This design comes from an exercise in tuning for small area on the open sky130 flow, not from production work.
At most, simulation tests tie the RTL to the original design; equivalence was not proved.
Not every run is shown, and edits may drop behaviour that the tests do not exercise.
Function not checked in run 2: the RTL went through the layout flow alone.

run_1/floorplan.png
Pins as bars on the die edge.
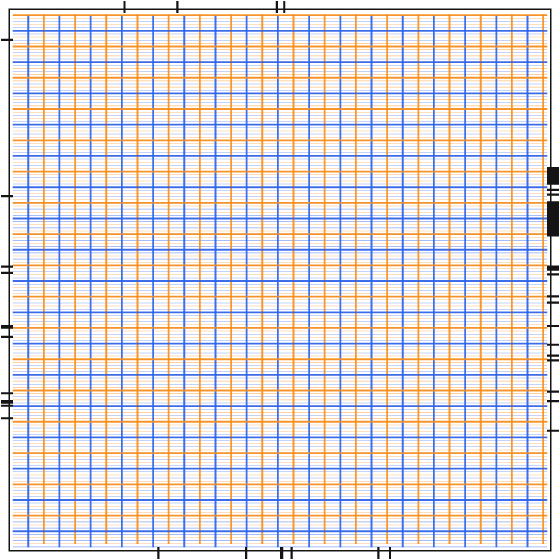
run_1/class_map.png
Bar = 100 um.
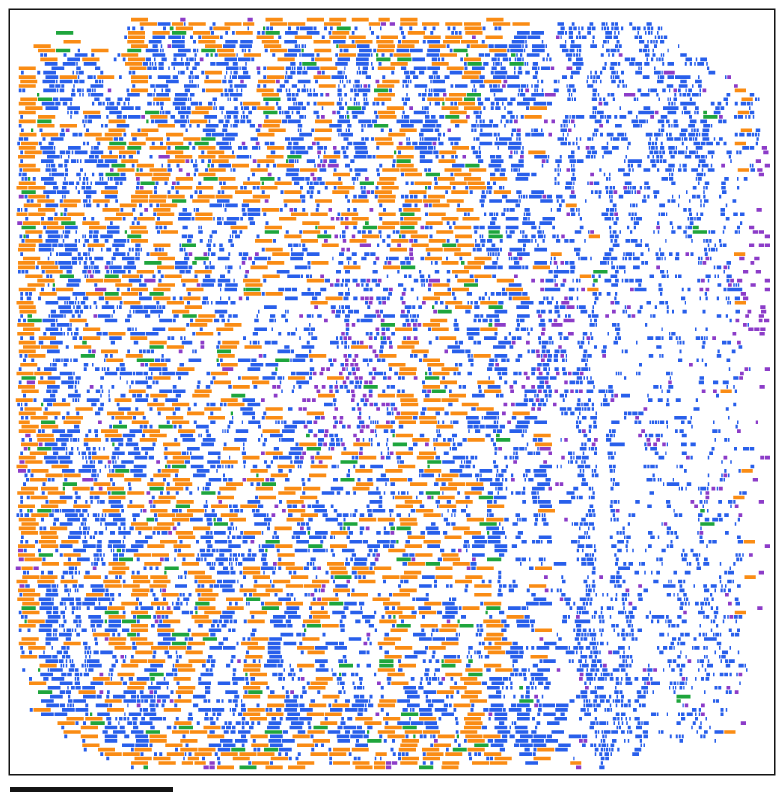
run_1/clock_wires.png
Bar = 100 um.
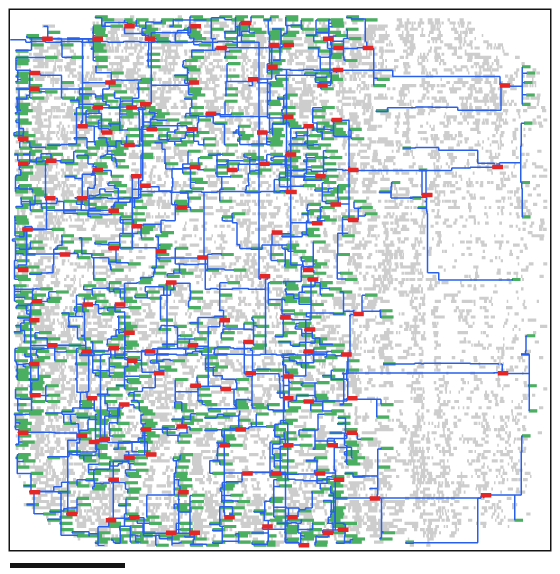
run_1/layers.png
Bar = 100 um.
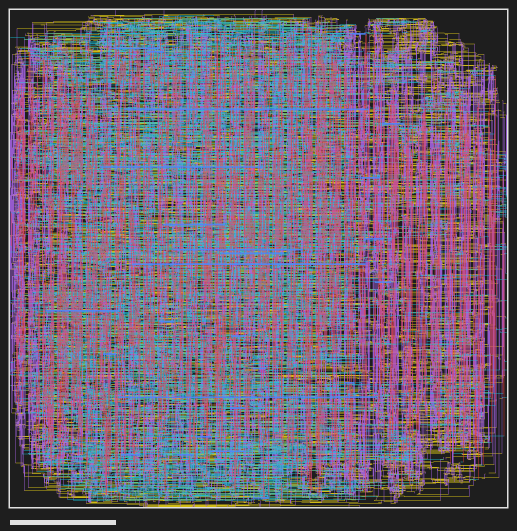
[flow/run.sh]
#!/bin/bash
# synth_recipe.tcl (not shown) runs the flow's synth.tcl, then flattens the netlist and writes it again
# the make line also repeats each setting of config.mk as NAME=value (left out here)
make -C /OpenROAD-flow-scripts/flow DESIGN_CONFIG=/design/flow/config.mk WORK_HOME=/design/flow/orfs CLKGATE_MAP_FILE= SYNTH_SCRIPT=/design/flow/synth_recipe.tcl finish
[flow/constraint.sdc]
create_clock -name core_clock -period 20.0 [get_ports {clk}]
set_input_delay 4.0000 -clock core_clock [delete_from_list [all_inputs] [get_ports {clk}]]
set_output_delay 4.0000 -clock core_clock [all_outputs]
set_load 0.01 [all_outputs]
[flow/config.mk]
export PLATFORM = sky130hd
export DESIGN_NAME = CPU
export DESIGN_NICKNAME = CPU
export VERILOG_FILES = /design/flow/design.v
export SDC_FILE = /design/flow/constraint.sdc
export NUM_CORES = 8
export LEC_CHECK = 0
export CAP_MARGIN = 20
export CORE_MARGIN = 2
export CORE_UTILIZATION = 40
export SLEW_MARGIN = 20
[flow/design.v]
module decode (input [31:0] instruction, output reg [5:0] op_code, output reg [5:0] func_code, output reg [4:0] rs, output reg [4:0] rt, output reg [4:0] rd, output reg [4:0] shamt, output reg [15:0] address);
    always @ (*) begin
        op_code = instruction [31:26];
        func_code = instruction [5:0];
        shamt = instruction [10:6];
        address = instruction [15:0];
        rs = instruction [25:21];
        rt = instruction [20:16];
        if (op_code == 0) begin  
            rd = instruction [15:11];
        end
        else begin  
            rd = instruction [20:16];
        end
    end
endmodule
module CPU (input clk, input rst, input [31:0] instr, output reg [4:0] pc, output reg [31:0] out);
    reg [31:0] data_memory [31:0];
    wire [5:0] op_code;
    wire [5:0] func_code;
    wire [4:0] rs;
    wire [4:0] rt;
    wire [4:0] rd;
    wire [4:0] shamt;
    wire [15:0] address;
    wire [31:0] op1;
    wire [31:0] op2;
    wire [31:0] cur;
    wire [31:0] maddr;
    wire m_in;
    wire [31:0] mval;
    reg [31:0] ans;
    reg [4:0] next_pc;
    reg jal_we;
    reg sw_we;
    integer i;
    decode d (instr, op_code, func_code, rs, rt, rd, shamt, address);
    assign op1 = data_memory[rs];
    assign op2 = data_memory[rt];
    assign cur = data_memory[rd];
    assign maddr = op1 + address;
    assign m_in = (maddr[31:5] == 27'd0);
    assign mval = m_in ? data_memory[maddr[4:0]] : 32'd0;
    always @ (*) begin
        ans = cur;
        next_pc = pc;
        jal_we = 1'b0;
        sw_we = 1'b0;
        if (op_code == 6'd0) begin  
            case(func_code)
                6'd1: ans = op1 + op2;  
                6'd2: ans = op1 - op2;  
                6'd3: ans = op1 + op2;  
                6'd4: ans = op1 - op2;  
                6'd5: ans = op1 & op2;  
                6'd6: ans = op1 | op2;  
                6'd9: ans = (op1<op2) ? 1 : 0;  
                default: ;
            endcase
            next_pc = pc + 5'b1;
        end
        if (op_code != 6'd0 && op_code != 6'd1) begin
            case(op_code)
                6'd2: begin ans = op1 + address; next_pc = pc + 5'b1; end  
                6'd3: begin ans = op1 + address; next_pc = pc + 5'b1; end  
                6'd4: begin ans = op1 & address; next_pc = pc + 5'b1; end  
                6'd5: begin ans = op1 | address; next_pc = pc + 5'b1; end  
                6'd6: begin ans = op1 << address; next_pc = pc + 5'b1; end  
                6'd7: begin ans = op1 >> address; next_pc = pc + 5'b1; end  
                6'd9: begin ans = mval; next_pc = pc + 5'b1; end  
                6'd8: begin ans = mval; sw_we = m_in; next_pc = pc + 5'b1; end  
                6'd10: next_pc = (op1 < op2) ? address[4:0] : pc + 5'b1;  
                6'd11: next_pc = (op1 != op2) ? address[4:0] : pc + 5'b1;  
                6'd12: next_pc = (op1 == op2) ? address[4:0] : pc + 5'b1;  
                6'd13: next_pc = (op1 > op2) ? address[4:0] : pc + 5'b1;  
                6'd14: next_pc = (op1 >= op2) ? address[4:0] : pc + 5'b1;  
                6'd15: next_pc = (op1 <= op2) ? address[4:0] : pc + 5'b1;  
                6'd16: begin ans = (op1 < address) ? 1 : 0; next_pc = pc + 5'b1; end  
                default: ;
            endcase
        end
        if (op_code == 6'd1) begin
            case(op1)
                32'd1: next_pc = address[4:0];  
                32'd2: begin jal_we = 1'b1; next_pc = address[4:0]; end  
                32'd3: next_pc = data_memory[22][4:0];  
                default: ;
            endcase
        end
    end
    always @ (posedge clk) begin
        if (rst) begin
            pc <= 5'd0;
            out <= 32'd0;
            for (i = 0; i < 32; i = i + 1) data_memory[i] <= 32'd0;
            data_memory[0] <= 32'd78;  
            data_memory[1] <= 32'd456;
            data_memory[2] <= 32'd1;
            data_memory[3] <= 32'd89;
            data_memory[4] <= 32'd13;
            data_memory[5] <= 32'd56;
            data_memory[6] <= 32'd267;
            data_memory[7] <= 32'd102;
            data_memory[8] <= 32'd3;
            data_memory[9] <= 32'd51;  
            data_memory[11] <= 32'd9;  
            data_memory[14] <= 32'd10;  
        end
        else begin
            pc <= next_pc;
            out <= ans;
            if (jal_we) data_memory[21] <= {27'd0, pc} + 32'd1;
            if (sw_we) data_memory[maddr[4:0]] <= cur;
            data_memory[rd] <= ans;
        end
    end
endmodule
==> impl_results.md, run 1 <==
- Status: finished clean
- Top cells by area, synth: edfxtp_1, mux4_2, o22ai_1
- Non-Clock Buffer Count: 562
- First-pass GRT wire length: about 800 mm
- Footprint of the multi-input gates: 51800 um2
- Metal3 WL: 112 mm
- Critical path fanouts, max: 71
- Post-CTS Hold Fix Bufs: 0
- Final worst slack: 5420 ps
- Crit path time final: 14580 ps
- Largest family of logic cells by synthesized area: multiplexers
- DRT Pass-1 Iters: 9
- IO Port Bufs: 70
- Die X-Extent: 470 um
- Met1 GRT Util: between 50% and 60%
- FFs & Latches: ~1100
- Top-count cell post-synth: edfxtp_1
- Drc violations: 0
- P&R area growth vs syn: 11.4%
- Slew headroom: 6.32%
- Final-report setup violation count: 0
- CTS resizes: 0
- Xor/xnor share of the synthesized area: less than 1%
- Count of multi-input gates: 5842
- Root Buffer: clkbuf_16
- Die area: 221000 um2
- Ant. Diodes: 119
- Starting DRT DRC Count: 19990
- Vias per std cell: approximately 9
- Largest regs: data_memory: 1024 flops, out: 32 flops, pc: 5 flops
- Critical path buffers and inverters: 7
- Clk cell area share: under 10%
- Placement Cell Area: 91800 um2
- Rows: 170
- Met2 routed WL: 246 mm
- Fill cell count: ~20000
- Most frequent CP cell: buf_4
- Non-clk buf share: around 4.8%
- YS warnings: 2
- Post-Syn Area: 86700 um2
- RSZ-0062 raised after global routing: no
- CTS tree: yes
- Uppermost routed layer: met5
- Post-synthesis mux area share: 25.8%
- Synth cell types: 98
- Biggest register: data_memory
- Vias in the first global route: 85967
- # Taps: between 2000 and 3000
- CP Data Arrival Time: 15250 ps
- Clock Sinks: 1061
- WHS Path Cells: 3
- Hold Path Class: flop to flop
- FF/Latch Area: 31500 um2
- ANT nets after route: 0
- Dpl cells: 10432
- Seq/total area: about 33%
- Largest cell class: multi-input gates
- Min-Delay Startpoint: pc[1]
- CTS Buffer Depth: 3
- Syn avg cell area: 10.8 um2
- Register bit count reported by yosys: 1061
- Layer with the highest usage: met2
- Clock buffer cells: 158
- Adder-cell share of the synthesized area: 2.38%
- FMAX: 68.6 MHz
- Reg2reg path depth: 22
- Worst Tran Pin Value: 1370 ps
- Max stage delay on crit path: 1190 ps
- Critical path depth in cells: 23
- Synth Area in Compound Gates: 19.9%
- MaxCap Viol Count: 0
- Sequential element share of the synthesized area: 36.3%
- Synthesized Nets: 8197
- Largest net degree at the start of global routing: 103
- Met3 Usage GRT: ~33%
Back to the opening pictures, floorplan.png:
legend:
  orange:
    net: VDD
  blue:
    net: VSS
rows: 170
met5 straps: 34
met1 rails: 171

Back to the opening pictures, class_map.png:
legend:
  purple:
    class: remaining buffers and delay cells
    cells: 562
  orange:
    class: registers
    cells: 1061
  blue:
    class: remaining logic cells
    cells: 5974
  green:
    class: clock drivers and dummy loads
    cells: 240

Back to the opening pictures, clock_wires.png:
legend:
  green:
    item: flip-flops
    count: 1061
  red:
    item: clock-net drivers
    count: 132
  blue:
    item: clock wires
    length: 18100 um
routed clock nets: 133
skew final: 46.6 ps

Back to the opening pictures, layers.png:
legend:
  blue:
    layer: M5
    wire_length: 1430 um
  cyan:
    layer: M3
    wire_length: 112 mm
  red:
    layer: M4
    wire_length: 73.8 mm
  yellow:
    layer: M1
    wire_length: 193 mm
  purple:
    layer: M2
    wire_length: 246 mm
Global Route Usage Sum: 54.9%
routed wire length: 626 mm
vias: 94601
Routed WL per cell: 58.0 um

run_1/clock_nets.png
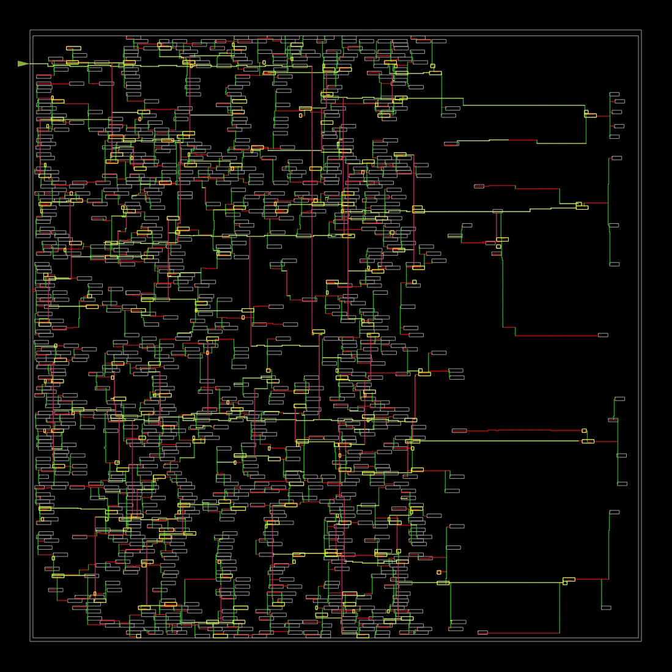

--- run 2 (changed files replaced; the others as in run 1) ---
==> flow/design.v <==
module decode (input [4:0] a, output [31:0] y);
    assign y = 32'd1 << a;
endmodule
module aoi222 (input a1, a2, b1, b2, c1, c2, output y);
    assign y = ~((a1 & a2) | (b1 & b2) | (c1 & c2));
endmodule
module aoi22 (input a1, a2, b1, b2, output y);
    assign y = ~((a1 & a2) | (b1 & b2));
endmodule
module rbit (input [31:0] s, input [31:0] d, output y);
    wire [10:0] t;
    genvar g;
    generate for (g = 0; g < 10; g = g + 1) begin : a
        aoi222 u (s[3*g], d[3*g], s[3*g+1], d[3*g+1], s[3*g+2], d[3*g+2], t[g]);
    end endgenerate
    aoi22 u10 (s[30], d[30], s[31], d[31], t[10]);
    assign y = ~&t;
endmodule
module stbit (input sa, a, sb, b, h, q, output d);
    assign d = (sa & a) | (sb & b) | (h & q);
endmodule
module fa (input a, b, ci, output s, co);
    assign s = a ^ b ^ ci;
    assign co = (a & b) | (ci & (a ^ b));
endmodule
module ha (input a, b, output s, co);
    assign s = a ^ b;
    assign co = a & b;
endmodule
module incseg #(parameter N = 11) (input [N-1:0] a, input [N-1:0] b, input ci, output [N-1:0] s, output co);
    wire [N:0] h;
    wire [N-1:0] s0;
    wire [N:0] p;
    ha u0 (a[0], b[0], s0[0], h[1]);
    genvar g;
    generate for (g = 1; g < N; g = g + 1) begin : r
        fa u (a[g], b[g], h[g], s0[g], h[g+1]);
    end endgenerate
    assign p[0] = 1'b1;
    generate for (g = 0; g < N; g = g + 1) begin : inc
        assign p[g+1] = p[g] & s0[g];
        assign s[g] = s0[g] ^ (ci & p[g]);
    end endgenerate
    assign co = h[N] | (ci & p[N]);
endmodule
module add32 (input [31:0] a, input [31:0] b, input ci, output [31:0] s, output co);
    wire [11:0] c;
    wire c22;
    assign c[0] = ci;
    genvar g;
    generate for (g = 0; g < 11; g = g + 1) begin : lo
        fa u (a[g], b[g], c[g], s[g], c[g+1]);
    end endgenerate
    incseg #(11) m1 (a[21:11], b[21:11], c[11], s[21:11], c22);
    incseg #(10) m2 (a[31:22], b[31:22], c22, s[31:22], co);
endmodule
module shr32 (input [31:0] a, input [4:0] n, output [31:0] y);
    assign y = a >> n;
endmodule
module CPU (input clk, input rst, input [31:0] instr, output reg [4:0] pc, output reg [31:0] out);
    reg [1023:0] m;
    wire [5:0]  op   = instr[31:26];
    wire [5:0]  func = instr[5:0];
    wire [4:0]  rs   = instr[25:21];
    wire [4:0]  rt   = instr[20:16];
    wire [15:0] imm  = instr[15:0];
    wire        is_r = (op == 6'd0);
    wire [4:0]  rd   = is_r ? instr[15:11] : rt;
    wire r_add = (func == 6'd1) | (func == 6'd3);
    wire r_sub = (func == 6'd2) | (func == 6'd4);
    wire r_and = (func == 6'd5);
    wire r_or  = (func == 6'd6);
    wire r_slt = (func == 6'd9);
    wire r_ok  = r_add | r_sub | r_and | r_or | r_slt;
    wire i_add = (op == 6'd2) | (op == 6'd3);
    wire i_and = (op == 6'd4);
    wire i_or  = (op == 6'd5);
    wire i_sll = (op == 6'd6);
    wire i_srl = (op == 6'd7);
    wire i_sw  = (op == 6'd8);
    wire i_lw  = (op == 6'd9);
    wire i_br  = (op[5:4] == 2'b00) & (op[3:1] == 3'b101 || op[3:2] == 2'b11);  
    wire i_slt = (op == 6'd16);
    wire i_j   = (op == 6'd1);
    wire [4:0] pb = (is_r & ~r_ok) ? instr[15:11] : rt;
    wire [31:0] sel_a, sel_b, sel_rd, sel_c;
    decode da (rs, sel_a);
    decode db (pb, sel_b);
    decode dd (rd, sel_rd);
    wire [31:0] op1, rb, mval;
    genvar b, k, i;
    generate
        for (b = 0; b < 32; b = b + 1) begin : rp
            wire [31:0] d;
            for (k = 0; k < 32; k = k + 1) begin : c
                assign d[k] = m[32*k + b];
            end
            rbit ua (sel_a, d, op1[b]);
            rbit ub (sel_b, d, rb[b]);
            rbit uc (sel_c, d, mval[b]);
        end
    endgenerate
    wire use_imm = i_add | i_and | i_or | i_sw | i_lw | i_slt;
    wire [31:0] x = use_imm ? {16'd0, imm} : rb;
    wire sub = (is_r & (r_sub | r_slt)) | i_slt | i_br;
    wire [31:0] sum;
    wire co;
    add32 ad (op1, x ^ {32{sub}}, sub, sum, co);
    wire lt = ~co;                   
    wire eq = (sum == 32'd0);        
    wire m_in = (sum[31:5] == 27'd0);
    decode dc (sum[4:0], sel_c);
    wire [31:0] op1_r, sh, sh_r;
    generate for (k = 0; k < 32; k = k + 1) begin : rv
        assign op1_r[k] = op1[31-k];
        assign sh_r[k] = sh[31-k];
    end endgenerate
    shr32 sr (i_sll ? op1_r : op1, imm[4:0], sh);
    wire sh_ok = (imm[15:5] == 11'd0);
    wire s_sum = (is_r & (r_add | r_sub)) | i_add;
    wire s_and = (is_r & r_and) | i_and;
    wire s_or  = (is_r & r_or) | i_or;
    wire s_slt = (is_r & r_slt) | i_slt;
    wire s_mem = (i_sw | i_lw) & m_in;
    wire s_cur = ~(s_sum | s_and | s_or | s_slt | i_sw | i_lw | i_sll | i_srl);
    wire [31:0] ans = ({32{s_sum}} & sum)
                    | ({32{s_and}} & (op1 & x))
                    | ({32{s_or}}  & (op1 | x))
                    | ({32{s_cur}} & x)
                    | {31'd0, s_slt & lt}
                    | ({32{i_sll & sh_ok}} & sh_r)
                    | ({32{i_srl & sh_ok}} & sh)
                    | ({32{s_mem}} & mval);
    wire [4:0] pc1 = pc + 5'd1;
    reg take;
    always @(*) begin
        case (op[2:0])
            3'd2: take = lt;           
            3'd3: take = ~eq;          
            3'd4: take = eq;           
            3'd5: take = ~lt & ~eq;    
            3'd6: take = ~lt;          
            default: take = lt | eq;   
        endcase
    end
    wire op1_lo = (op1[31:2] == 30'd0);
    wire j1 = op1_lo & (op1[1:0] == 2'd1);
    wire j2 = op1_lo & (op1[1:0] == 2'd2);
    wire j3 = op1_lo & (op1[1:0] == 2'd3);
    wire stay = (op > 6'd16) | (i_j & ~(j1 | j2 | j3));
    wire to_imm = (i_br & take) | (i_j & (j1 | j2));
    wire [4:0] next_pc = stay ? pc : to_imm ? imm[4:0] : (i_j & j3) ? m[32*22 +: 5] : pc1;
    wire [31:0] s_a = sel_rd | {32{rst}};
    wire [31:0] s_b = sel_c & {32{i_sw & m_in & ~rst}};
    wire s_j = i_j & j2 & ~rst & ~sel_rd[21];
    wire [31:0] a_z = ans & {32{~rst}};
    wire [31:0] a_o = ans | {32{rst}};
    wire [5:0] pcn = {1'b0, pc} + 6'd1;
    function [31:0] init_val(input integer w);
        case (w)
            0: init_val = 32'd78;   1: init_val = 32'd456; 2: init_val = 32'd1;
            3: init_val = 32'd89;   4: init_val = 32'd13;  5: init_val = 32'd56;
            6: init_val = 32'd267;  7: init_val = 32'd102; 8: init_val = 32'd3;
            9: init_val = 32'd51;   11: init_val = 32'd9;  14: init_val = 32'd10;
            default: init_val = 32'd0;
        endcase
    endfunction
    generate
        for (i = 0; i < 32; i = i + 1) begin : w
            wire [31:0] av = (a_z & ~init_val(i)) | (a_o & init_val(i));
            wire hold = ~(s_a[i] | s_b[i] | (i == 21 ? s_j : 1'b0));
            wire [31:0] jv = (i == 21) ? ({32{s_j}} & {26'd0, pcn}) : 32'd0;
            wire [31:0] nx;
            for (k = 0; k < 32; k = k + 1) begin : bt
                stbit u (s_a[i], av[k], s_b[i], rb[k], hold, m[32*i + k], nx[k]);
            end
            always @(posedge clk)
                m[32*i +: 32] <= nx | jv;
        end
    endgenerate
    always @(posedge clk) begin
        pc <= rst ? 5'd0 : next_pc;
        out <= a_z;
    end
endmodule
==> flow/config.mk <==
export PLATFORM = sky130hd
export DESIGN_NAME = CPU
export DESIGN_NICKNAME = CPU
export VERILOG_FILES = /design/flow/design.v
export SDC_FILE = /design/flow/constraint.sdc
export NUM_CORES = 8
export LEC_CHECK = 0
export CAP_MARGIN = 0
export CELL_PAD_IN_SITES_DETAIL_PLACEMENT = 1
export CELL_PAD_IN_SITES_GLOBAL_PLACEMENT = 2
export CORE_MARGIN = 2
export CORE_UTILIZATION = 30
export PLACE_DENSITY = 0.35
export SLEW_MARGIN = 0
export SYNTH_HIERARCHICAL = 1
export SYNTH_MINIMUM_KEEP_SIZE = 0
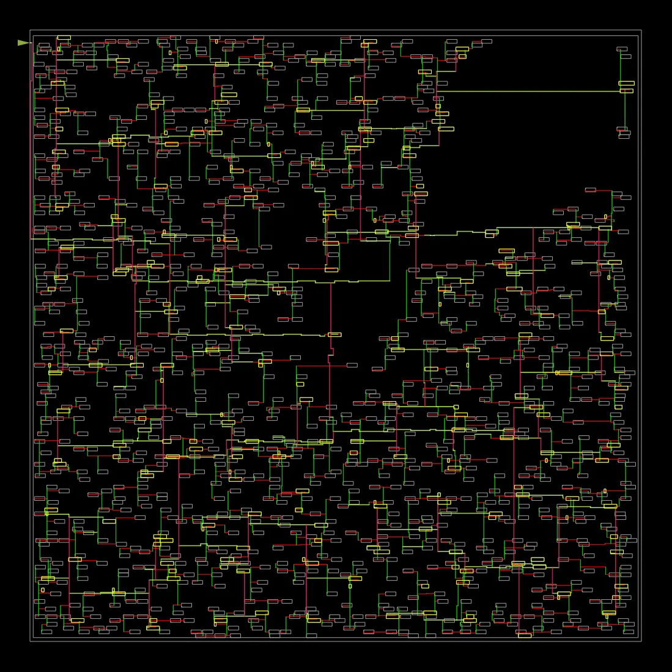
run_2/clock_nets.png
FFs & Latches: 1061
skew final: 35.5 ps
clock buffer count from CTS: 141
Clock Sinks: 1061

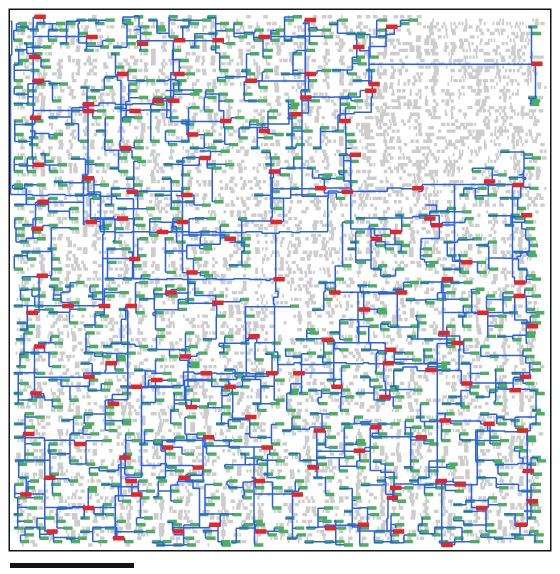
run_2/clock_wires.png
Bar = 100 um.
legend:
  blue:
    item: clock wires
    length: 18400 um
  red:
    item: clock-net drivers
    count: 141
  green:
    item: flip-flops
    count: 1061
flops lie: all over the die
routed clock nets: 142
Clock Latency Late Sink: 860 ps

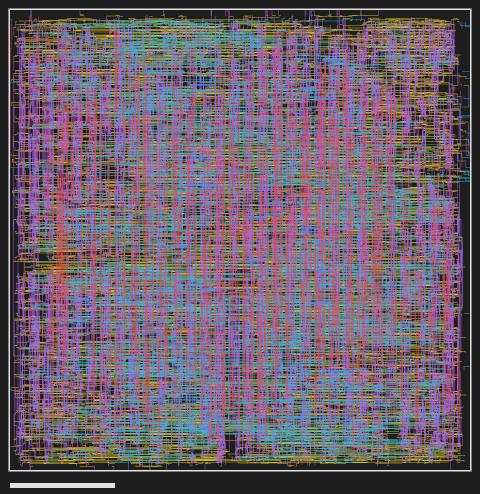
run_2/layers.png
Bar = 100 um.
legend:
  red:
    layer: M4
    wire_length: 41.9 mm
  cyan:
    layer: M3
    wire_length: 71.3 mm
  yellow:
    layer: M1
    wire_length: 171 mm
  blue:
    layer: M5
    wire_length: 579 um
  purple:
    layer: M2
    wire_length: 190 mm
vias: 71530
Global Route Usage Sum: 47.2%
Routed WL per cell: 53.9 um
routed wire length: 474 mm

==> run 2 against run 1 <==
Synthesized cell count down 29%; clock skew fell by 11 ps; via count is 24% lower; maximum frequency shrank 22%; critical endpoint is now m[328]; largest cell class unchanged.
==> impl_results.md, run 2 <==
- Slew headroom: 4.66%
- Final-report setup violation count: 0
- Critical-path top delay cell: a41oi_1
- ANT nets after route: 0
- Post-synthesis mux area share: 2.54%
- Final worst slack: 1380 ps
- CTS Buffer Depth: 3
- Largest net degree at the start of global routing: ~50
- Most frequent CP cell: fa_1
- DRT Pass-1 Iters: 17
- Die area: 191000 um2
- Status: finished clean
- Clk cell area share: 6.96%
- Largest cell class: multi-input gates
- Metal3 WL: about 71 mm
- Clock buffer cells: 218
- Met2 routed WL: 190 mm
- FF/Latch Area: 21200 um2
- RSZ-0062 raised after global routing: no
- Xor/xnor share of the synthesized area: less than 1%
- WHS Path Cells: 2
- Rows: 158
- Largest family of logic cells by synthesized area: compound AO/OA/AOI/OAI gates
- Critical path depth in cells: 39
- Non-Clock Buffer Count: 403
- First-pass GRT wire length: 619 mm
- Register bit count reported by yosys: 1061
- CTS tree: yes
- Synth cell types: 81
- Post-CTS Hold Fix Bufs: 0
- Largest regs: m: 1024 flops, out: 32 flops, pc: 5 flops
- Critical path buffers and inverters: 6
- Crit path time final: 18620 ps
- Placement Cell Area: 63500 um2
- Synth area leader: dfxtp_1
- Layer with the highest usage: met2
- Fill cell count: 20612
- Min-Delay Startpoint: m[716]
- R2R Path End: m[328]
- Non-clk buf share: 4.65%
- Pre-CTS WS: around 1200 ps
- Synth Area in Compound Gates: 40.8%
- Footprint of the multi-input gates: 32000 um2
- Top cells by area, synth: dfxtp_1, a222oi_1, inv_1
- Root Buffer: clkbuf_16
- Dpl cells: 8459
- CP Data Arrival Time: 19350 ps
- Die X-Extent: 437 um
- Sequential element share of the synthesized area: 37.8%
- YS warnings: 7
- Post-Syn Area: about 56000 um2
- Met3 Usage GRT: around a fifth
- Max stage delay on crit path: 1050 ps
- Syn avg cell area: 9.91 um2
- Worst Tran Pin Value: approximately 1400 ps
- Reg clk slew, reported paths: ~60 ps
- Uppermost routed layer: met5
- Top-count cell post-synth: a222oi_1
- Ant. Diodes: 94
- Biggest register: m
- Critical path fanouts, max: 33
- MaxCap Viol Count: 0
- Adder-cell share of the synthesized area: around 1.2%
- Drc violations: 0
- CTS resizes: 0
run_2/floorplan.png
Pins as bars on the die edge.
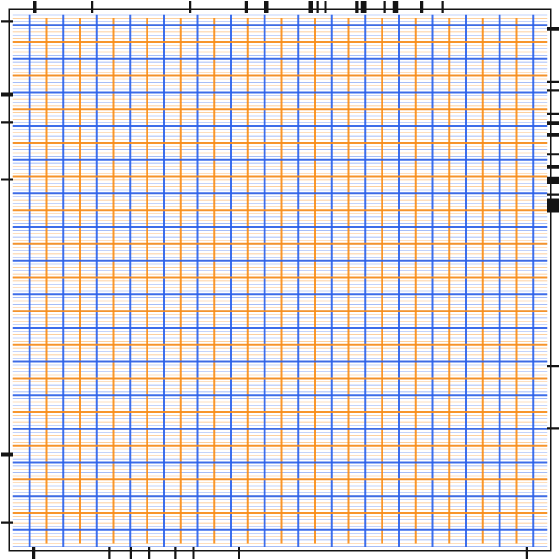

==> run 3: changes to the inputs <==
--- a/flow/design.v
+++ b/flow/design.v
@@ -1,20 +1,35 @@
 module decode (input [4:0] a, output [31:0] y);
     assign y = 32'd1 << a;
 endmodule
+module aoi22 (input a1, a2, b1, b2, output y);
+    assign y = ~((a1 & a2) | (b1 & b2));
+endmodule
 module aoi222 (input a1, a2, b1, b2, c1, c2, output y);
     assign y = ~((a1 & a2) | (b1 & b2) | (c1 & c2));
 endmodule
-module aoi22 (input a1, a2, b1, b2, output y);
-    assign y = ~((a1 & a2) | (b1 & b2));
+module nand4m (input a, b, c, d, output y);
+    assign y = ~(a & b & c & d);
+endmodule
+module nand3m (input a, b, c, output y);
+    assign y = ~(a & b & c);
+endmodule
+module fin2 (input t8, t9, a1, a2, b1, b2, output y);
+    assign y = ~(t8 & t9) | (a1 & a2) | (b1 & b2);
+endmodule
+module or3m (input a, b, c, output y);
+    assign y = a | b | c;
 endmodule
 module rbit (input [31:0] s, input [31:0] d, output y);
-    wire [10:0] t;
+    wire [9:0] t;
+    wire [2:0] n;
     genvar g;
     generate for (g = 0; g < 10; g = g + 1) begin : a
         aoi222 u (s[3*g], d[3*g], s[3*g+1], d[3*g+1], s[3*g+2], d[3*g+2], t[g]);
     end endgenerate
-    aoi22 u10 (s[30], d[30], s[31], d[31], t[10]);
-    assign y = ~&t;
+    nand4m n0 (t[0], t[1], t[2], t[3], n[0]);
+    nand4m n1 (t[4], t[5], t[6], t[7], n[1]);
+    fin2 n2 (t[8], t[9], s[30], d[30], s[31], d[31], n[2]);
+    or3m o (n[0], n[1], n[2], y);
 endmodule
 module stbit (input sa, a, sb, b, h, q, output d);
     assign d = (sa & a) | (sb & b) | (h & q);
==> flow/flow/run.sh (new file) <==
#!/bin/bash
# The standard ORFS layout (standard.sh), with two changes passed to ORFS as variables:
#  - clock tree synthesis without dummy loads, with clkbuf_8 sink buffers and larger clusters
#  - input/output port buffers of type buf_2
# Every tool's output goes to make_finish.log here; ORFS's own per-step logs are under orfs/logs.
set -euo pipefail
export CTS_ARGS="-sink_clustering_enable -repair_clock_nets -dont_use_dummy_load -buf_list sky130_fd_sc_hd__clkbuf_8 -sink_clustering_size 20 -sink_clustering_max_diameter 70"
export BUFFER_PORTS_ARGS="-buffer_cell sky130_fd_sc_hd__buf_2"
bash standard.sh finish > make_finish.log 2>&1
==> flow/standard.sh (new file) <==
#!/bin/bash
# synth_recipe.tcl (not shown) runs the flow's synth.tcl, then flattens the netlist and writes it again
# the make line also repeats each setting of config.mk as NAME=value (left out here)
make -C /OpenROAD-flow-scripts/flow DESIGN_CONFIG=/design/flow/config.mk WORK_HOME=/design/flow/orfs CLKGATE_MAP_FILE= SYNTH_SCRIPT=/design/flow/synth_recipe.tcl "${@:-finish}"
removed: flow/run.sh
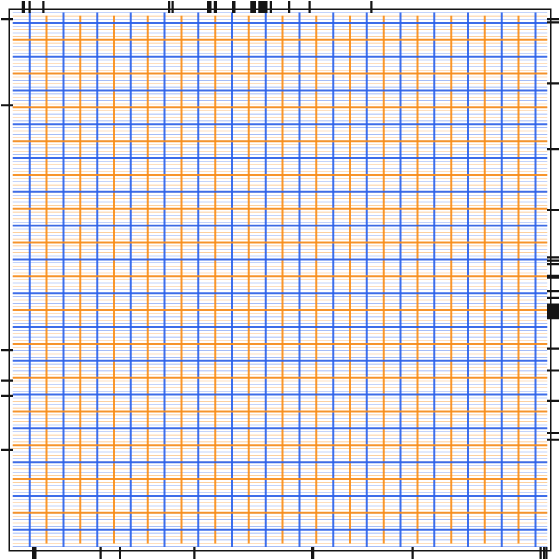
run_3/floorplan.png
Pins as bars on the die edge.
legend:
  blue:
    net: VSS
  orange:
    net: VDD
rows: 158
signal pins: 71

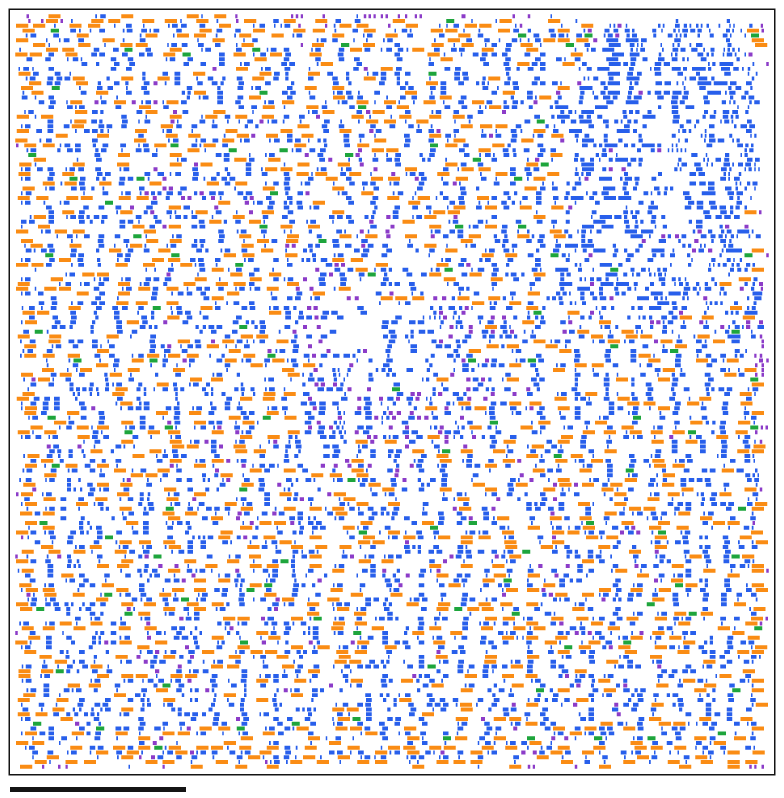
run_3/class_map.png
Bar = 100 um.
legend:
  blue:
    class: remaining logic cells
    cells: 4515
  purple:
    class: remaining buffers and delay cells
    cells: 401
  orange:
    class: registers
    cells: 1061
  green:
    class: clock-net drivers
    cells: 116

==> run 3 against run 2 <==
Now fails the layout checks on capacitance limit, slew limit; synthesized cell count unchanged; die area down 0.85%; worst hold slack better by 5.6 ps; sequential share of layout area up 1.9 points; routed wire length down 1.2%; register-to-register slack worse by 170 ps; global-route usage down 0.45 points; critical path depth unchanged; non-clock buffer count down 2.
==> impl_results.md, run 3 <==
- Status: finished with violations
- Layout Check Fails: capacitance limit, slew limit
- Die X-Extent: 435 um
- Most frequent CP cell: fa_1
- Non-clk buf share: between 4 and 5%
- Layer with the highest usage: met2
- Largest net degree at the start of global routing: 48
- Starting DRT DRC Count: 21253
- Critical path fanouts, max: 47
- Die area: 189000 um2
- Top-count cell post-synth: a222oi_1
- Post-synthesis mux area share: around 2.6%
- P&R area growth vs syn: 15.8%
- Clk cell area share: 2.48%
- Rows: 158
- Sequential element share of the synthesized area: 38.2%
- CTS Buffer Depth: 3
- Largest regs: m: 1024 flops, out: 32 flops, pc: 5 flops
- Footprint of the multi-input gates: 31600 um2
- Routed WL per cell: between 50 and 60 um
- Clock Sinks: 1061
- Met2 routed WL: 188 mm
- Reg clk slew, reported paths: roughly 80 ps
- Register bit count reported by yosys: 1061
- Pre-CTS WS: between 1500 and 2000 ps
- Vias: 70740
- Clock buffer cells: roughly 120
- Hold Path Class: flop to flop
- DRT Pass-1 Iters: 17
- Root Buffer: clkbuf_8
- Biggest register: m
- FFs & Latches: 1061
- Crit path time final: 17450 ps
- CTS tree: yes
- Count of multi-input gates: 3482
- Routed wire length: 468 mm
- Global Route Usage Sum: 46.8%
- Pins Over Slew Limit: 27
- YS warnings: 7
- CTS resizes: 0
- Uppermost routed layer: met5
- Critical path depth in cells: 39
- Largest family of logic cells by synthesized area: compound AO/OA/AOI/OAI gates
- Top cells by area, synth: dfxtp_1, a222oi_1, inv_1
- Worst Tran Pin Value: 1520 ps
- Seq/total area: 33.0%
- Synth cell types: 80
- MaxCap Viol Count: 1
- Drc violations: 0
- Metal3 WL: about 70 mm
- FMAX: 57.3 MHz
- Synthesized Nets: 5733
- Largest cell class: multi-input gates
- First-pass GRT wire length: approximately 610 mm
- Final-report setup violation count: 0
- Syn avg cell area: 9.83 um2
- Critical-path top delay cell: a31oi_4
- R2R Path End: m[473]
- Non-Clock Buffer Count: between 400 and 500
- Met1 GRT Util: 58.1%
- Clock Latency Late Sink: 1010 ps
- Vias per std cell: 8.16
- Critical path buffers and inverters: 7
- IO Port Bufs: 70
- Reg2reg path depth: 29
- Synth Area in Compound Gates: 40.3%
- Max stage delay on crit path: 1150 ps
- Placement Cell Area: about 63000 um2
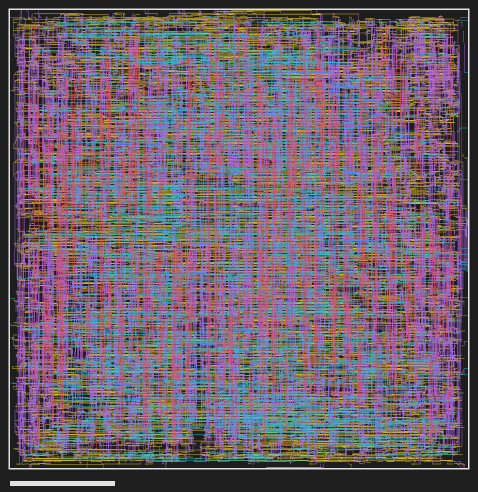
run_3/layers.png
Bar = 100 um.
legend:
  red:
    layer: M4
    wire_length: 39.5 mm
  blue:
    layer: M5
    wire_length: 402 um
  cyan:
    layer: M3
    wire_length: 68.0 mm
  yellow:
    layer: M1
    wire_length: 172 mm
  purple:
    layer: M2
    wire_length: 188 mm

run_3/clock_wires.png
Bar = 100 um.
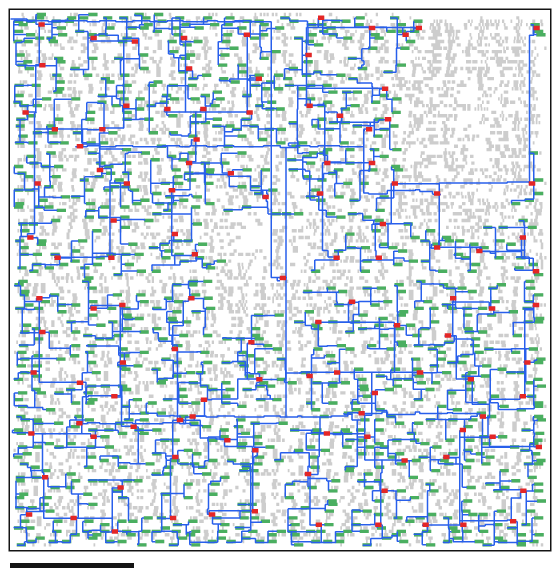

==> run 4: changes to the inputs <==
==> flow/flow/run.sh (replaced) <==
#!/bin/bash
# The standard ORFS layout (standard.sh), with two changes passed to ORFS as variables:
#  - clock tree synthesis without dummy loads, with clkbuf_4 buffers and clusters of at most 8 sinks
#  - input/output port buffers of type buf_2
# Every tool's output goes to make_finish.log here; ORFS's own per-step logs are under orfs/logs.
set -euo pipefail
export CTS_ARGS="-sink_clustering_enable -repair_clock_nets -dont_use_dummy_load -buf_list sky130_fd_sc_hd__clkbuf_4 -sink_clustering_size 8 -sink_clustering_max_diameter 50"
export BUFFER_PORTS_ARGS="-buffer_cell sky130_fd_sc_hd__buf_2"
bash standard.sh finish > make_finish.log 2>&1
==> flow/config.mk (replaced) <==
export PLATFORM = sky130hd
export DESIGN_NAME = CPU
export DESIGN_NICKNAME = CPU
export VERILOG_FILES = /design/flow/design.v
export SDC_FILE = /design/flow/constraint.sdc
export NUM_CORES = 8
export LEC_CHECK = 0
export CAP_MARGIN = 10
export CELL_PAD_IN_SITES_DETAIL_PLACEMENT = 1
export CELL_PAD_IN_SITES_GLOBAL_PLACEMENT = 2
export CORE_MARGIN = 2
export CORE_UTILIZATION = 30
export SLEW_MARGIN = 10
export SYNTH_HIERARCHICAL = 1
export SYNTH_MINIMUM_KEEP_SIZE = 0
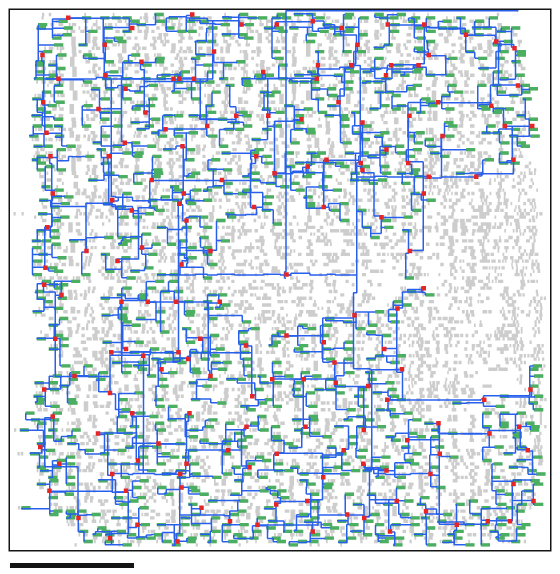
run_4/clock_wires.png
Bar = 100 um.
legend:
  blue:
    item: clock wires
    length: 17500 um
  red:
    item: clock-net drivers
    count: 171
  green:
    item: flip-flops
    count: 1061
routed clock nets: 172
flops lie: all over the die
Clock Latency Late Sink: 1380 ps
skew final: 177 ps

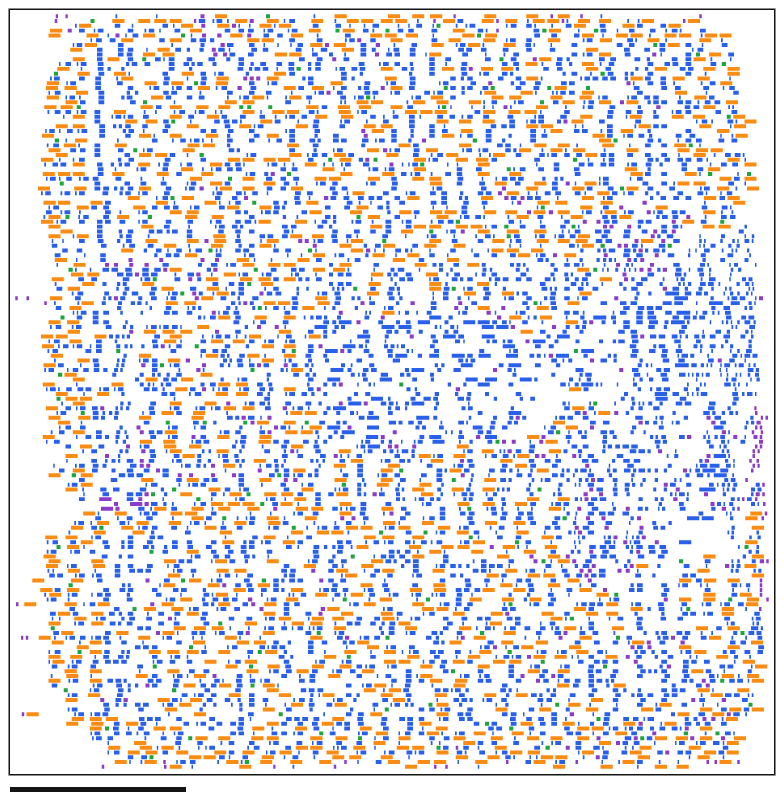
run_4/class_map.png
Bar = 100 um.
legend:
  green:
    class: clock-net drivers
    cells: 171
  purple:
    class: remaining buffers and delay cells
    cells: 392
  blue:
    class: remaining logic cells
    cells: 4515
  orange:
    class: registers
    cells: 1061

==> run 4 against run 3 <==
Final area shrank 0.86%; worst hold slack lost 73 ps; register-to-register slack gained 450 ps; the layout still fails its checks (capacitance limit, slew limit); clock skew grew 28 ps; first-iteration DRC count grew 0.26%; routed wire length shrank 11%; synthesized area is the same; via count shrank 1.8%; setup slack gained 830 ps.
==> impl_results.md, run 4 <==
- FFs & Latches: 1061
- P&R area growth vs syn: 14.8%
- Ant. Diodes: 27
- Dpl cells: 8448
- Xor/xnor share of the synthesized area: less than 1%
- Post-CTS Hold Fix Bufs: 0
- Footprint of the multi-input gates: roughly 32000 um2
- Layer with the highest usage: met2
- Max stage delay on crit path: about 770 ps
- Largest cell class: multi-input gates
- Critical-path top delay cell: nand2b_1
- First-pass GRT wire length: 557 mm
- Pre-CTS WS: 2450 ps
- Largest regs: m: 1024 flops, out: 32 flops, pc: 5 flops
- Synth area leader: dfxtp_1
- RSZ-0062 raised after global routing: no
- Vias in the first global route: approximately 64000
- Most frequent CP cell: fa_1
- CTS resizes: 0
- Min-Delay Startpoint: pc[0]
- Post-synthesis mux area share: 2.56%
- Status: finished with violations
- Die area: 189000 um2
- Placement Cell Area: 62600 um2
- Rows: 158
- MaxCap Viol Count: 1
- Synth cell types: 80
- Synth Area in Compound Gates: 40.3%
- Top cells by area, synth: dfxtp_1, a222oi_1, inv_1
- Drc violations: 0
- Crit path time final: 16620 ps
- Reg clk slew, reported paths: around 90 ps
- CP Data Arrival Time: 17770 ps
- Metal3 WL: approximately 59 mm
- Clock Sinks: 1061
- Vias per std cell: 8.03
- CTS Buffer Depth: 3
- Clock buffer count from CTS: 171
- Largest net degree at the start of global routing: 48
- Non-Clock Buffer Count: 392
- Pins Over Slew Limit: 1
- Layout Check Fails: capacitance limit, slew limit
- Starting DRT DRC Count: 21309
- Hold Path Class: flop to flop
- IO Port Bufs: 70
- Fill cell count: 20929
- Met2 routed WL: 168 mm
- Syn avg cell area: 9.83 um2
- R2R Path End: m[32]
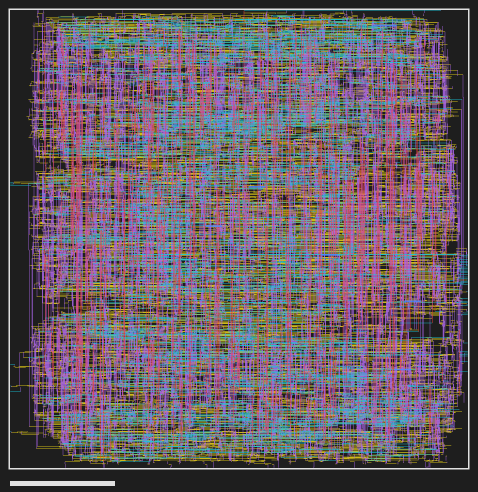
run_4/layers.png
Bar = 100 um.
legend:
  red:
    layer: M4
    wire_length: 29.8 mm
  yellow:
    layer: M1
    wire_length: 162 mm
  blue:
    layer: M5
    wire_length: 90.2 um
  cyan:
    layer: M3
    wire_length: 59.0 mm
  purple:
    layer: M2
    wire_length: 168 mm
routed wire length: 418 mm
vias: 69462
Routed WL per cell: 48.4 um

run_4/floorplan.png
Pins as bars on the die edge.
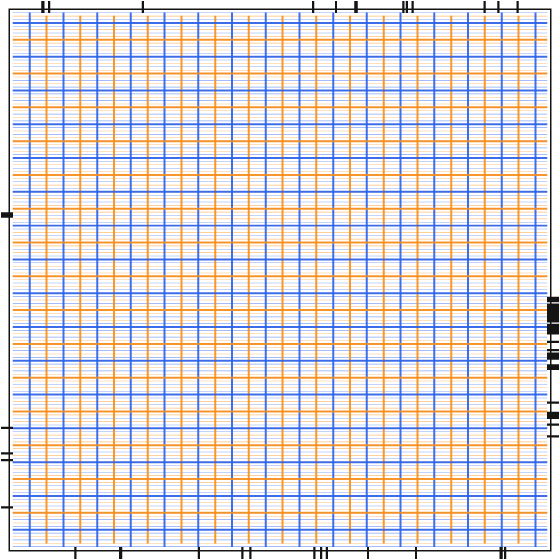

==> run 5: changes to the inputs <==
--- a/flow/design.v
+++ b/flow/design.v
@@ -32,7 +32,7 @@
     or3m o (n[0], n[1], n[2], y);
 endmodule
 module stbit (input sa, a, sb, b, h, q, output d);
-    assign d = (sa & a) | (sb & b) | (h & q);
+    assign d = ~((sa & a) | (sb & b) | (h & q));
 endmodule
 module fa (input a, b, ci, output s, co);
     assign s = a ^ b ^ ci;
@@ -74,6 +74,8 @@
 endmodule
 module CPU (input clk, input rst, input [31:0] instr, output reg [4:0] pc, output reg [31:0] out);
     reg [1023:0] m;
+    reg ph;
+    wire nph = ~ph & ~rst;   
     wire [5:0]  op   = instr[31:26];
     wire [5:0]  func = instr[5:0];
     wire [4:0]  rs   = instr[25:21];
@@ -102,7 +104,10 @@
     decode da (rs, sel_a);
     decode db (pb, sel_b);
     decode dd (rd, sel_rd);
-    wire [31:0] op1, rb, mval;
+    wire [31:0] op1_s, rb_s, mval_s;   
+    wire [31:0] op1 = op1_s ^ {32{ph}};
+    wire [31:0] rb = rb_s ^ {32{ph}};
+    wire [31:0] mval = mval_s ^ {32{ph}};
     genvar b, k, i;
     generate
         for (b = 0; b < 32; b = b + 1) begin : rp
@@ -110,9 +115,9 @@
             for (k = 0; k < 32; k = k + 1) begin : c
                 assign d[k] = m[32*k + b];
             end
-            rbit ua (sel_a, d, op1[b]);
-            rbit ub (sel_b, d, rb[b]);
-            rbit uc (sel_c, d, mval[b]);
+            rbit ua (sel_a, d, op1_s[b]);
+            rbit ub (sel_b, d, rb_s[b]);
+            rbit uc (sel_c, d, mval_s[b]);
         end
     endgenerate
     wire use_imm = i_add | i_and | i_or | i_sw | i_lw | i_slt;
@@ -164,12 +169,14 @@
     wire j3 = op1_lo & (op1[1:0] == 2'd3);
     wire stay = (op > 6'd16) | (i_j & ~(j1 | j2 | j3));
     wire to_imm = (i_br & take) | (i_j & (j1 | j2));
-    wire [4:0] next_pc = stay ? pc : to_imm ? imm[4:0] : (i_j & j3) ? m[32*22 +: 5] : pc1;
+    wire [4:0] next_pc = stay ? pc : to_imm ? imm[4:0] : (i_j & j3) ? (m[32*22 +: 5] ^ {5{ph}}) : pc1;
     wire [31:0] s_a = sel_rd | {32{rst}};
     wire [31:0] s_b = sel_c & {32{i_sw & m_in & ~rst}};
     wire s_j = i_j & j2 & ~rst & ~sel_rd[21];
     wire [31:0] a_z = ans & {32{~rst}};
     wire [31:0] a_o = ans | {32{rst}};
+    wire [31:0] bz = ~(a_z ^ {32{nph}});
+    wire [31:0] bo = ~(a_o ^ {32{nph}});
     wire [5:0] pcn = {1'b0, pc} + 6'd1;
     function [31:0] init_val(input integer w);
         case (w)
@@ -182,19 +189,20 @@
     endfunction
     generate
         for (i = 0; i < 32; i = i + 1) begin : w
-            wire [31:0] av = (a_z & ~init_val(i)) | (a_o & init_val(i));
+            wire [31:0] av = (bz & ~init_val(i)) | (bo & init_val(i));
             wire hold = ~(s_a[i] | s_b[i] | (i == 21 ? s_j : 1'b0));
-            wire [31:0] jv = (i == 21) ? ({32{s_j}} & {26'd0, pcn}) : 32'd0;
+            wire [31:0] jv = {26'd0, pcn} ^ {32{nph}};
             wire [31:0] nx;
             for (k = 0; k < 32; k = k + 1) begin : bt
-                stbit u (s_a[i], av[k], s_b[i], rb[k], hold, m[32*i + k], nx[k]);
+                stbit u (s_a[i], av[k], s_b[i], rb_s[k], hold, m[32*i + k], nx[k]);
             end
             always @(posedge clk)
-                m[32*i +: 32] <= nx | jv;
+                m[32*i +: 32] <= (i == 21 && s_j) ? jv : nx;
         end
     endgenerate
     always @(posedge clk) begin
         pc <= rst ? 5'd0 : next_pc;
         out <= a_z;
+        ph <= nph;
     end
 endmodule
--- a/flow/config.mk
+++ b/flow/config.mk
@@ -5,11 +5,11 @@
 export SDC_FILE = /design/flow/constraint.sdc
 export NUM_CORES = 8
 export LEC_CHECK = 0
-export CAP_MARGIN = 10
+export CAP_MARGIN = 20
 export CELL_PAD_IN_SITES_DETAIL_PLACEMENT = 1
 export CELL_PAD_IN_SITES_GLOBAL_PLACEMENT = 2
 export CORE_MARGIN = 2
 export CORE_UTILIZATION = 30
-export SLEW_MARGIN = 10
+export SLEW_MARGIN = 15
 export SYNTH_HIERARCHICAL = 1
 export SYNTH_MINIMUM_KEEP_SIZE = 0
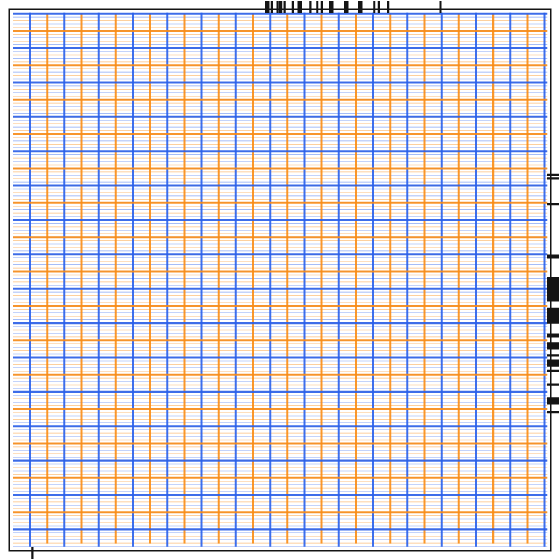
run_5/floorplan.png
Pins as bars on the die edge.
legend:
  blue:
    net: VSS
  orange:
    net: VDD
met5 straps: 31
met1 rails: 156
rows: 155
signal pins: 71
met4 straps: 31
Die X-Extent: 427 um
Core ar.: 178000 um2
Die H: 427 um

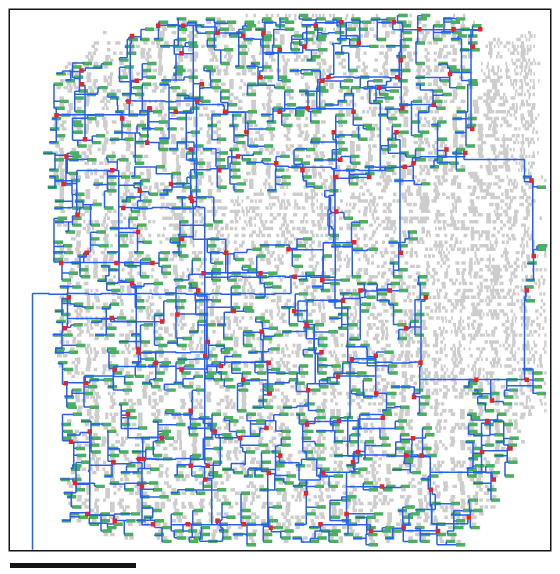
run_5/clock_wires.png
Bar = 100 um.
legend:
  blue:
    item: clock wires
    length: 16600 um
  green:
    item: flip-flops
    count: 1062
  red:
    item: clock-net drivers
    count: 172
routed clock nets: 173
flops lie: all over the die

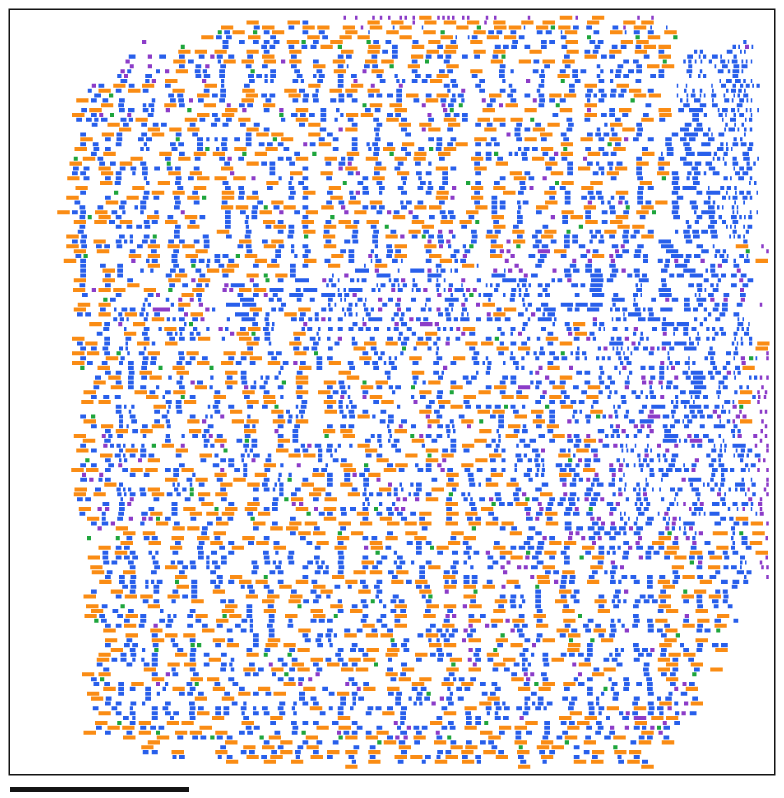
run_5/class_map.png
Bar = 100 um.
legend:
  blue:
    class: remaining logic cells
    cells: 3699
  purple:
    class: remaining buffers and delay cells
    cells: 457
  green:
    class: clock-net drivers
    cells: 172
  orange:
    class: registers
    cells: 1062

==> run 5 against run 4 <==
The run now finishes clean; routed wire length rose by 0.56%; final area shrank 2.6%; critical path type unchanged; highest routed layer unchanged; worst hold slack improved by 46 ps; critical path depth down 1; cell count decreased by 10%; maximum frequency down 8.1%; largest cell class unchanged.
==> impl_results.md, run 5 <==
- Biggest register: m
- # Taps: roughly 2400
- Synthesized Nets: a little under 5000
- Count of multi-input gates: 3682
- Worst Tran Pin Value: 1370 ps
- Largest regs: m: 1024 flops, out: 32 flops, pc: 5 flops
- RSZ-0062 raised after global routing: no
- Vias per std cell: 8.85
- Footprint of the multi-input gates: ~33000 um2
- CTS Buffer Depth: 3
- Syn avg cell area: about 11 um2
- Seq/total area: about a third
- Routed WL per cell: approximately 54 um
- Post-synthesis mux area share: roughly 3.5%
- ANT nets after route: 0
- P&R area growth vs syn: 15.8%
- Starting DRT DRC Count: 22358
- Register bit count reported by yosys: 1062
- Sequential element share of the synthesized area: 39.6%
- Adder-cell share of the synthesized area: ~1.2%
- Max stage delay on crit path: between 900 and 1000 ps
- Dpl cells: 7570
- Non-clk buf share: around 5.4%
- Largest net degree at the start of global routing: 53
- Synth Area in Compound Gates: 41.7%
- CTS resizes: 0
- Post-CTS Hold Fix Bufs: 0
- MaxCap Viol Count: 0
- Fill cell count: 19595
- Non-Clock Buffer Count: approximately 460
- Status: finished clean
- Root Buffer: clkbuf_4
- Critical path fanouts, max: 33
- Met1 GRT Util: 53.8%
- Top-count cell post-synth: a222oi_1
- Clock buffer count from CTS: roughly 170
- Pre-CTS WS: around 1300 ps
- Clock Sinks: approximately 1100
- FFs & Latches: 1062
- Reg2reg path depth: 33
==> run 6: changes to the inputs <==
--- a/flow/config.mk
+++ b/flow/config.mk
@@ -6,10 +6,11 @@
 export NUM_CORES = 8
 export LEC_CHECK = 0
 export CAP_MARGIN = 20
-export CELL_PAD_IN_SITES_DETAIL_PLACEMENT = 1
-export CELL_PAD_IN_SITES_GLOBAL_PLACEMENT = 2
+export CELL_PAD_IN_SITES_DETAIL_PLACEMENT = 3
+export CELL_PAD_IN_SITES_GLOBAL_PLACEMENT = 0
 export CORE_MARGIN = 2
 export CORE_UTILIZATION = 30
+export PLACE_DENSITY = 0.75
 export SLEW_MARGIN = 15
 export SYNTH_HIERARCHICAL = 1
 export SYNTH_MINIMUM_KEEP_SIZE = 0
==> run 6 against run 5 <==
The run now fails in global routing; synthesized area unchanged; synthesized cell count unchanged.
==> impl_results.md, run 6 <==
- Synthesized Nets: 4948
- Syn avg cell area: 11.0 um2
- Initial Utilization: 30.2%
- Synth cell types: 86
- Vias in the first global route: 93625
- Synth Area in Compound Gates: 41.7%
- Met2 GRT Util: 82.7%
- Met1 GRT Util: 70.7%
- FFs w/ async S/R, synth: 0%
- Post-CTS Hold Fix Bufs: 0
- CTS Buffer Depth: 3
- Stage reached: global routing
- CTS resizes: 0
- Sequential element share of the synthesized area: 39.6%
- Top FF cell, synth: dfxtp_1
- Register bit count reported by yosys: 1062
- Top-count cell post-synth: a222oi_1
- Clock buffer count from CTS: ~170
- Met3 Usage GRT: 66.9%
- Number of synthesized flops with an enable pin: 0
- Placement Cell Area: 60200 um2
- YS warnings: 7
- Final Wtd Congestion: 1.15
- Post-synthesis mux area share: under 10%
- Root Buffer: clkbuf_4
- IO Port Bufs: 70
- Xor/xnor share of the synthesized area: ~2.8%
- Die H: 427 um
- Die X-Extent: 427 um
- Global Route Usage Sum: 72.1%
- First-pass GRT wire length: 910 mm
- Largest net degree at the start of global routing: 56
- Top cells by area, synth: dfxtp_1, a222oi_1, nand4_1
- # IOs: slightly above 70
- DP HPWL: 337 mm
- Layer with the highest usage: met2
- Post-synth top area share: 39.6%
- Rows: 155
- Clock Sinks: 1062
- Post-Syn Area: approximately 54000 um2
- Dpl cells: 7506
- Pre-CTS WS: between 200 and 300 ps
- Largest family of logic cells by synthesized area: compound AO/OA/AOI/OAI gates
- Post-CTS setup buffers: 0
- Adder-cell share of the synthesized area: 1.23%
- Synth area leader: dfxtp_1
- First error: [ERROR GRT-0116] Global routing finished with congestion. Check the congestion regions in the DRC Viewer.
- Simple-Gate Fraction of Synth Area: between 10% and 20%
- Status: aborted with a tool error
==> run 7: changes to the inputs <==
==> flow/flow/run.sh (replaced) <==
#!/bin/bash
# The standard ORFS layout (standard.sh), with these changes passed to ORFS as variables:
#  - clock tree synthesis without dummy loads, with clkbuf_4 buffers and clusters of at most 8 sinks
#  - input/output port buffers of type buf_2
#  - timing-driven global placement that reweights nets (and repairs the design) at
#    overflows 97, 90, 80, 70 and 60 %, while the cells are still close together
# Every tool's output goes to make_finish.log here; ORFS's own per-step logs are under orfs/logs.
set -euo pipefail
export CTS_ARGS="-sink_clustering_enable -repair_clock_nets -dont_use_dummy_load -buf_list sky130_fd_sc_hd__clkbuf_4 -sink_clustering_size 8 -sink_clustering_max_diameter 50"
export GLOBAL_PLACEMENT_ARGS="-timing_driven_net_reweight_overflow {97 90 80 70 60}"
export BUFFER_PORTS_ARGS="-buffer_cell sky130_fd_sc_hd__buf_2"
bash standard.sh finish > make_finish.log 2>&1
==> flow/config.mk (replaced) <==
export PLATFORM = sky130hd
export DESIGN_NAME = CPU
export DESIGN_NICKNAME = CPU
export VERILOG_FILES = /design/flow/design.v
export SDC_FILE = /design/flow/constraint.sdc
export NUM_CORES = 8
export LEC_CHECK = 0
export CAP_MARGIN = 20
export CELL_PAD_IN_SITES_DETAIL_PLACEMENT = 1
export CELL_PAD_IN_SITES_GLOBAL_PLACEMENT = 2
export CORE_MARGIN = 2
export CORE_UTILIZATION = 30
export SLEW_MARGIN = 15
export SYNTH_HIERARCHICAL = 1
export SYNTH_MINIMUM_KEEP_SIZE = 0
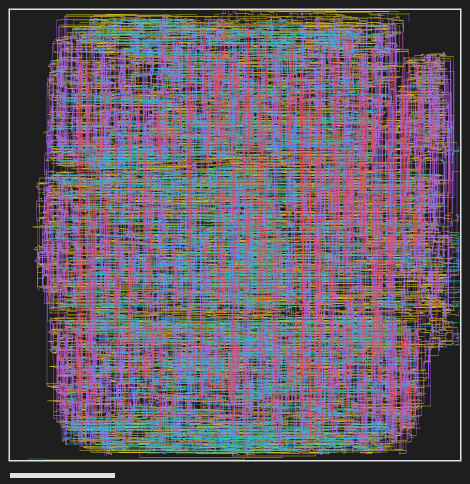
run_7/layers.png
Bar = 100 um.
legend:
  red:
    layer: M4
    wire_length: 39.2 mm
  yellow:
    layer: M1
    wire_length: 149 mm
  cyan:
    layer: M3
    wire_length: 65.3 mm
  blue:
    layer: M5
    wire_length: 182 um
  purple:
    layer: M2
    wire_length: 165 mm
vias: 67395
routed wire length: 418 mm
Routed WL per cell: 54.4 um

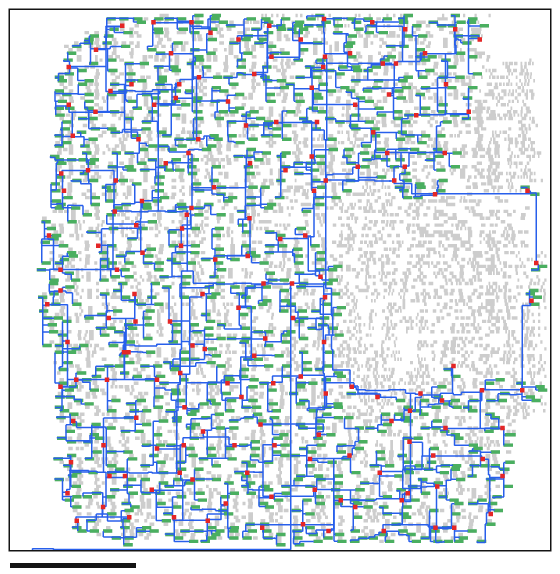
run_7/clock_wires.png
Bar = 100 um.
legend:
  blue:
    item: clock wires
    length: 16600 um
  red:
    item: clock-net drivers
    count: 171
  green:
    item: flip-flops
    count: 1062
flops lie: all over the die
skew final: 133 ps
Clock Latency Late Sink: 1390 ps

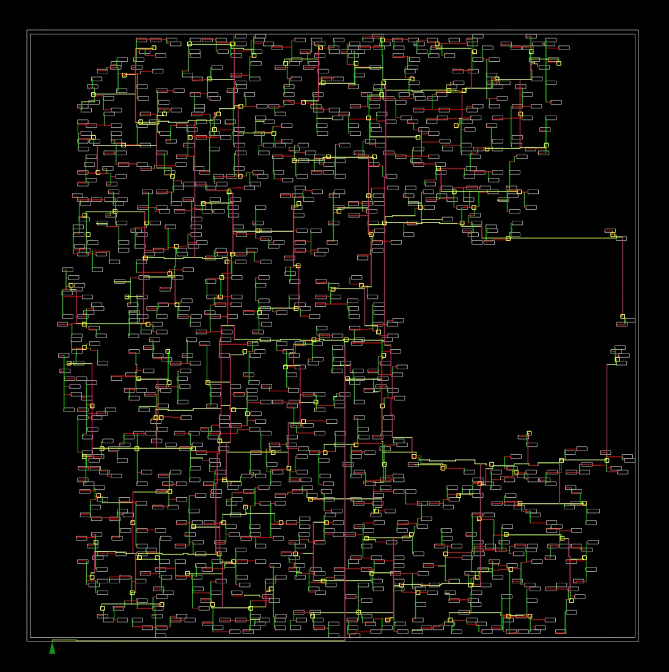
run_7/clock_nets.png
Clock Sinks: 1062
clock buffer count from CTS: 171

==> run 7 against run 6 <==
The run now finishes clean; synthesized cell count is the same; synthesized area unchanged.
==> impl_results.md, run 7 <==
- Status: finished clean
- Post-CTS setup buffers: 0
- Post-synthesis mux area share: 3.49%
- Layer with the highest usage: met2
- Critical-path top delay cell: nor2_1
- Most frequent CP cell: fa_1
- Post-CTS Hold Fix Bufs: 0
- Largest family of logic cells by synthesized area: compound AO/OA/AOI/OAI gates
- FFs & Latches: 1062
- Fill cell count: 19569
- CTS resizes: 0
- Ant. Diodes: 20
- Syn avg cell area: 11.0 um2
- Largest cell class: multi-input gates
- Crit path time final: approximately 17000 ps
- Synthesized Nets: 4948
- Seq/total area: 34.9%
- FF/Latch Area: 21300 um2
- Min-Delay Startpoint: m[139]
- Largest net degree at the start of global routing: 68
- Critical path fanouts, max: 32
- Adder-cell share of the synthesized area: 1.23%
- Largest regs: m: 1024 flops, out: 32 flops, pc: 5 flops
- Met2 routed WL: 165 mm
- Root Buffer: clkbuf_4
- Number of synthesized flops with an enable pin: 0
- Initial Utilization: between 30% and 40%
- Top-count cell post-synth: a222oi_1
- CTS tree: yes
- IO Port Bufs: 70
- DP HPWL: 252 mm
- First-pass GRT wire length: roughly 550 mm
- Met3 Usage GRT: 17.2%
- Hold Path Class: flop to flop
- P&R area growth vs syn: 13.5%
- Synth area leader: dfxtp_1
- MaxCap Viol Count: 0
- Top FF cell, synth: dfxtp_1
- Pins Over Slew Limit: 0
- RSZ-0062 raised after global routing: no
- Starting DRT DRC Count: around 22000
- # Taps: about 2400
- Uppermost routed layer: met5
- Critical path buffers and inverters: 4
- DRT Pass-1 Iters: 22
- Footprint of the multi-input gates: 32200 um2
- Worst Tran Pin Value: 1370 ps
- FFs w/ async S/R, synth: 0%
- Die X-Extent: 427 um
- Met2 GRT Util: 60.3%
- Sequential element share of the synthesized area: 39.6%
- Die H: 427 um
- YS warnings: 7
- R2R Path End: m[473]
- Synth Area in Compound Gates: 41.7%
- Non-Clock Buffer Count: 384
- Final worst slack: 2520 ps
- Post-Syn Area: 53700 um2
- FMAX: 57.2 MHz
- Met1 GRT Util: roughly 53%
- Metal3 WL: approximately 65 mm
- Final-report setup violation count: 0
- Biggest register: m
- Dpl cells: between 7000 and 8000
- Post-synth top area share: a little under 40%
- Critical path depth in cells: 38
- Vias in the first global route: 62208
- WHS Path Cells: 1
- Synth cell types: 86
- Global Route Usage Sum: 43.4%
- Placement Cell Area: 59500 um2
- Max stage delay on crit path: ~1000 ps
- # IOs: 71
- Reg2reg path depth: 30
- CP Data Arrival Time: 18580 ps
run_7/class_map.png
Bar = 100 um.
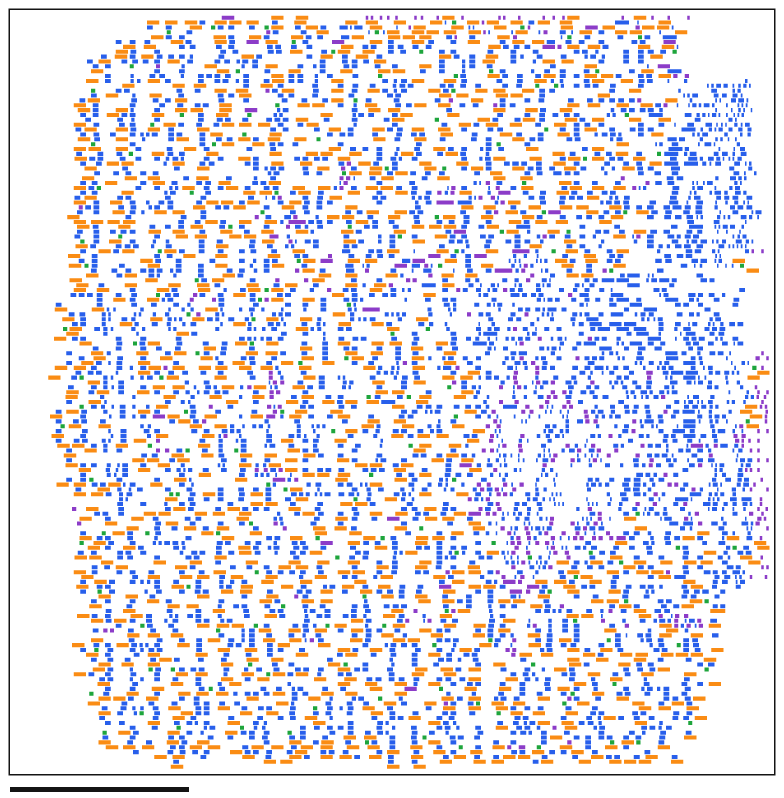

==> run 8: changes to the inputs <==
--- a/flow/config.mk
+++ b/flow/config.mk
@@ -5,11 +5,11 @@
 export SDC_FILE = /design/flow/constraint.sdc
 export NUM_CORES = 8
 export LEC_CHECK = 0
-export CAP_MARGIN = 20
+export CAP_MARGIN = 15
 export CELL_PAD_IN_SITES_DETAIL_PLACEMENT = 1
 export CELL_PAD_IN_SITES_GLOBAL_PLACEMENT = 2
 export CORE_MARGIN = 2
 export CORE_UTILIZATION = 30
-export SLEW_MARGIN = 15
+export SLEW_MARGIN = 10
 export SYNTH_HIERARCHICAL = 1
 export SYNTH_MINIMUM_KEEP_SIZE = 0
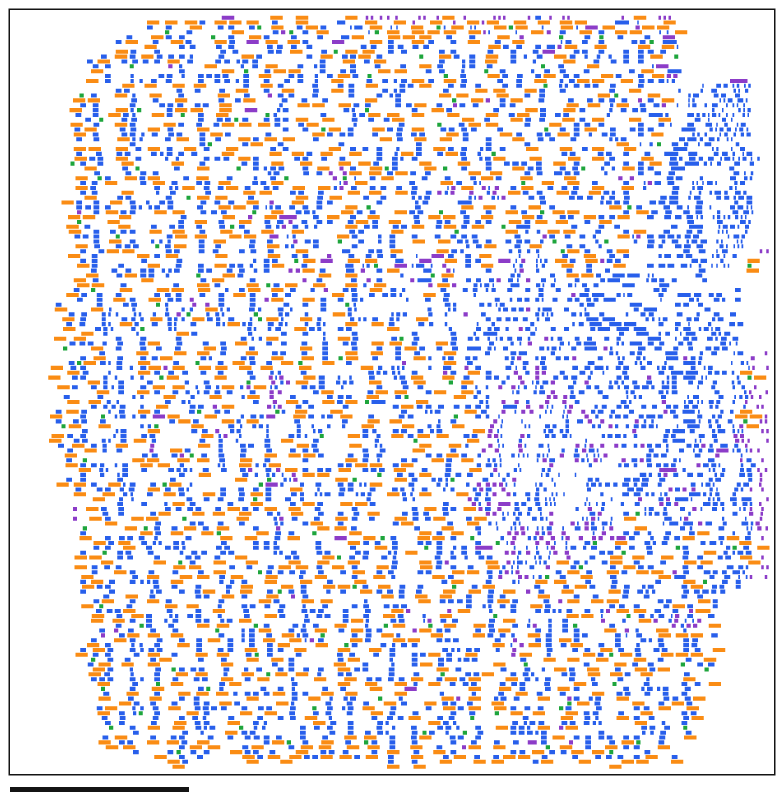
run_8/class_map.png
Bar = 100 um.
legend:
  green:
    class: clock-net drivers
    cells: 170
  purple:
    class: remaining buffers and delay cells
    cells: 372
  orange:
    class: registers
    cells: 1062
  blue:
    class: remaining logic cells
    cells: 3699

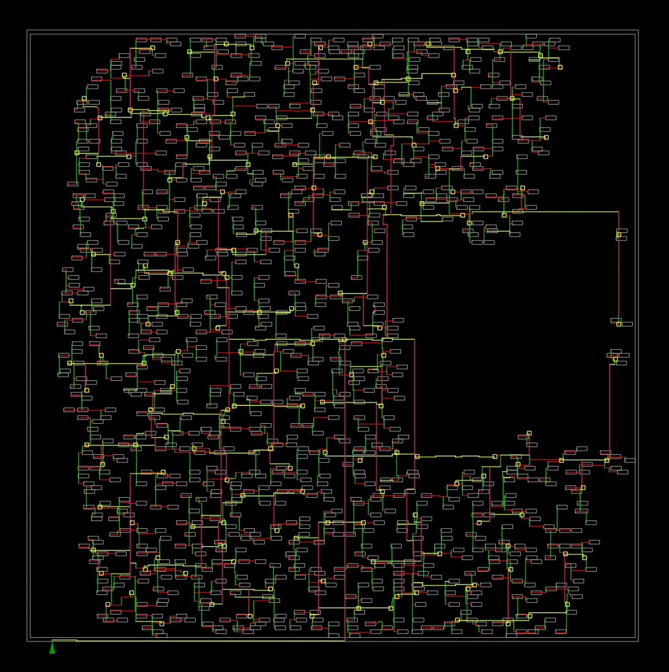
run_8/clock_nets.png
FFs & Latches: 1062
skew final: 139 ps
clock buffer count from CTS: 170
Clock buffer cells: 170

==> run 8 against run 7 <==
Critical endpoint is now m[693]; global-route usage shrank 0.098 points; critical path depth is the same; non-clock buffer count shrank 12; register-to-register slack lost 40 ps; via count grew 0.13%; die area is the same; first-iteration DRC count grew 1.8%; sequential share of layout area grew 0.14 points; final area shrank 0.40%; synthesized area is the same; cell count shrank 0.18%.
==> impl_results.md, run 8 <==
- Post-synthesis mux area share: under 10%
- Critical-path top delay cell: a221oi_1
- Vias: 67480
- Worst Tran Pin Value: approximately 1400 ps
- DP HPWL: 250 mm
- Adder-cell share of the synthesized area: around 1.2%
- Die area: 183000 um2
- Routed wire length: 417 mm
- Register bit count reported by yosys: 1062
- Largest net degree at the start of global routing: 68
- Synth Area in Compound Gates: 41.7%
- FMAX: between 50 and 60 MHz
- Reg clk slew, reported paths: 100 ps
- Hold Path Class: flop to flop
- CP Data Arrival Time: about 19000 ps
- Largest family of logic cells by synthesized area: compound AO/OA/AOI/OAI gates
- Metal3 WL: around 63 mm
- # IOs: between 70 and 80
- ANT nets after route: 0
- Most frequent CP cell: fa_1
- YS warnings: 7
- Footprint of the multi-input gates: 32200 um2
- Simple-Gate Fraction of Synth Area: 10.1%
- Die H: 427 um
- Clock Latency Late Sink: about 1400 ps
- Placement Cell Area: 59400 um2
- CTS tree: yes
- Core ar.: ~180000 um2
- R2R Path End: m[693]
- Number of synthesized flops with an enable pin: 0
- Vias in the first global route: 61926
- Drc violations: 0
- Clk cell area share: 2.10%
- Pins Over Slew Limit: 0
- Ant. Diodes: 19
- Synth cell types: 86
- DRT Pass-1 Iters: 22
- Dpl cells: 7484
- IO Port Bufs: 70
- Count of multi-input gates: 3682
- Starting DRT DRC Count: about 22000
- First-pass GRT wire length: between 500 and 600 mm
- Grt ovf: 0
- Crit path time final: 17460 ps
- Sequential element share of the synthesized area: between 30% and 40%
- Final-report setup violation count: 0
- Biggest register: m
- Initial Utilization: 30.2%
- Top-count cell post-synth: a222oi_1
- P&R area growth vs syn: 13.0%
- Top cells by area, synth: dfxtp_1, a222oi_1, nand4_1
- Rows: between 150 and 200
- Root Buffer: clkbuf_4
- Met1 GRT Util: ~53%
- Seq/total area: 35.0%
- RSZ-0062 raised after global routing: no
- Syn avg cell area: 11.0 um2
- Fill cell count: 19637
- Largest regs: m: 1024 flops, out: 32 flops, pc: 5 flops
- CTS resizes: 0
- Met3 Usage GRT: 16.4%
- Post-Syn Area: ~54000 um2
- Critical path fanouts, max: 32
- Top FF cell, synth: dfxtp_1
- # Taps: 2355
- Clock Sinks: 1062
- Non-Clock Buffer Count: 372
- Critical path buffers and inverters: 3
- Reg2reg path depth: 30
- Post-CTS Hold Fix Bufs: 0
- FF/Latch Area: approximately 21000 um2
- FFs w/ async S/R, synth: 0%
- Critical path depth in cells: 38
- Non-clk buf share: 4.88%
- Status: finished clean
- Final Wtd Congestion: 1.01
- Xor/xnor share of the synthesized area: 2.77%
- Vias per std cell: roughly 8.8
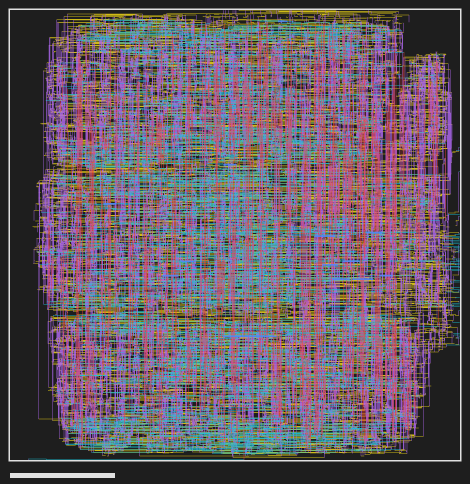
run_8/layers.png
Bar = 100 um.
legend:
  blue:
    layer: M5
    wire_length: 201 um
  yellow:
    layer: M1
    wire_length: 150 mm
  purple:
    layer: M2
    wire_length: 165 mm
  cyan:
    layer: M3
    wire_length: 63.5 mm
  red:
    layer: M4
    wire_length: 38.9 mm

run_8/clock_wires.png
Bar = 100 um.
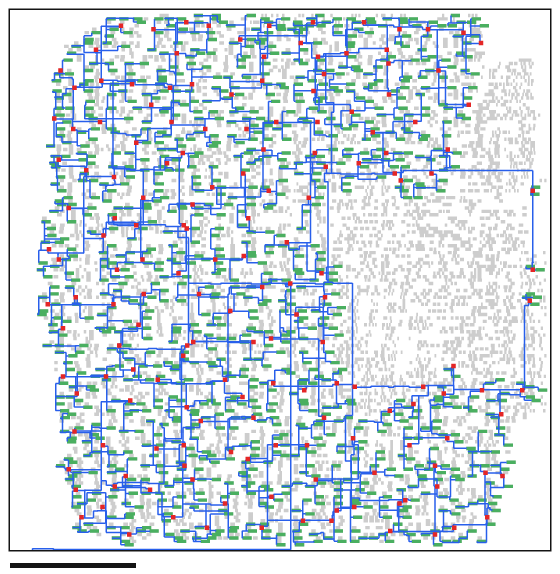

==> run 9: changes to the inputs <==
--- a/flow/config.mk
+++ b/flow/config.mk
@@ -6,8 +6,8 @@
 export NUM_CORES = 8
 export LEC_CHECK = 0
 export CAP_MARGIN = 15
-export CELL_PAD_IN_SITES_DETAIL_PLACEMENT = 1
-export CELL_PAD_IN_SITES_GLOBAL_PLACEMENT = 2
+export CELL_PAD_IN_SITES_DETAIL_PLACEMENT = 2
+export CELL_PAD_IN_SITES_GLOBAL_PLACEMENT = 0
 export CORE_MARGIN = 2
 export CORE_UTILIZATION = 30
 export SLEW_MARGIN = 10
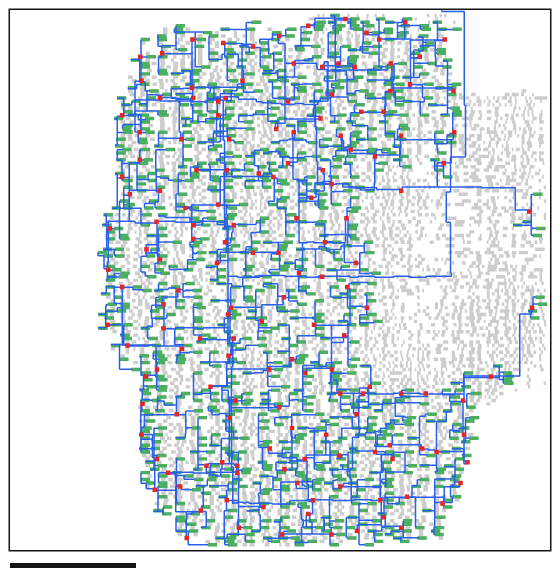
run_9/clock_wires.png
Bar = 100 um.
legend:
  blue:
    item: clock wires
    length: 15100 um
  green:
    item: flip-flops
    count: 1062
  red:
    item: clock-net drivers
    count: 159
routed clock nets: 160

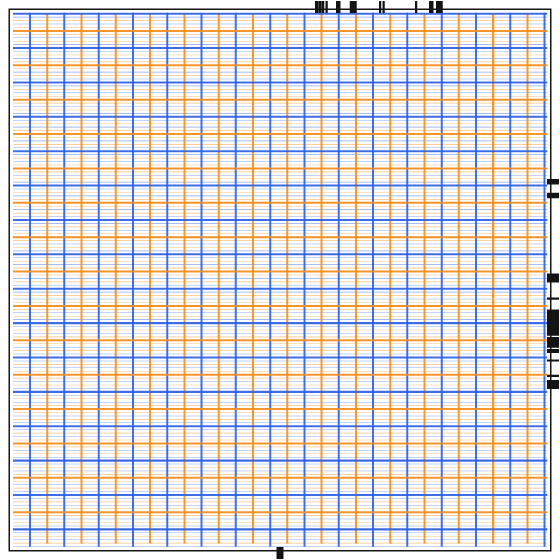
run_9/floorplan.png
Pins as bars on the die edge.
legend:
  orange:
    net: VDD
  blue:
    net: VSS
met1 rails: 156
met5 straps: 31
signal pins: 71

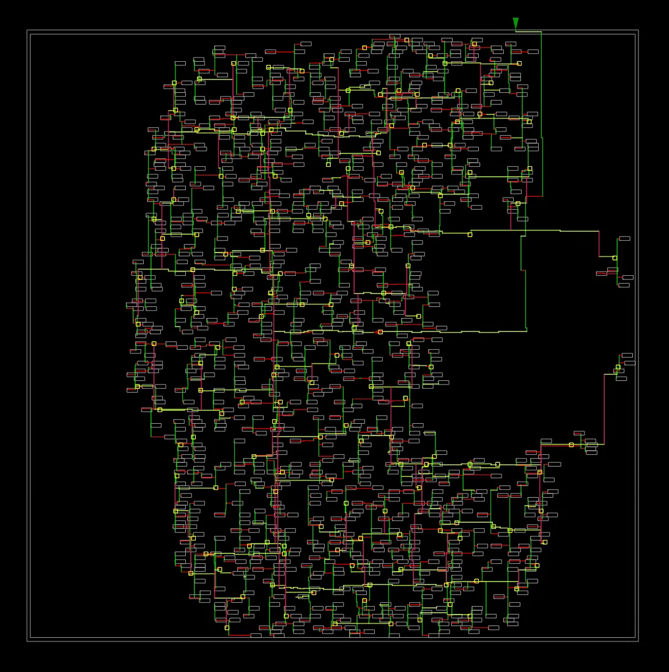
run_9/clock_nets.png
Clock buffer cells: 159
Clock Latency Late Sink: 1420 ps
clock buffer count from CTS: 159

==> run 9 against run 8 <==
Critical path type unchanged; critical endpoint is now m[701]; non-clock buffer count fell by 21; die area unchanged; largest cell class unchanged; global-route usage shrank 2.5 points; synthesized area is the same; still clean; final area down 0.79%.
==> impl_results.md, run 9 <==
- Clk cell area share: approximately 2%
- Die H: 427 um
- Critical path depth in cells: 38
- Top-count cell post-synth: a222oi_1
- Number of synthesized flops with an enable pin: 0
- Layer with the highest usage: met2
- Worst Tran Pin Value: 1430 ps
- Register bit count reported by yosys: 1062
- Critical-path top delay cell: a221oi_1
- Xor/xnor share of the synthesized area: under 10%
- Non-clk buf share: 4.35%
- P&R area growth vs syn: 12.2%
- CTS Buffer Depth: 3
- Post-synth top area share: between 30% and 40%
- Reg2reg path depth: 30
- Synthesized Nets: between 4000 and 5000
- Top FF cell, synth: dfxtp_1
- ANT nets after route: 0
- Synth Area in Compound Gates: between 40% and 50%
- WHS Path Cells: 1
- Biggest register: m
- Met2 GRT Util: 55.9%
- Post-Syn Area: 53700 um2
- Critical path buffers and inverters: 3
- Vias per std cell: 9.13
- DRT Pass-1 Iters: 29
- Clock Sinks: ~1100
- Largest net degree at the start of global routing: 82
- Placement Cell Area: 58800 um2
- CTS tree: yes
- Most frequent CP cell: fa_1
- Synth area leader: dfxtp_1
- Final worst slack: 1810 ps
- Pre-CTS WS: 1170 ps
- Die area: 183000 um2
- Met1 GRT Util: a little under half
- Routed wire length: about 400 mm
- CTS resizes: 0
- Met3 Usage GRT: about a fifth
- FFs & Latches: 1062
- Max stage delay on crit path: 1150 ps
- Met2 routed WL: 152 mm
- YS warnings: 7
- Drc violations: 0
- Skew final: 138 ps
- Hold Path Class: flop to flop
- Crit path time final: 18190 ps
- FMAX: 55.0 MHz
- Core ar.: 178000 um2
- Rows: 155
- DP HPWL: 232 mm
- Status: finished clean
- Post-CTS Hold Fix Bufs: 0
- Metal3 WL: about 67 mm
- Fill cell count: approximately 19000
- Uppermost routed layer: met5
- Global Route Usage Sum: about two fifths
- Vias in the first global route: 66014
- R2R Path End: m[701]
- Routed WL per cell: 51.3 um
- IO Port Bufs: 70
- Largest family of logic cells by synthesized area: compound AO/OA/AOI/OAI gates
- RSZ-0062 raised after global routing: no
- FF/Latch Area: 21300 um2
- Seq/total area: 35.3%
- CP Data Arrival Time: 19430 ps
- # IOs: 71
- MaxCap Viol Count: 0
- Dpl cells: 7454
- FFs w/ async S/R, synth: 0%
- Grt ovf: 0
- Largest regs: m: 1024 flops, out: 32 flops, pc: 5 flops
- Critical path fanouts, max: 32
run_9/layers.png
Bar = 100 um.
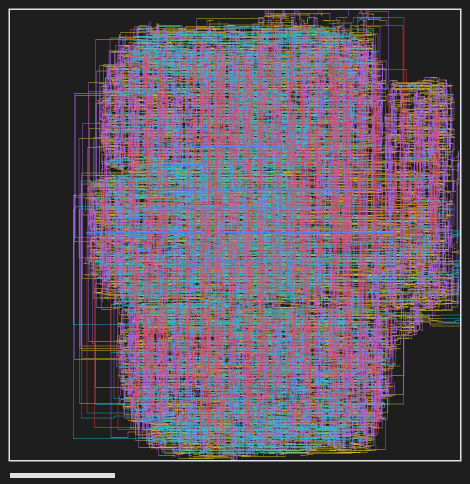

==> run 10: changes to the inputs <==
--- a/flow/config.mk
+++ b/flow/config.mk
@@ -5,11 +5,11 @@
 export SDC_FILE = /design/flow/constraint.sdc
 export NUM_CORES = 8
 export LEC_CHECK = 0
-export CAP_MARGIN = 15
+export CAP_MARGIN = 20
 export CELL_PAD_IN_SITES_DETAIL_PLACEMENT = 2
 export CELL_PAD_IN_SITES_GLOBAL_PLACEMENT = 0
 export CORE_MARGIN = 2
 export CORE_UTILIZATION = 30
-export SLEW_MARGIN = 10
+export SLEW_MARGIN = 15
 export SYNTH_HIERARCHICAL = 1
 export SYNTH_MINIMUM_KEEP_SIZE = 0
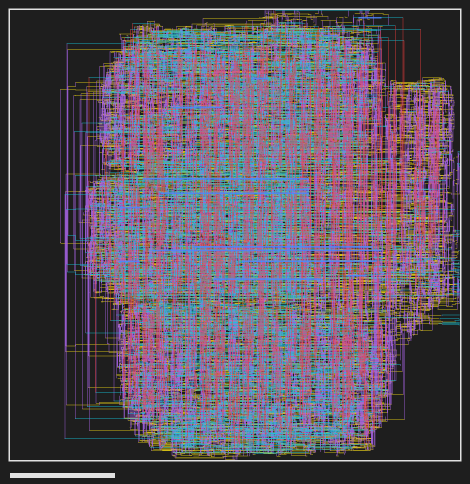
run_10/layers.png
Bar = 100 um.
legend:
  yellow:
    layer: M1
    wire_length: 127 mm
  blue:
    layer: M5
    wire_length: 1080 um
  red:
    layer: M4
    wire_length: 44.5 mm
  purple:
    layer: M2
    wire_length: 153 mm
  cyan:
    layer: M3
    wire_length: 69.9 mm

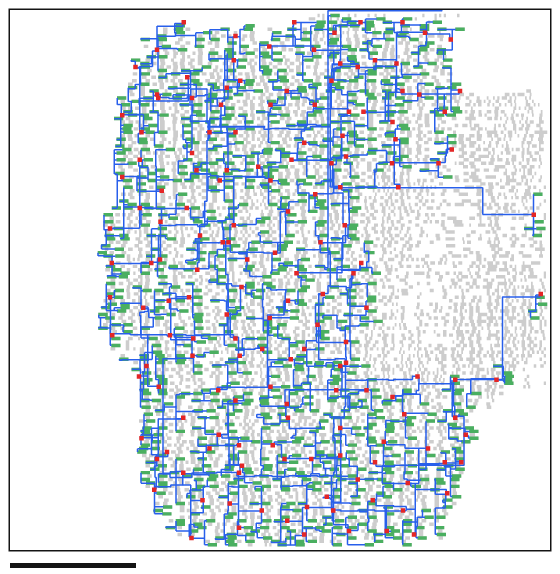
run_10/clock_wires.png
Bar = 100 um.
legend:
  green:
    item: flip-flops
    count: 1062
  red:
    item: clock-net drivers
    count: 161
  blue:
    item: clock wires
    length: 15200 um
routed clock nets: 162
skew final: 145 ps
Clock Latency Late Sink: 1440 ps

==> run 10 against run 9 <==
Routed wire length grew 0.53%; synthesized cell count did not move; via count barely moved; largest cell class unchanged; utilization hardly changed; first-iteration DRC count fell by 2.2%; sequential share of layout area is essentially flat; count of clock-buffer cells in the layout grew 2.
==> impl_results.md, run 10 <==
- DRT Pass-1 Iters: 22
- Uppermost routed layer: met5
- Most frequent CP cell: fa_1
- DP HPWL: 233 mm
- RSZ-0062 raised after global routing: no
- Final worst slack: 1840 ps
- Met2 routed WL: 153 mm
- CP Data Arrival Time: 19280 ps
- Adder-cell share of the synthesized area: 1.23%
- Die X-Extent: 427 um
- Post-CTS setup buffers: 0
- Critical path depth in cells: 40
- R2R Path End: m[338]
- Top cells by area, synth: dfxtp_1, a222oi_1, nand4_1
- Max stage delay on crit path: 1050 ps
- Number of synthesized flops with an enable pin: 0
- FFs & Latches: 1062
- Routed WL per cell: 51.6 um
- Crit path time final: approximately 18000 ps
- Placement Cell Area: 58800 um2
- Starting DRT DRC Count: 23511
- Min-Delay Startpoint: m[578]
- Post-synth top area share: 39.6%
- Metal3 WL: 69.9 mm
- Largest net degree at the start of global routing: 82
- Clk cell area share: 2.00%
- Met3 Usage GRT: 21.5%
- Largest cell class: multi-input gates
- Post-Syn Area: 53700 um2
- Routed wire length: 396 mm
- Met1 GRT Util: between 40% and 50%
- Met2 GRT Util: around 56%
- # Taps: 2355
- Vias in the first global route: 66228
- WHS Path Cells: 1
- Critical-path top delay cell: a221oi_1
- Final Wtd Congestion: 1.06
- Synth cell types: 86
- Critical path buffers and inverters: 4
- Die area: between 150000 and 200000 um2
- Final-report setup violation count: 0
- Slew headroom: ~1.9%
- Fill cell count: roughly 19000
- Synth area leader: dfxtp_1
- Worst Tran Pin Value: 1470 ps
- Top-count cell post-synth: a222oi_1
- Status: finished clean
- Top FF cell, synth: dfxtp_1
- Drc violations: 0
- IO Port Bufs: 70
- CTS Buffer Depth: 3
- Clock Sinks: 1062
- Biggest register: m
- Post-CTS Hold Fix Bufs: 0
- Hold Path Class: flop to flop
- FFs w/ async S/R, synth: 0%
- Synthesized Nets: 4948
- Reg2reg path depth: 32
- Sequential element share of the synthesized area: about 40%
- Count of multi-input gates: 3682
- Ant. Diodes: 48
- Initial Utilization: 30.2%
- Pins Over Slew Limit: 0
- Largest family of logic cells by synthesized area: compound AO/OA/AOI/OAI gates
- Largest regs: m: 1024 flops, out: 32 flops, pc: 5 flops
- Grt ovf: 0
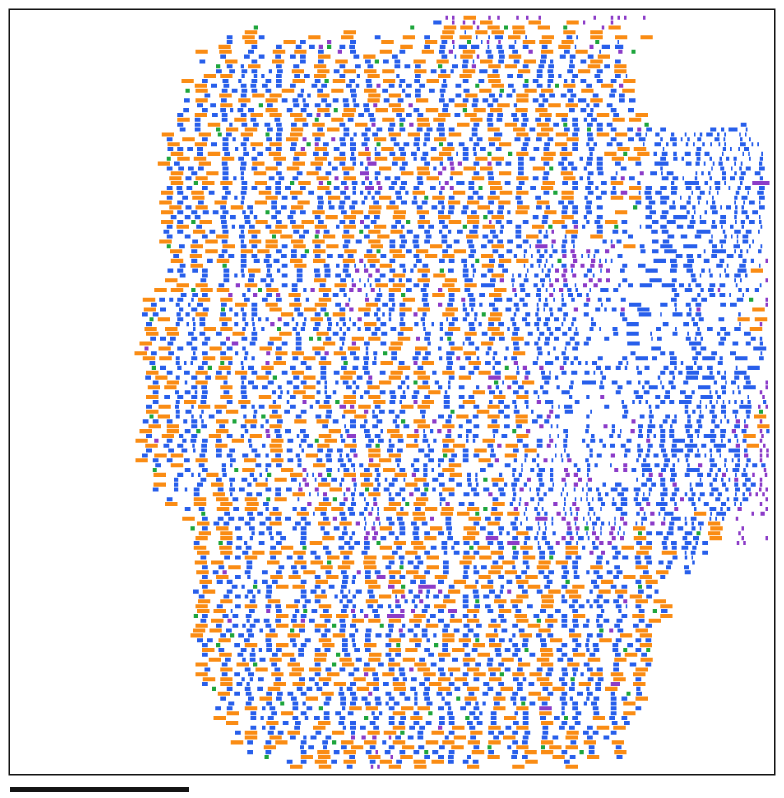
run_10/class_map.png
Bar = 100 um.
legend:
  blue:
    class: remaining logic cells
    cells: 3699
  green:
    class: clock-net drivers
    cells: 161
  orange:
    class: registers
    cells: 1062
  purple:
    class: remaining buffers and delay cells
    cells: 349
Seq/total area: 35.2%
Rows: 155
final cell utilization of the core: 33.9%
final instance area: 60300 um2


==> notes/layouts.md <==
Pictures saved along the way, in no particular order.

The clock network.
Plate I
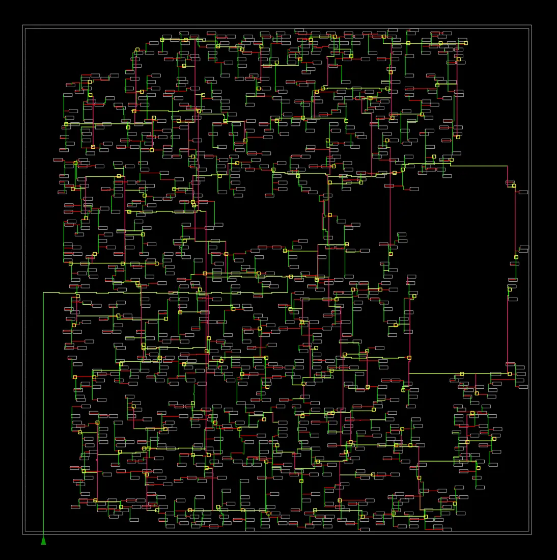
Plate II
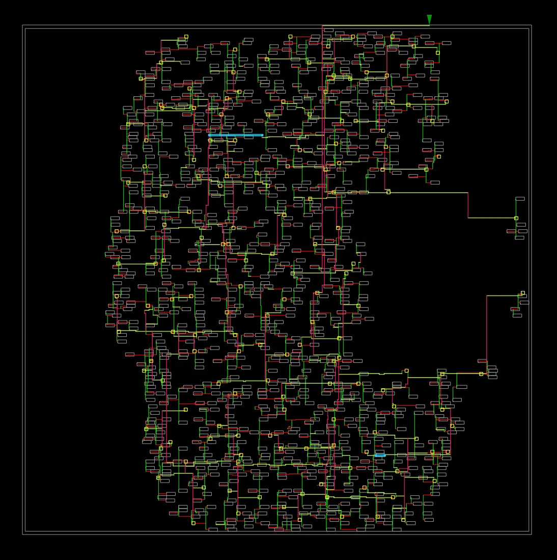
Plate III
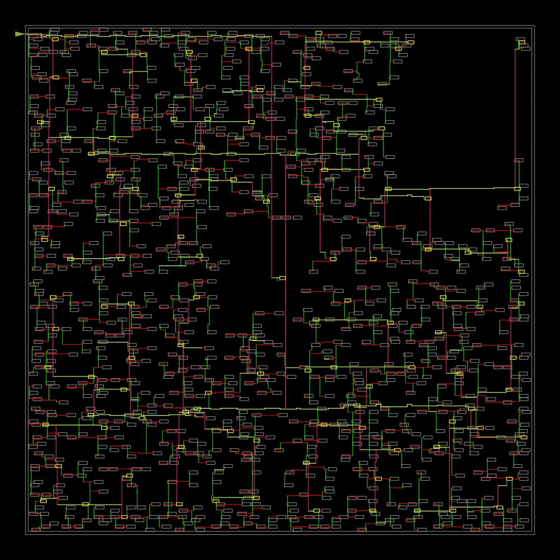
Plate IV
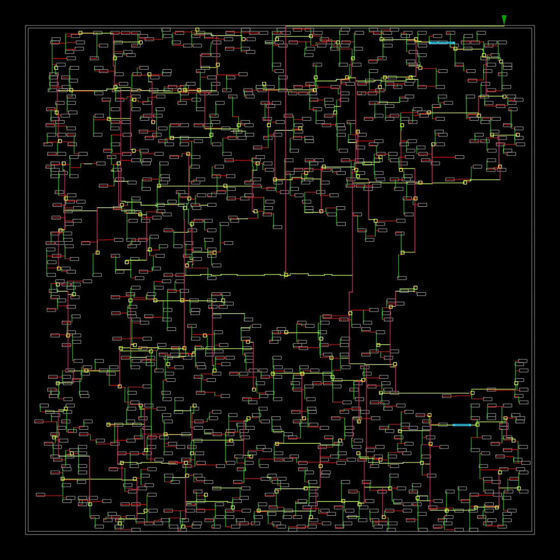
Of these, fewest clock buffers: Plate III
For run 5, see Plate I.
For run 4, see Plate IV.
For run 3, see Plate III.
For run 10, see Plate II.

==> re-timing with driven ports <==
How much do the figures lean on ideal ports? The routed layouts below were timed once more, with nothing changed but the port constraints.
Step 1 sets driving cells, clkbuf_16 on the clock port and buf_2 on the other inputs (assumed; they add their load-dependent delay and slew).
Step 2 moves the port delays by t, midway between the first and last clock arrival at a register: inputs arrive t later, outputs are due t later. That takes back most of the time a late clock gives input paths.
Three values: ideal, step 1, step 2; two values: the first two.
run	t (ns)	setup WS [ns]	cell pins on the clock port's net
run 1	0.958	5.422 / 5.477 / 4.519	1
run 2	0.935	1.376 / 1.442 / 0.506	1
run 3	1.038	2.549 / 2.598 / 1.559	1
run 4	1.373	3.378 / 3.435 / 2.061	1
run 5	1.381	1.908 / 1.964 / 0.583	1
run 7	1.407	2.516 / 2.574 / 1.168	1
run 8	1.401	2.540 / 2.596 / 1.196	1
run 9	1.417	1.807 / 1.851 / 0.434	1
run 10	1.441	1.843 / 1.895 / 0.455	1
For run 10, which loses most, drivers alone change the setup slack by +0.052 ns; drivers and shift together by -1.388 ns.
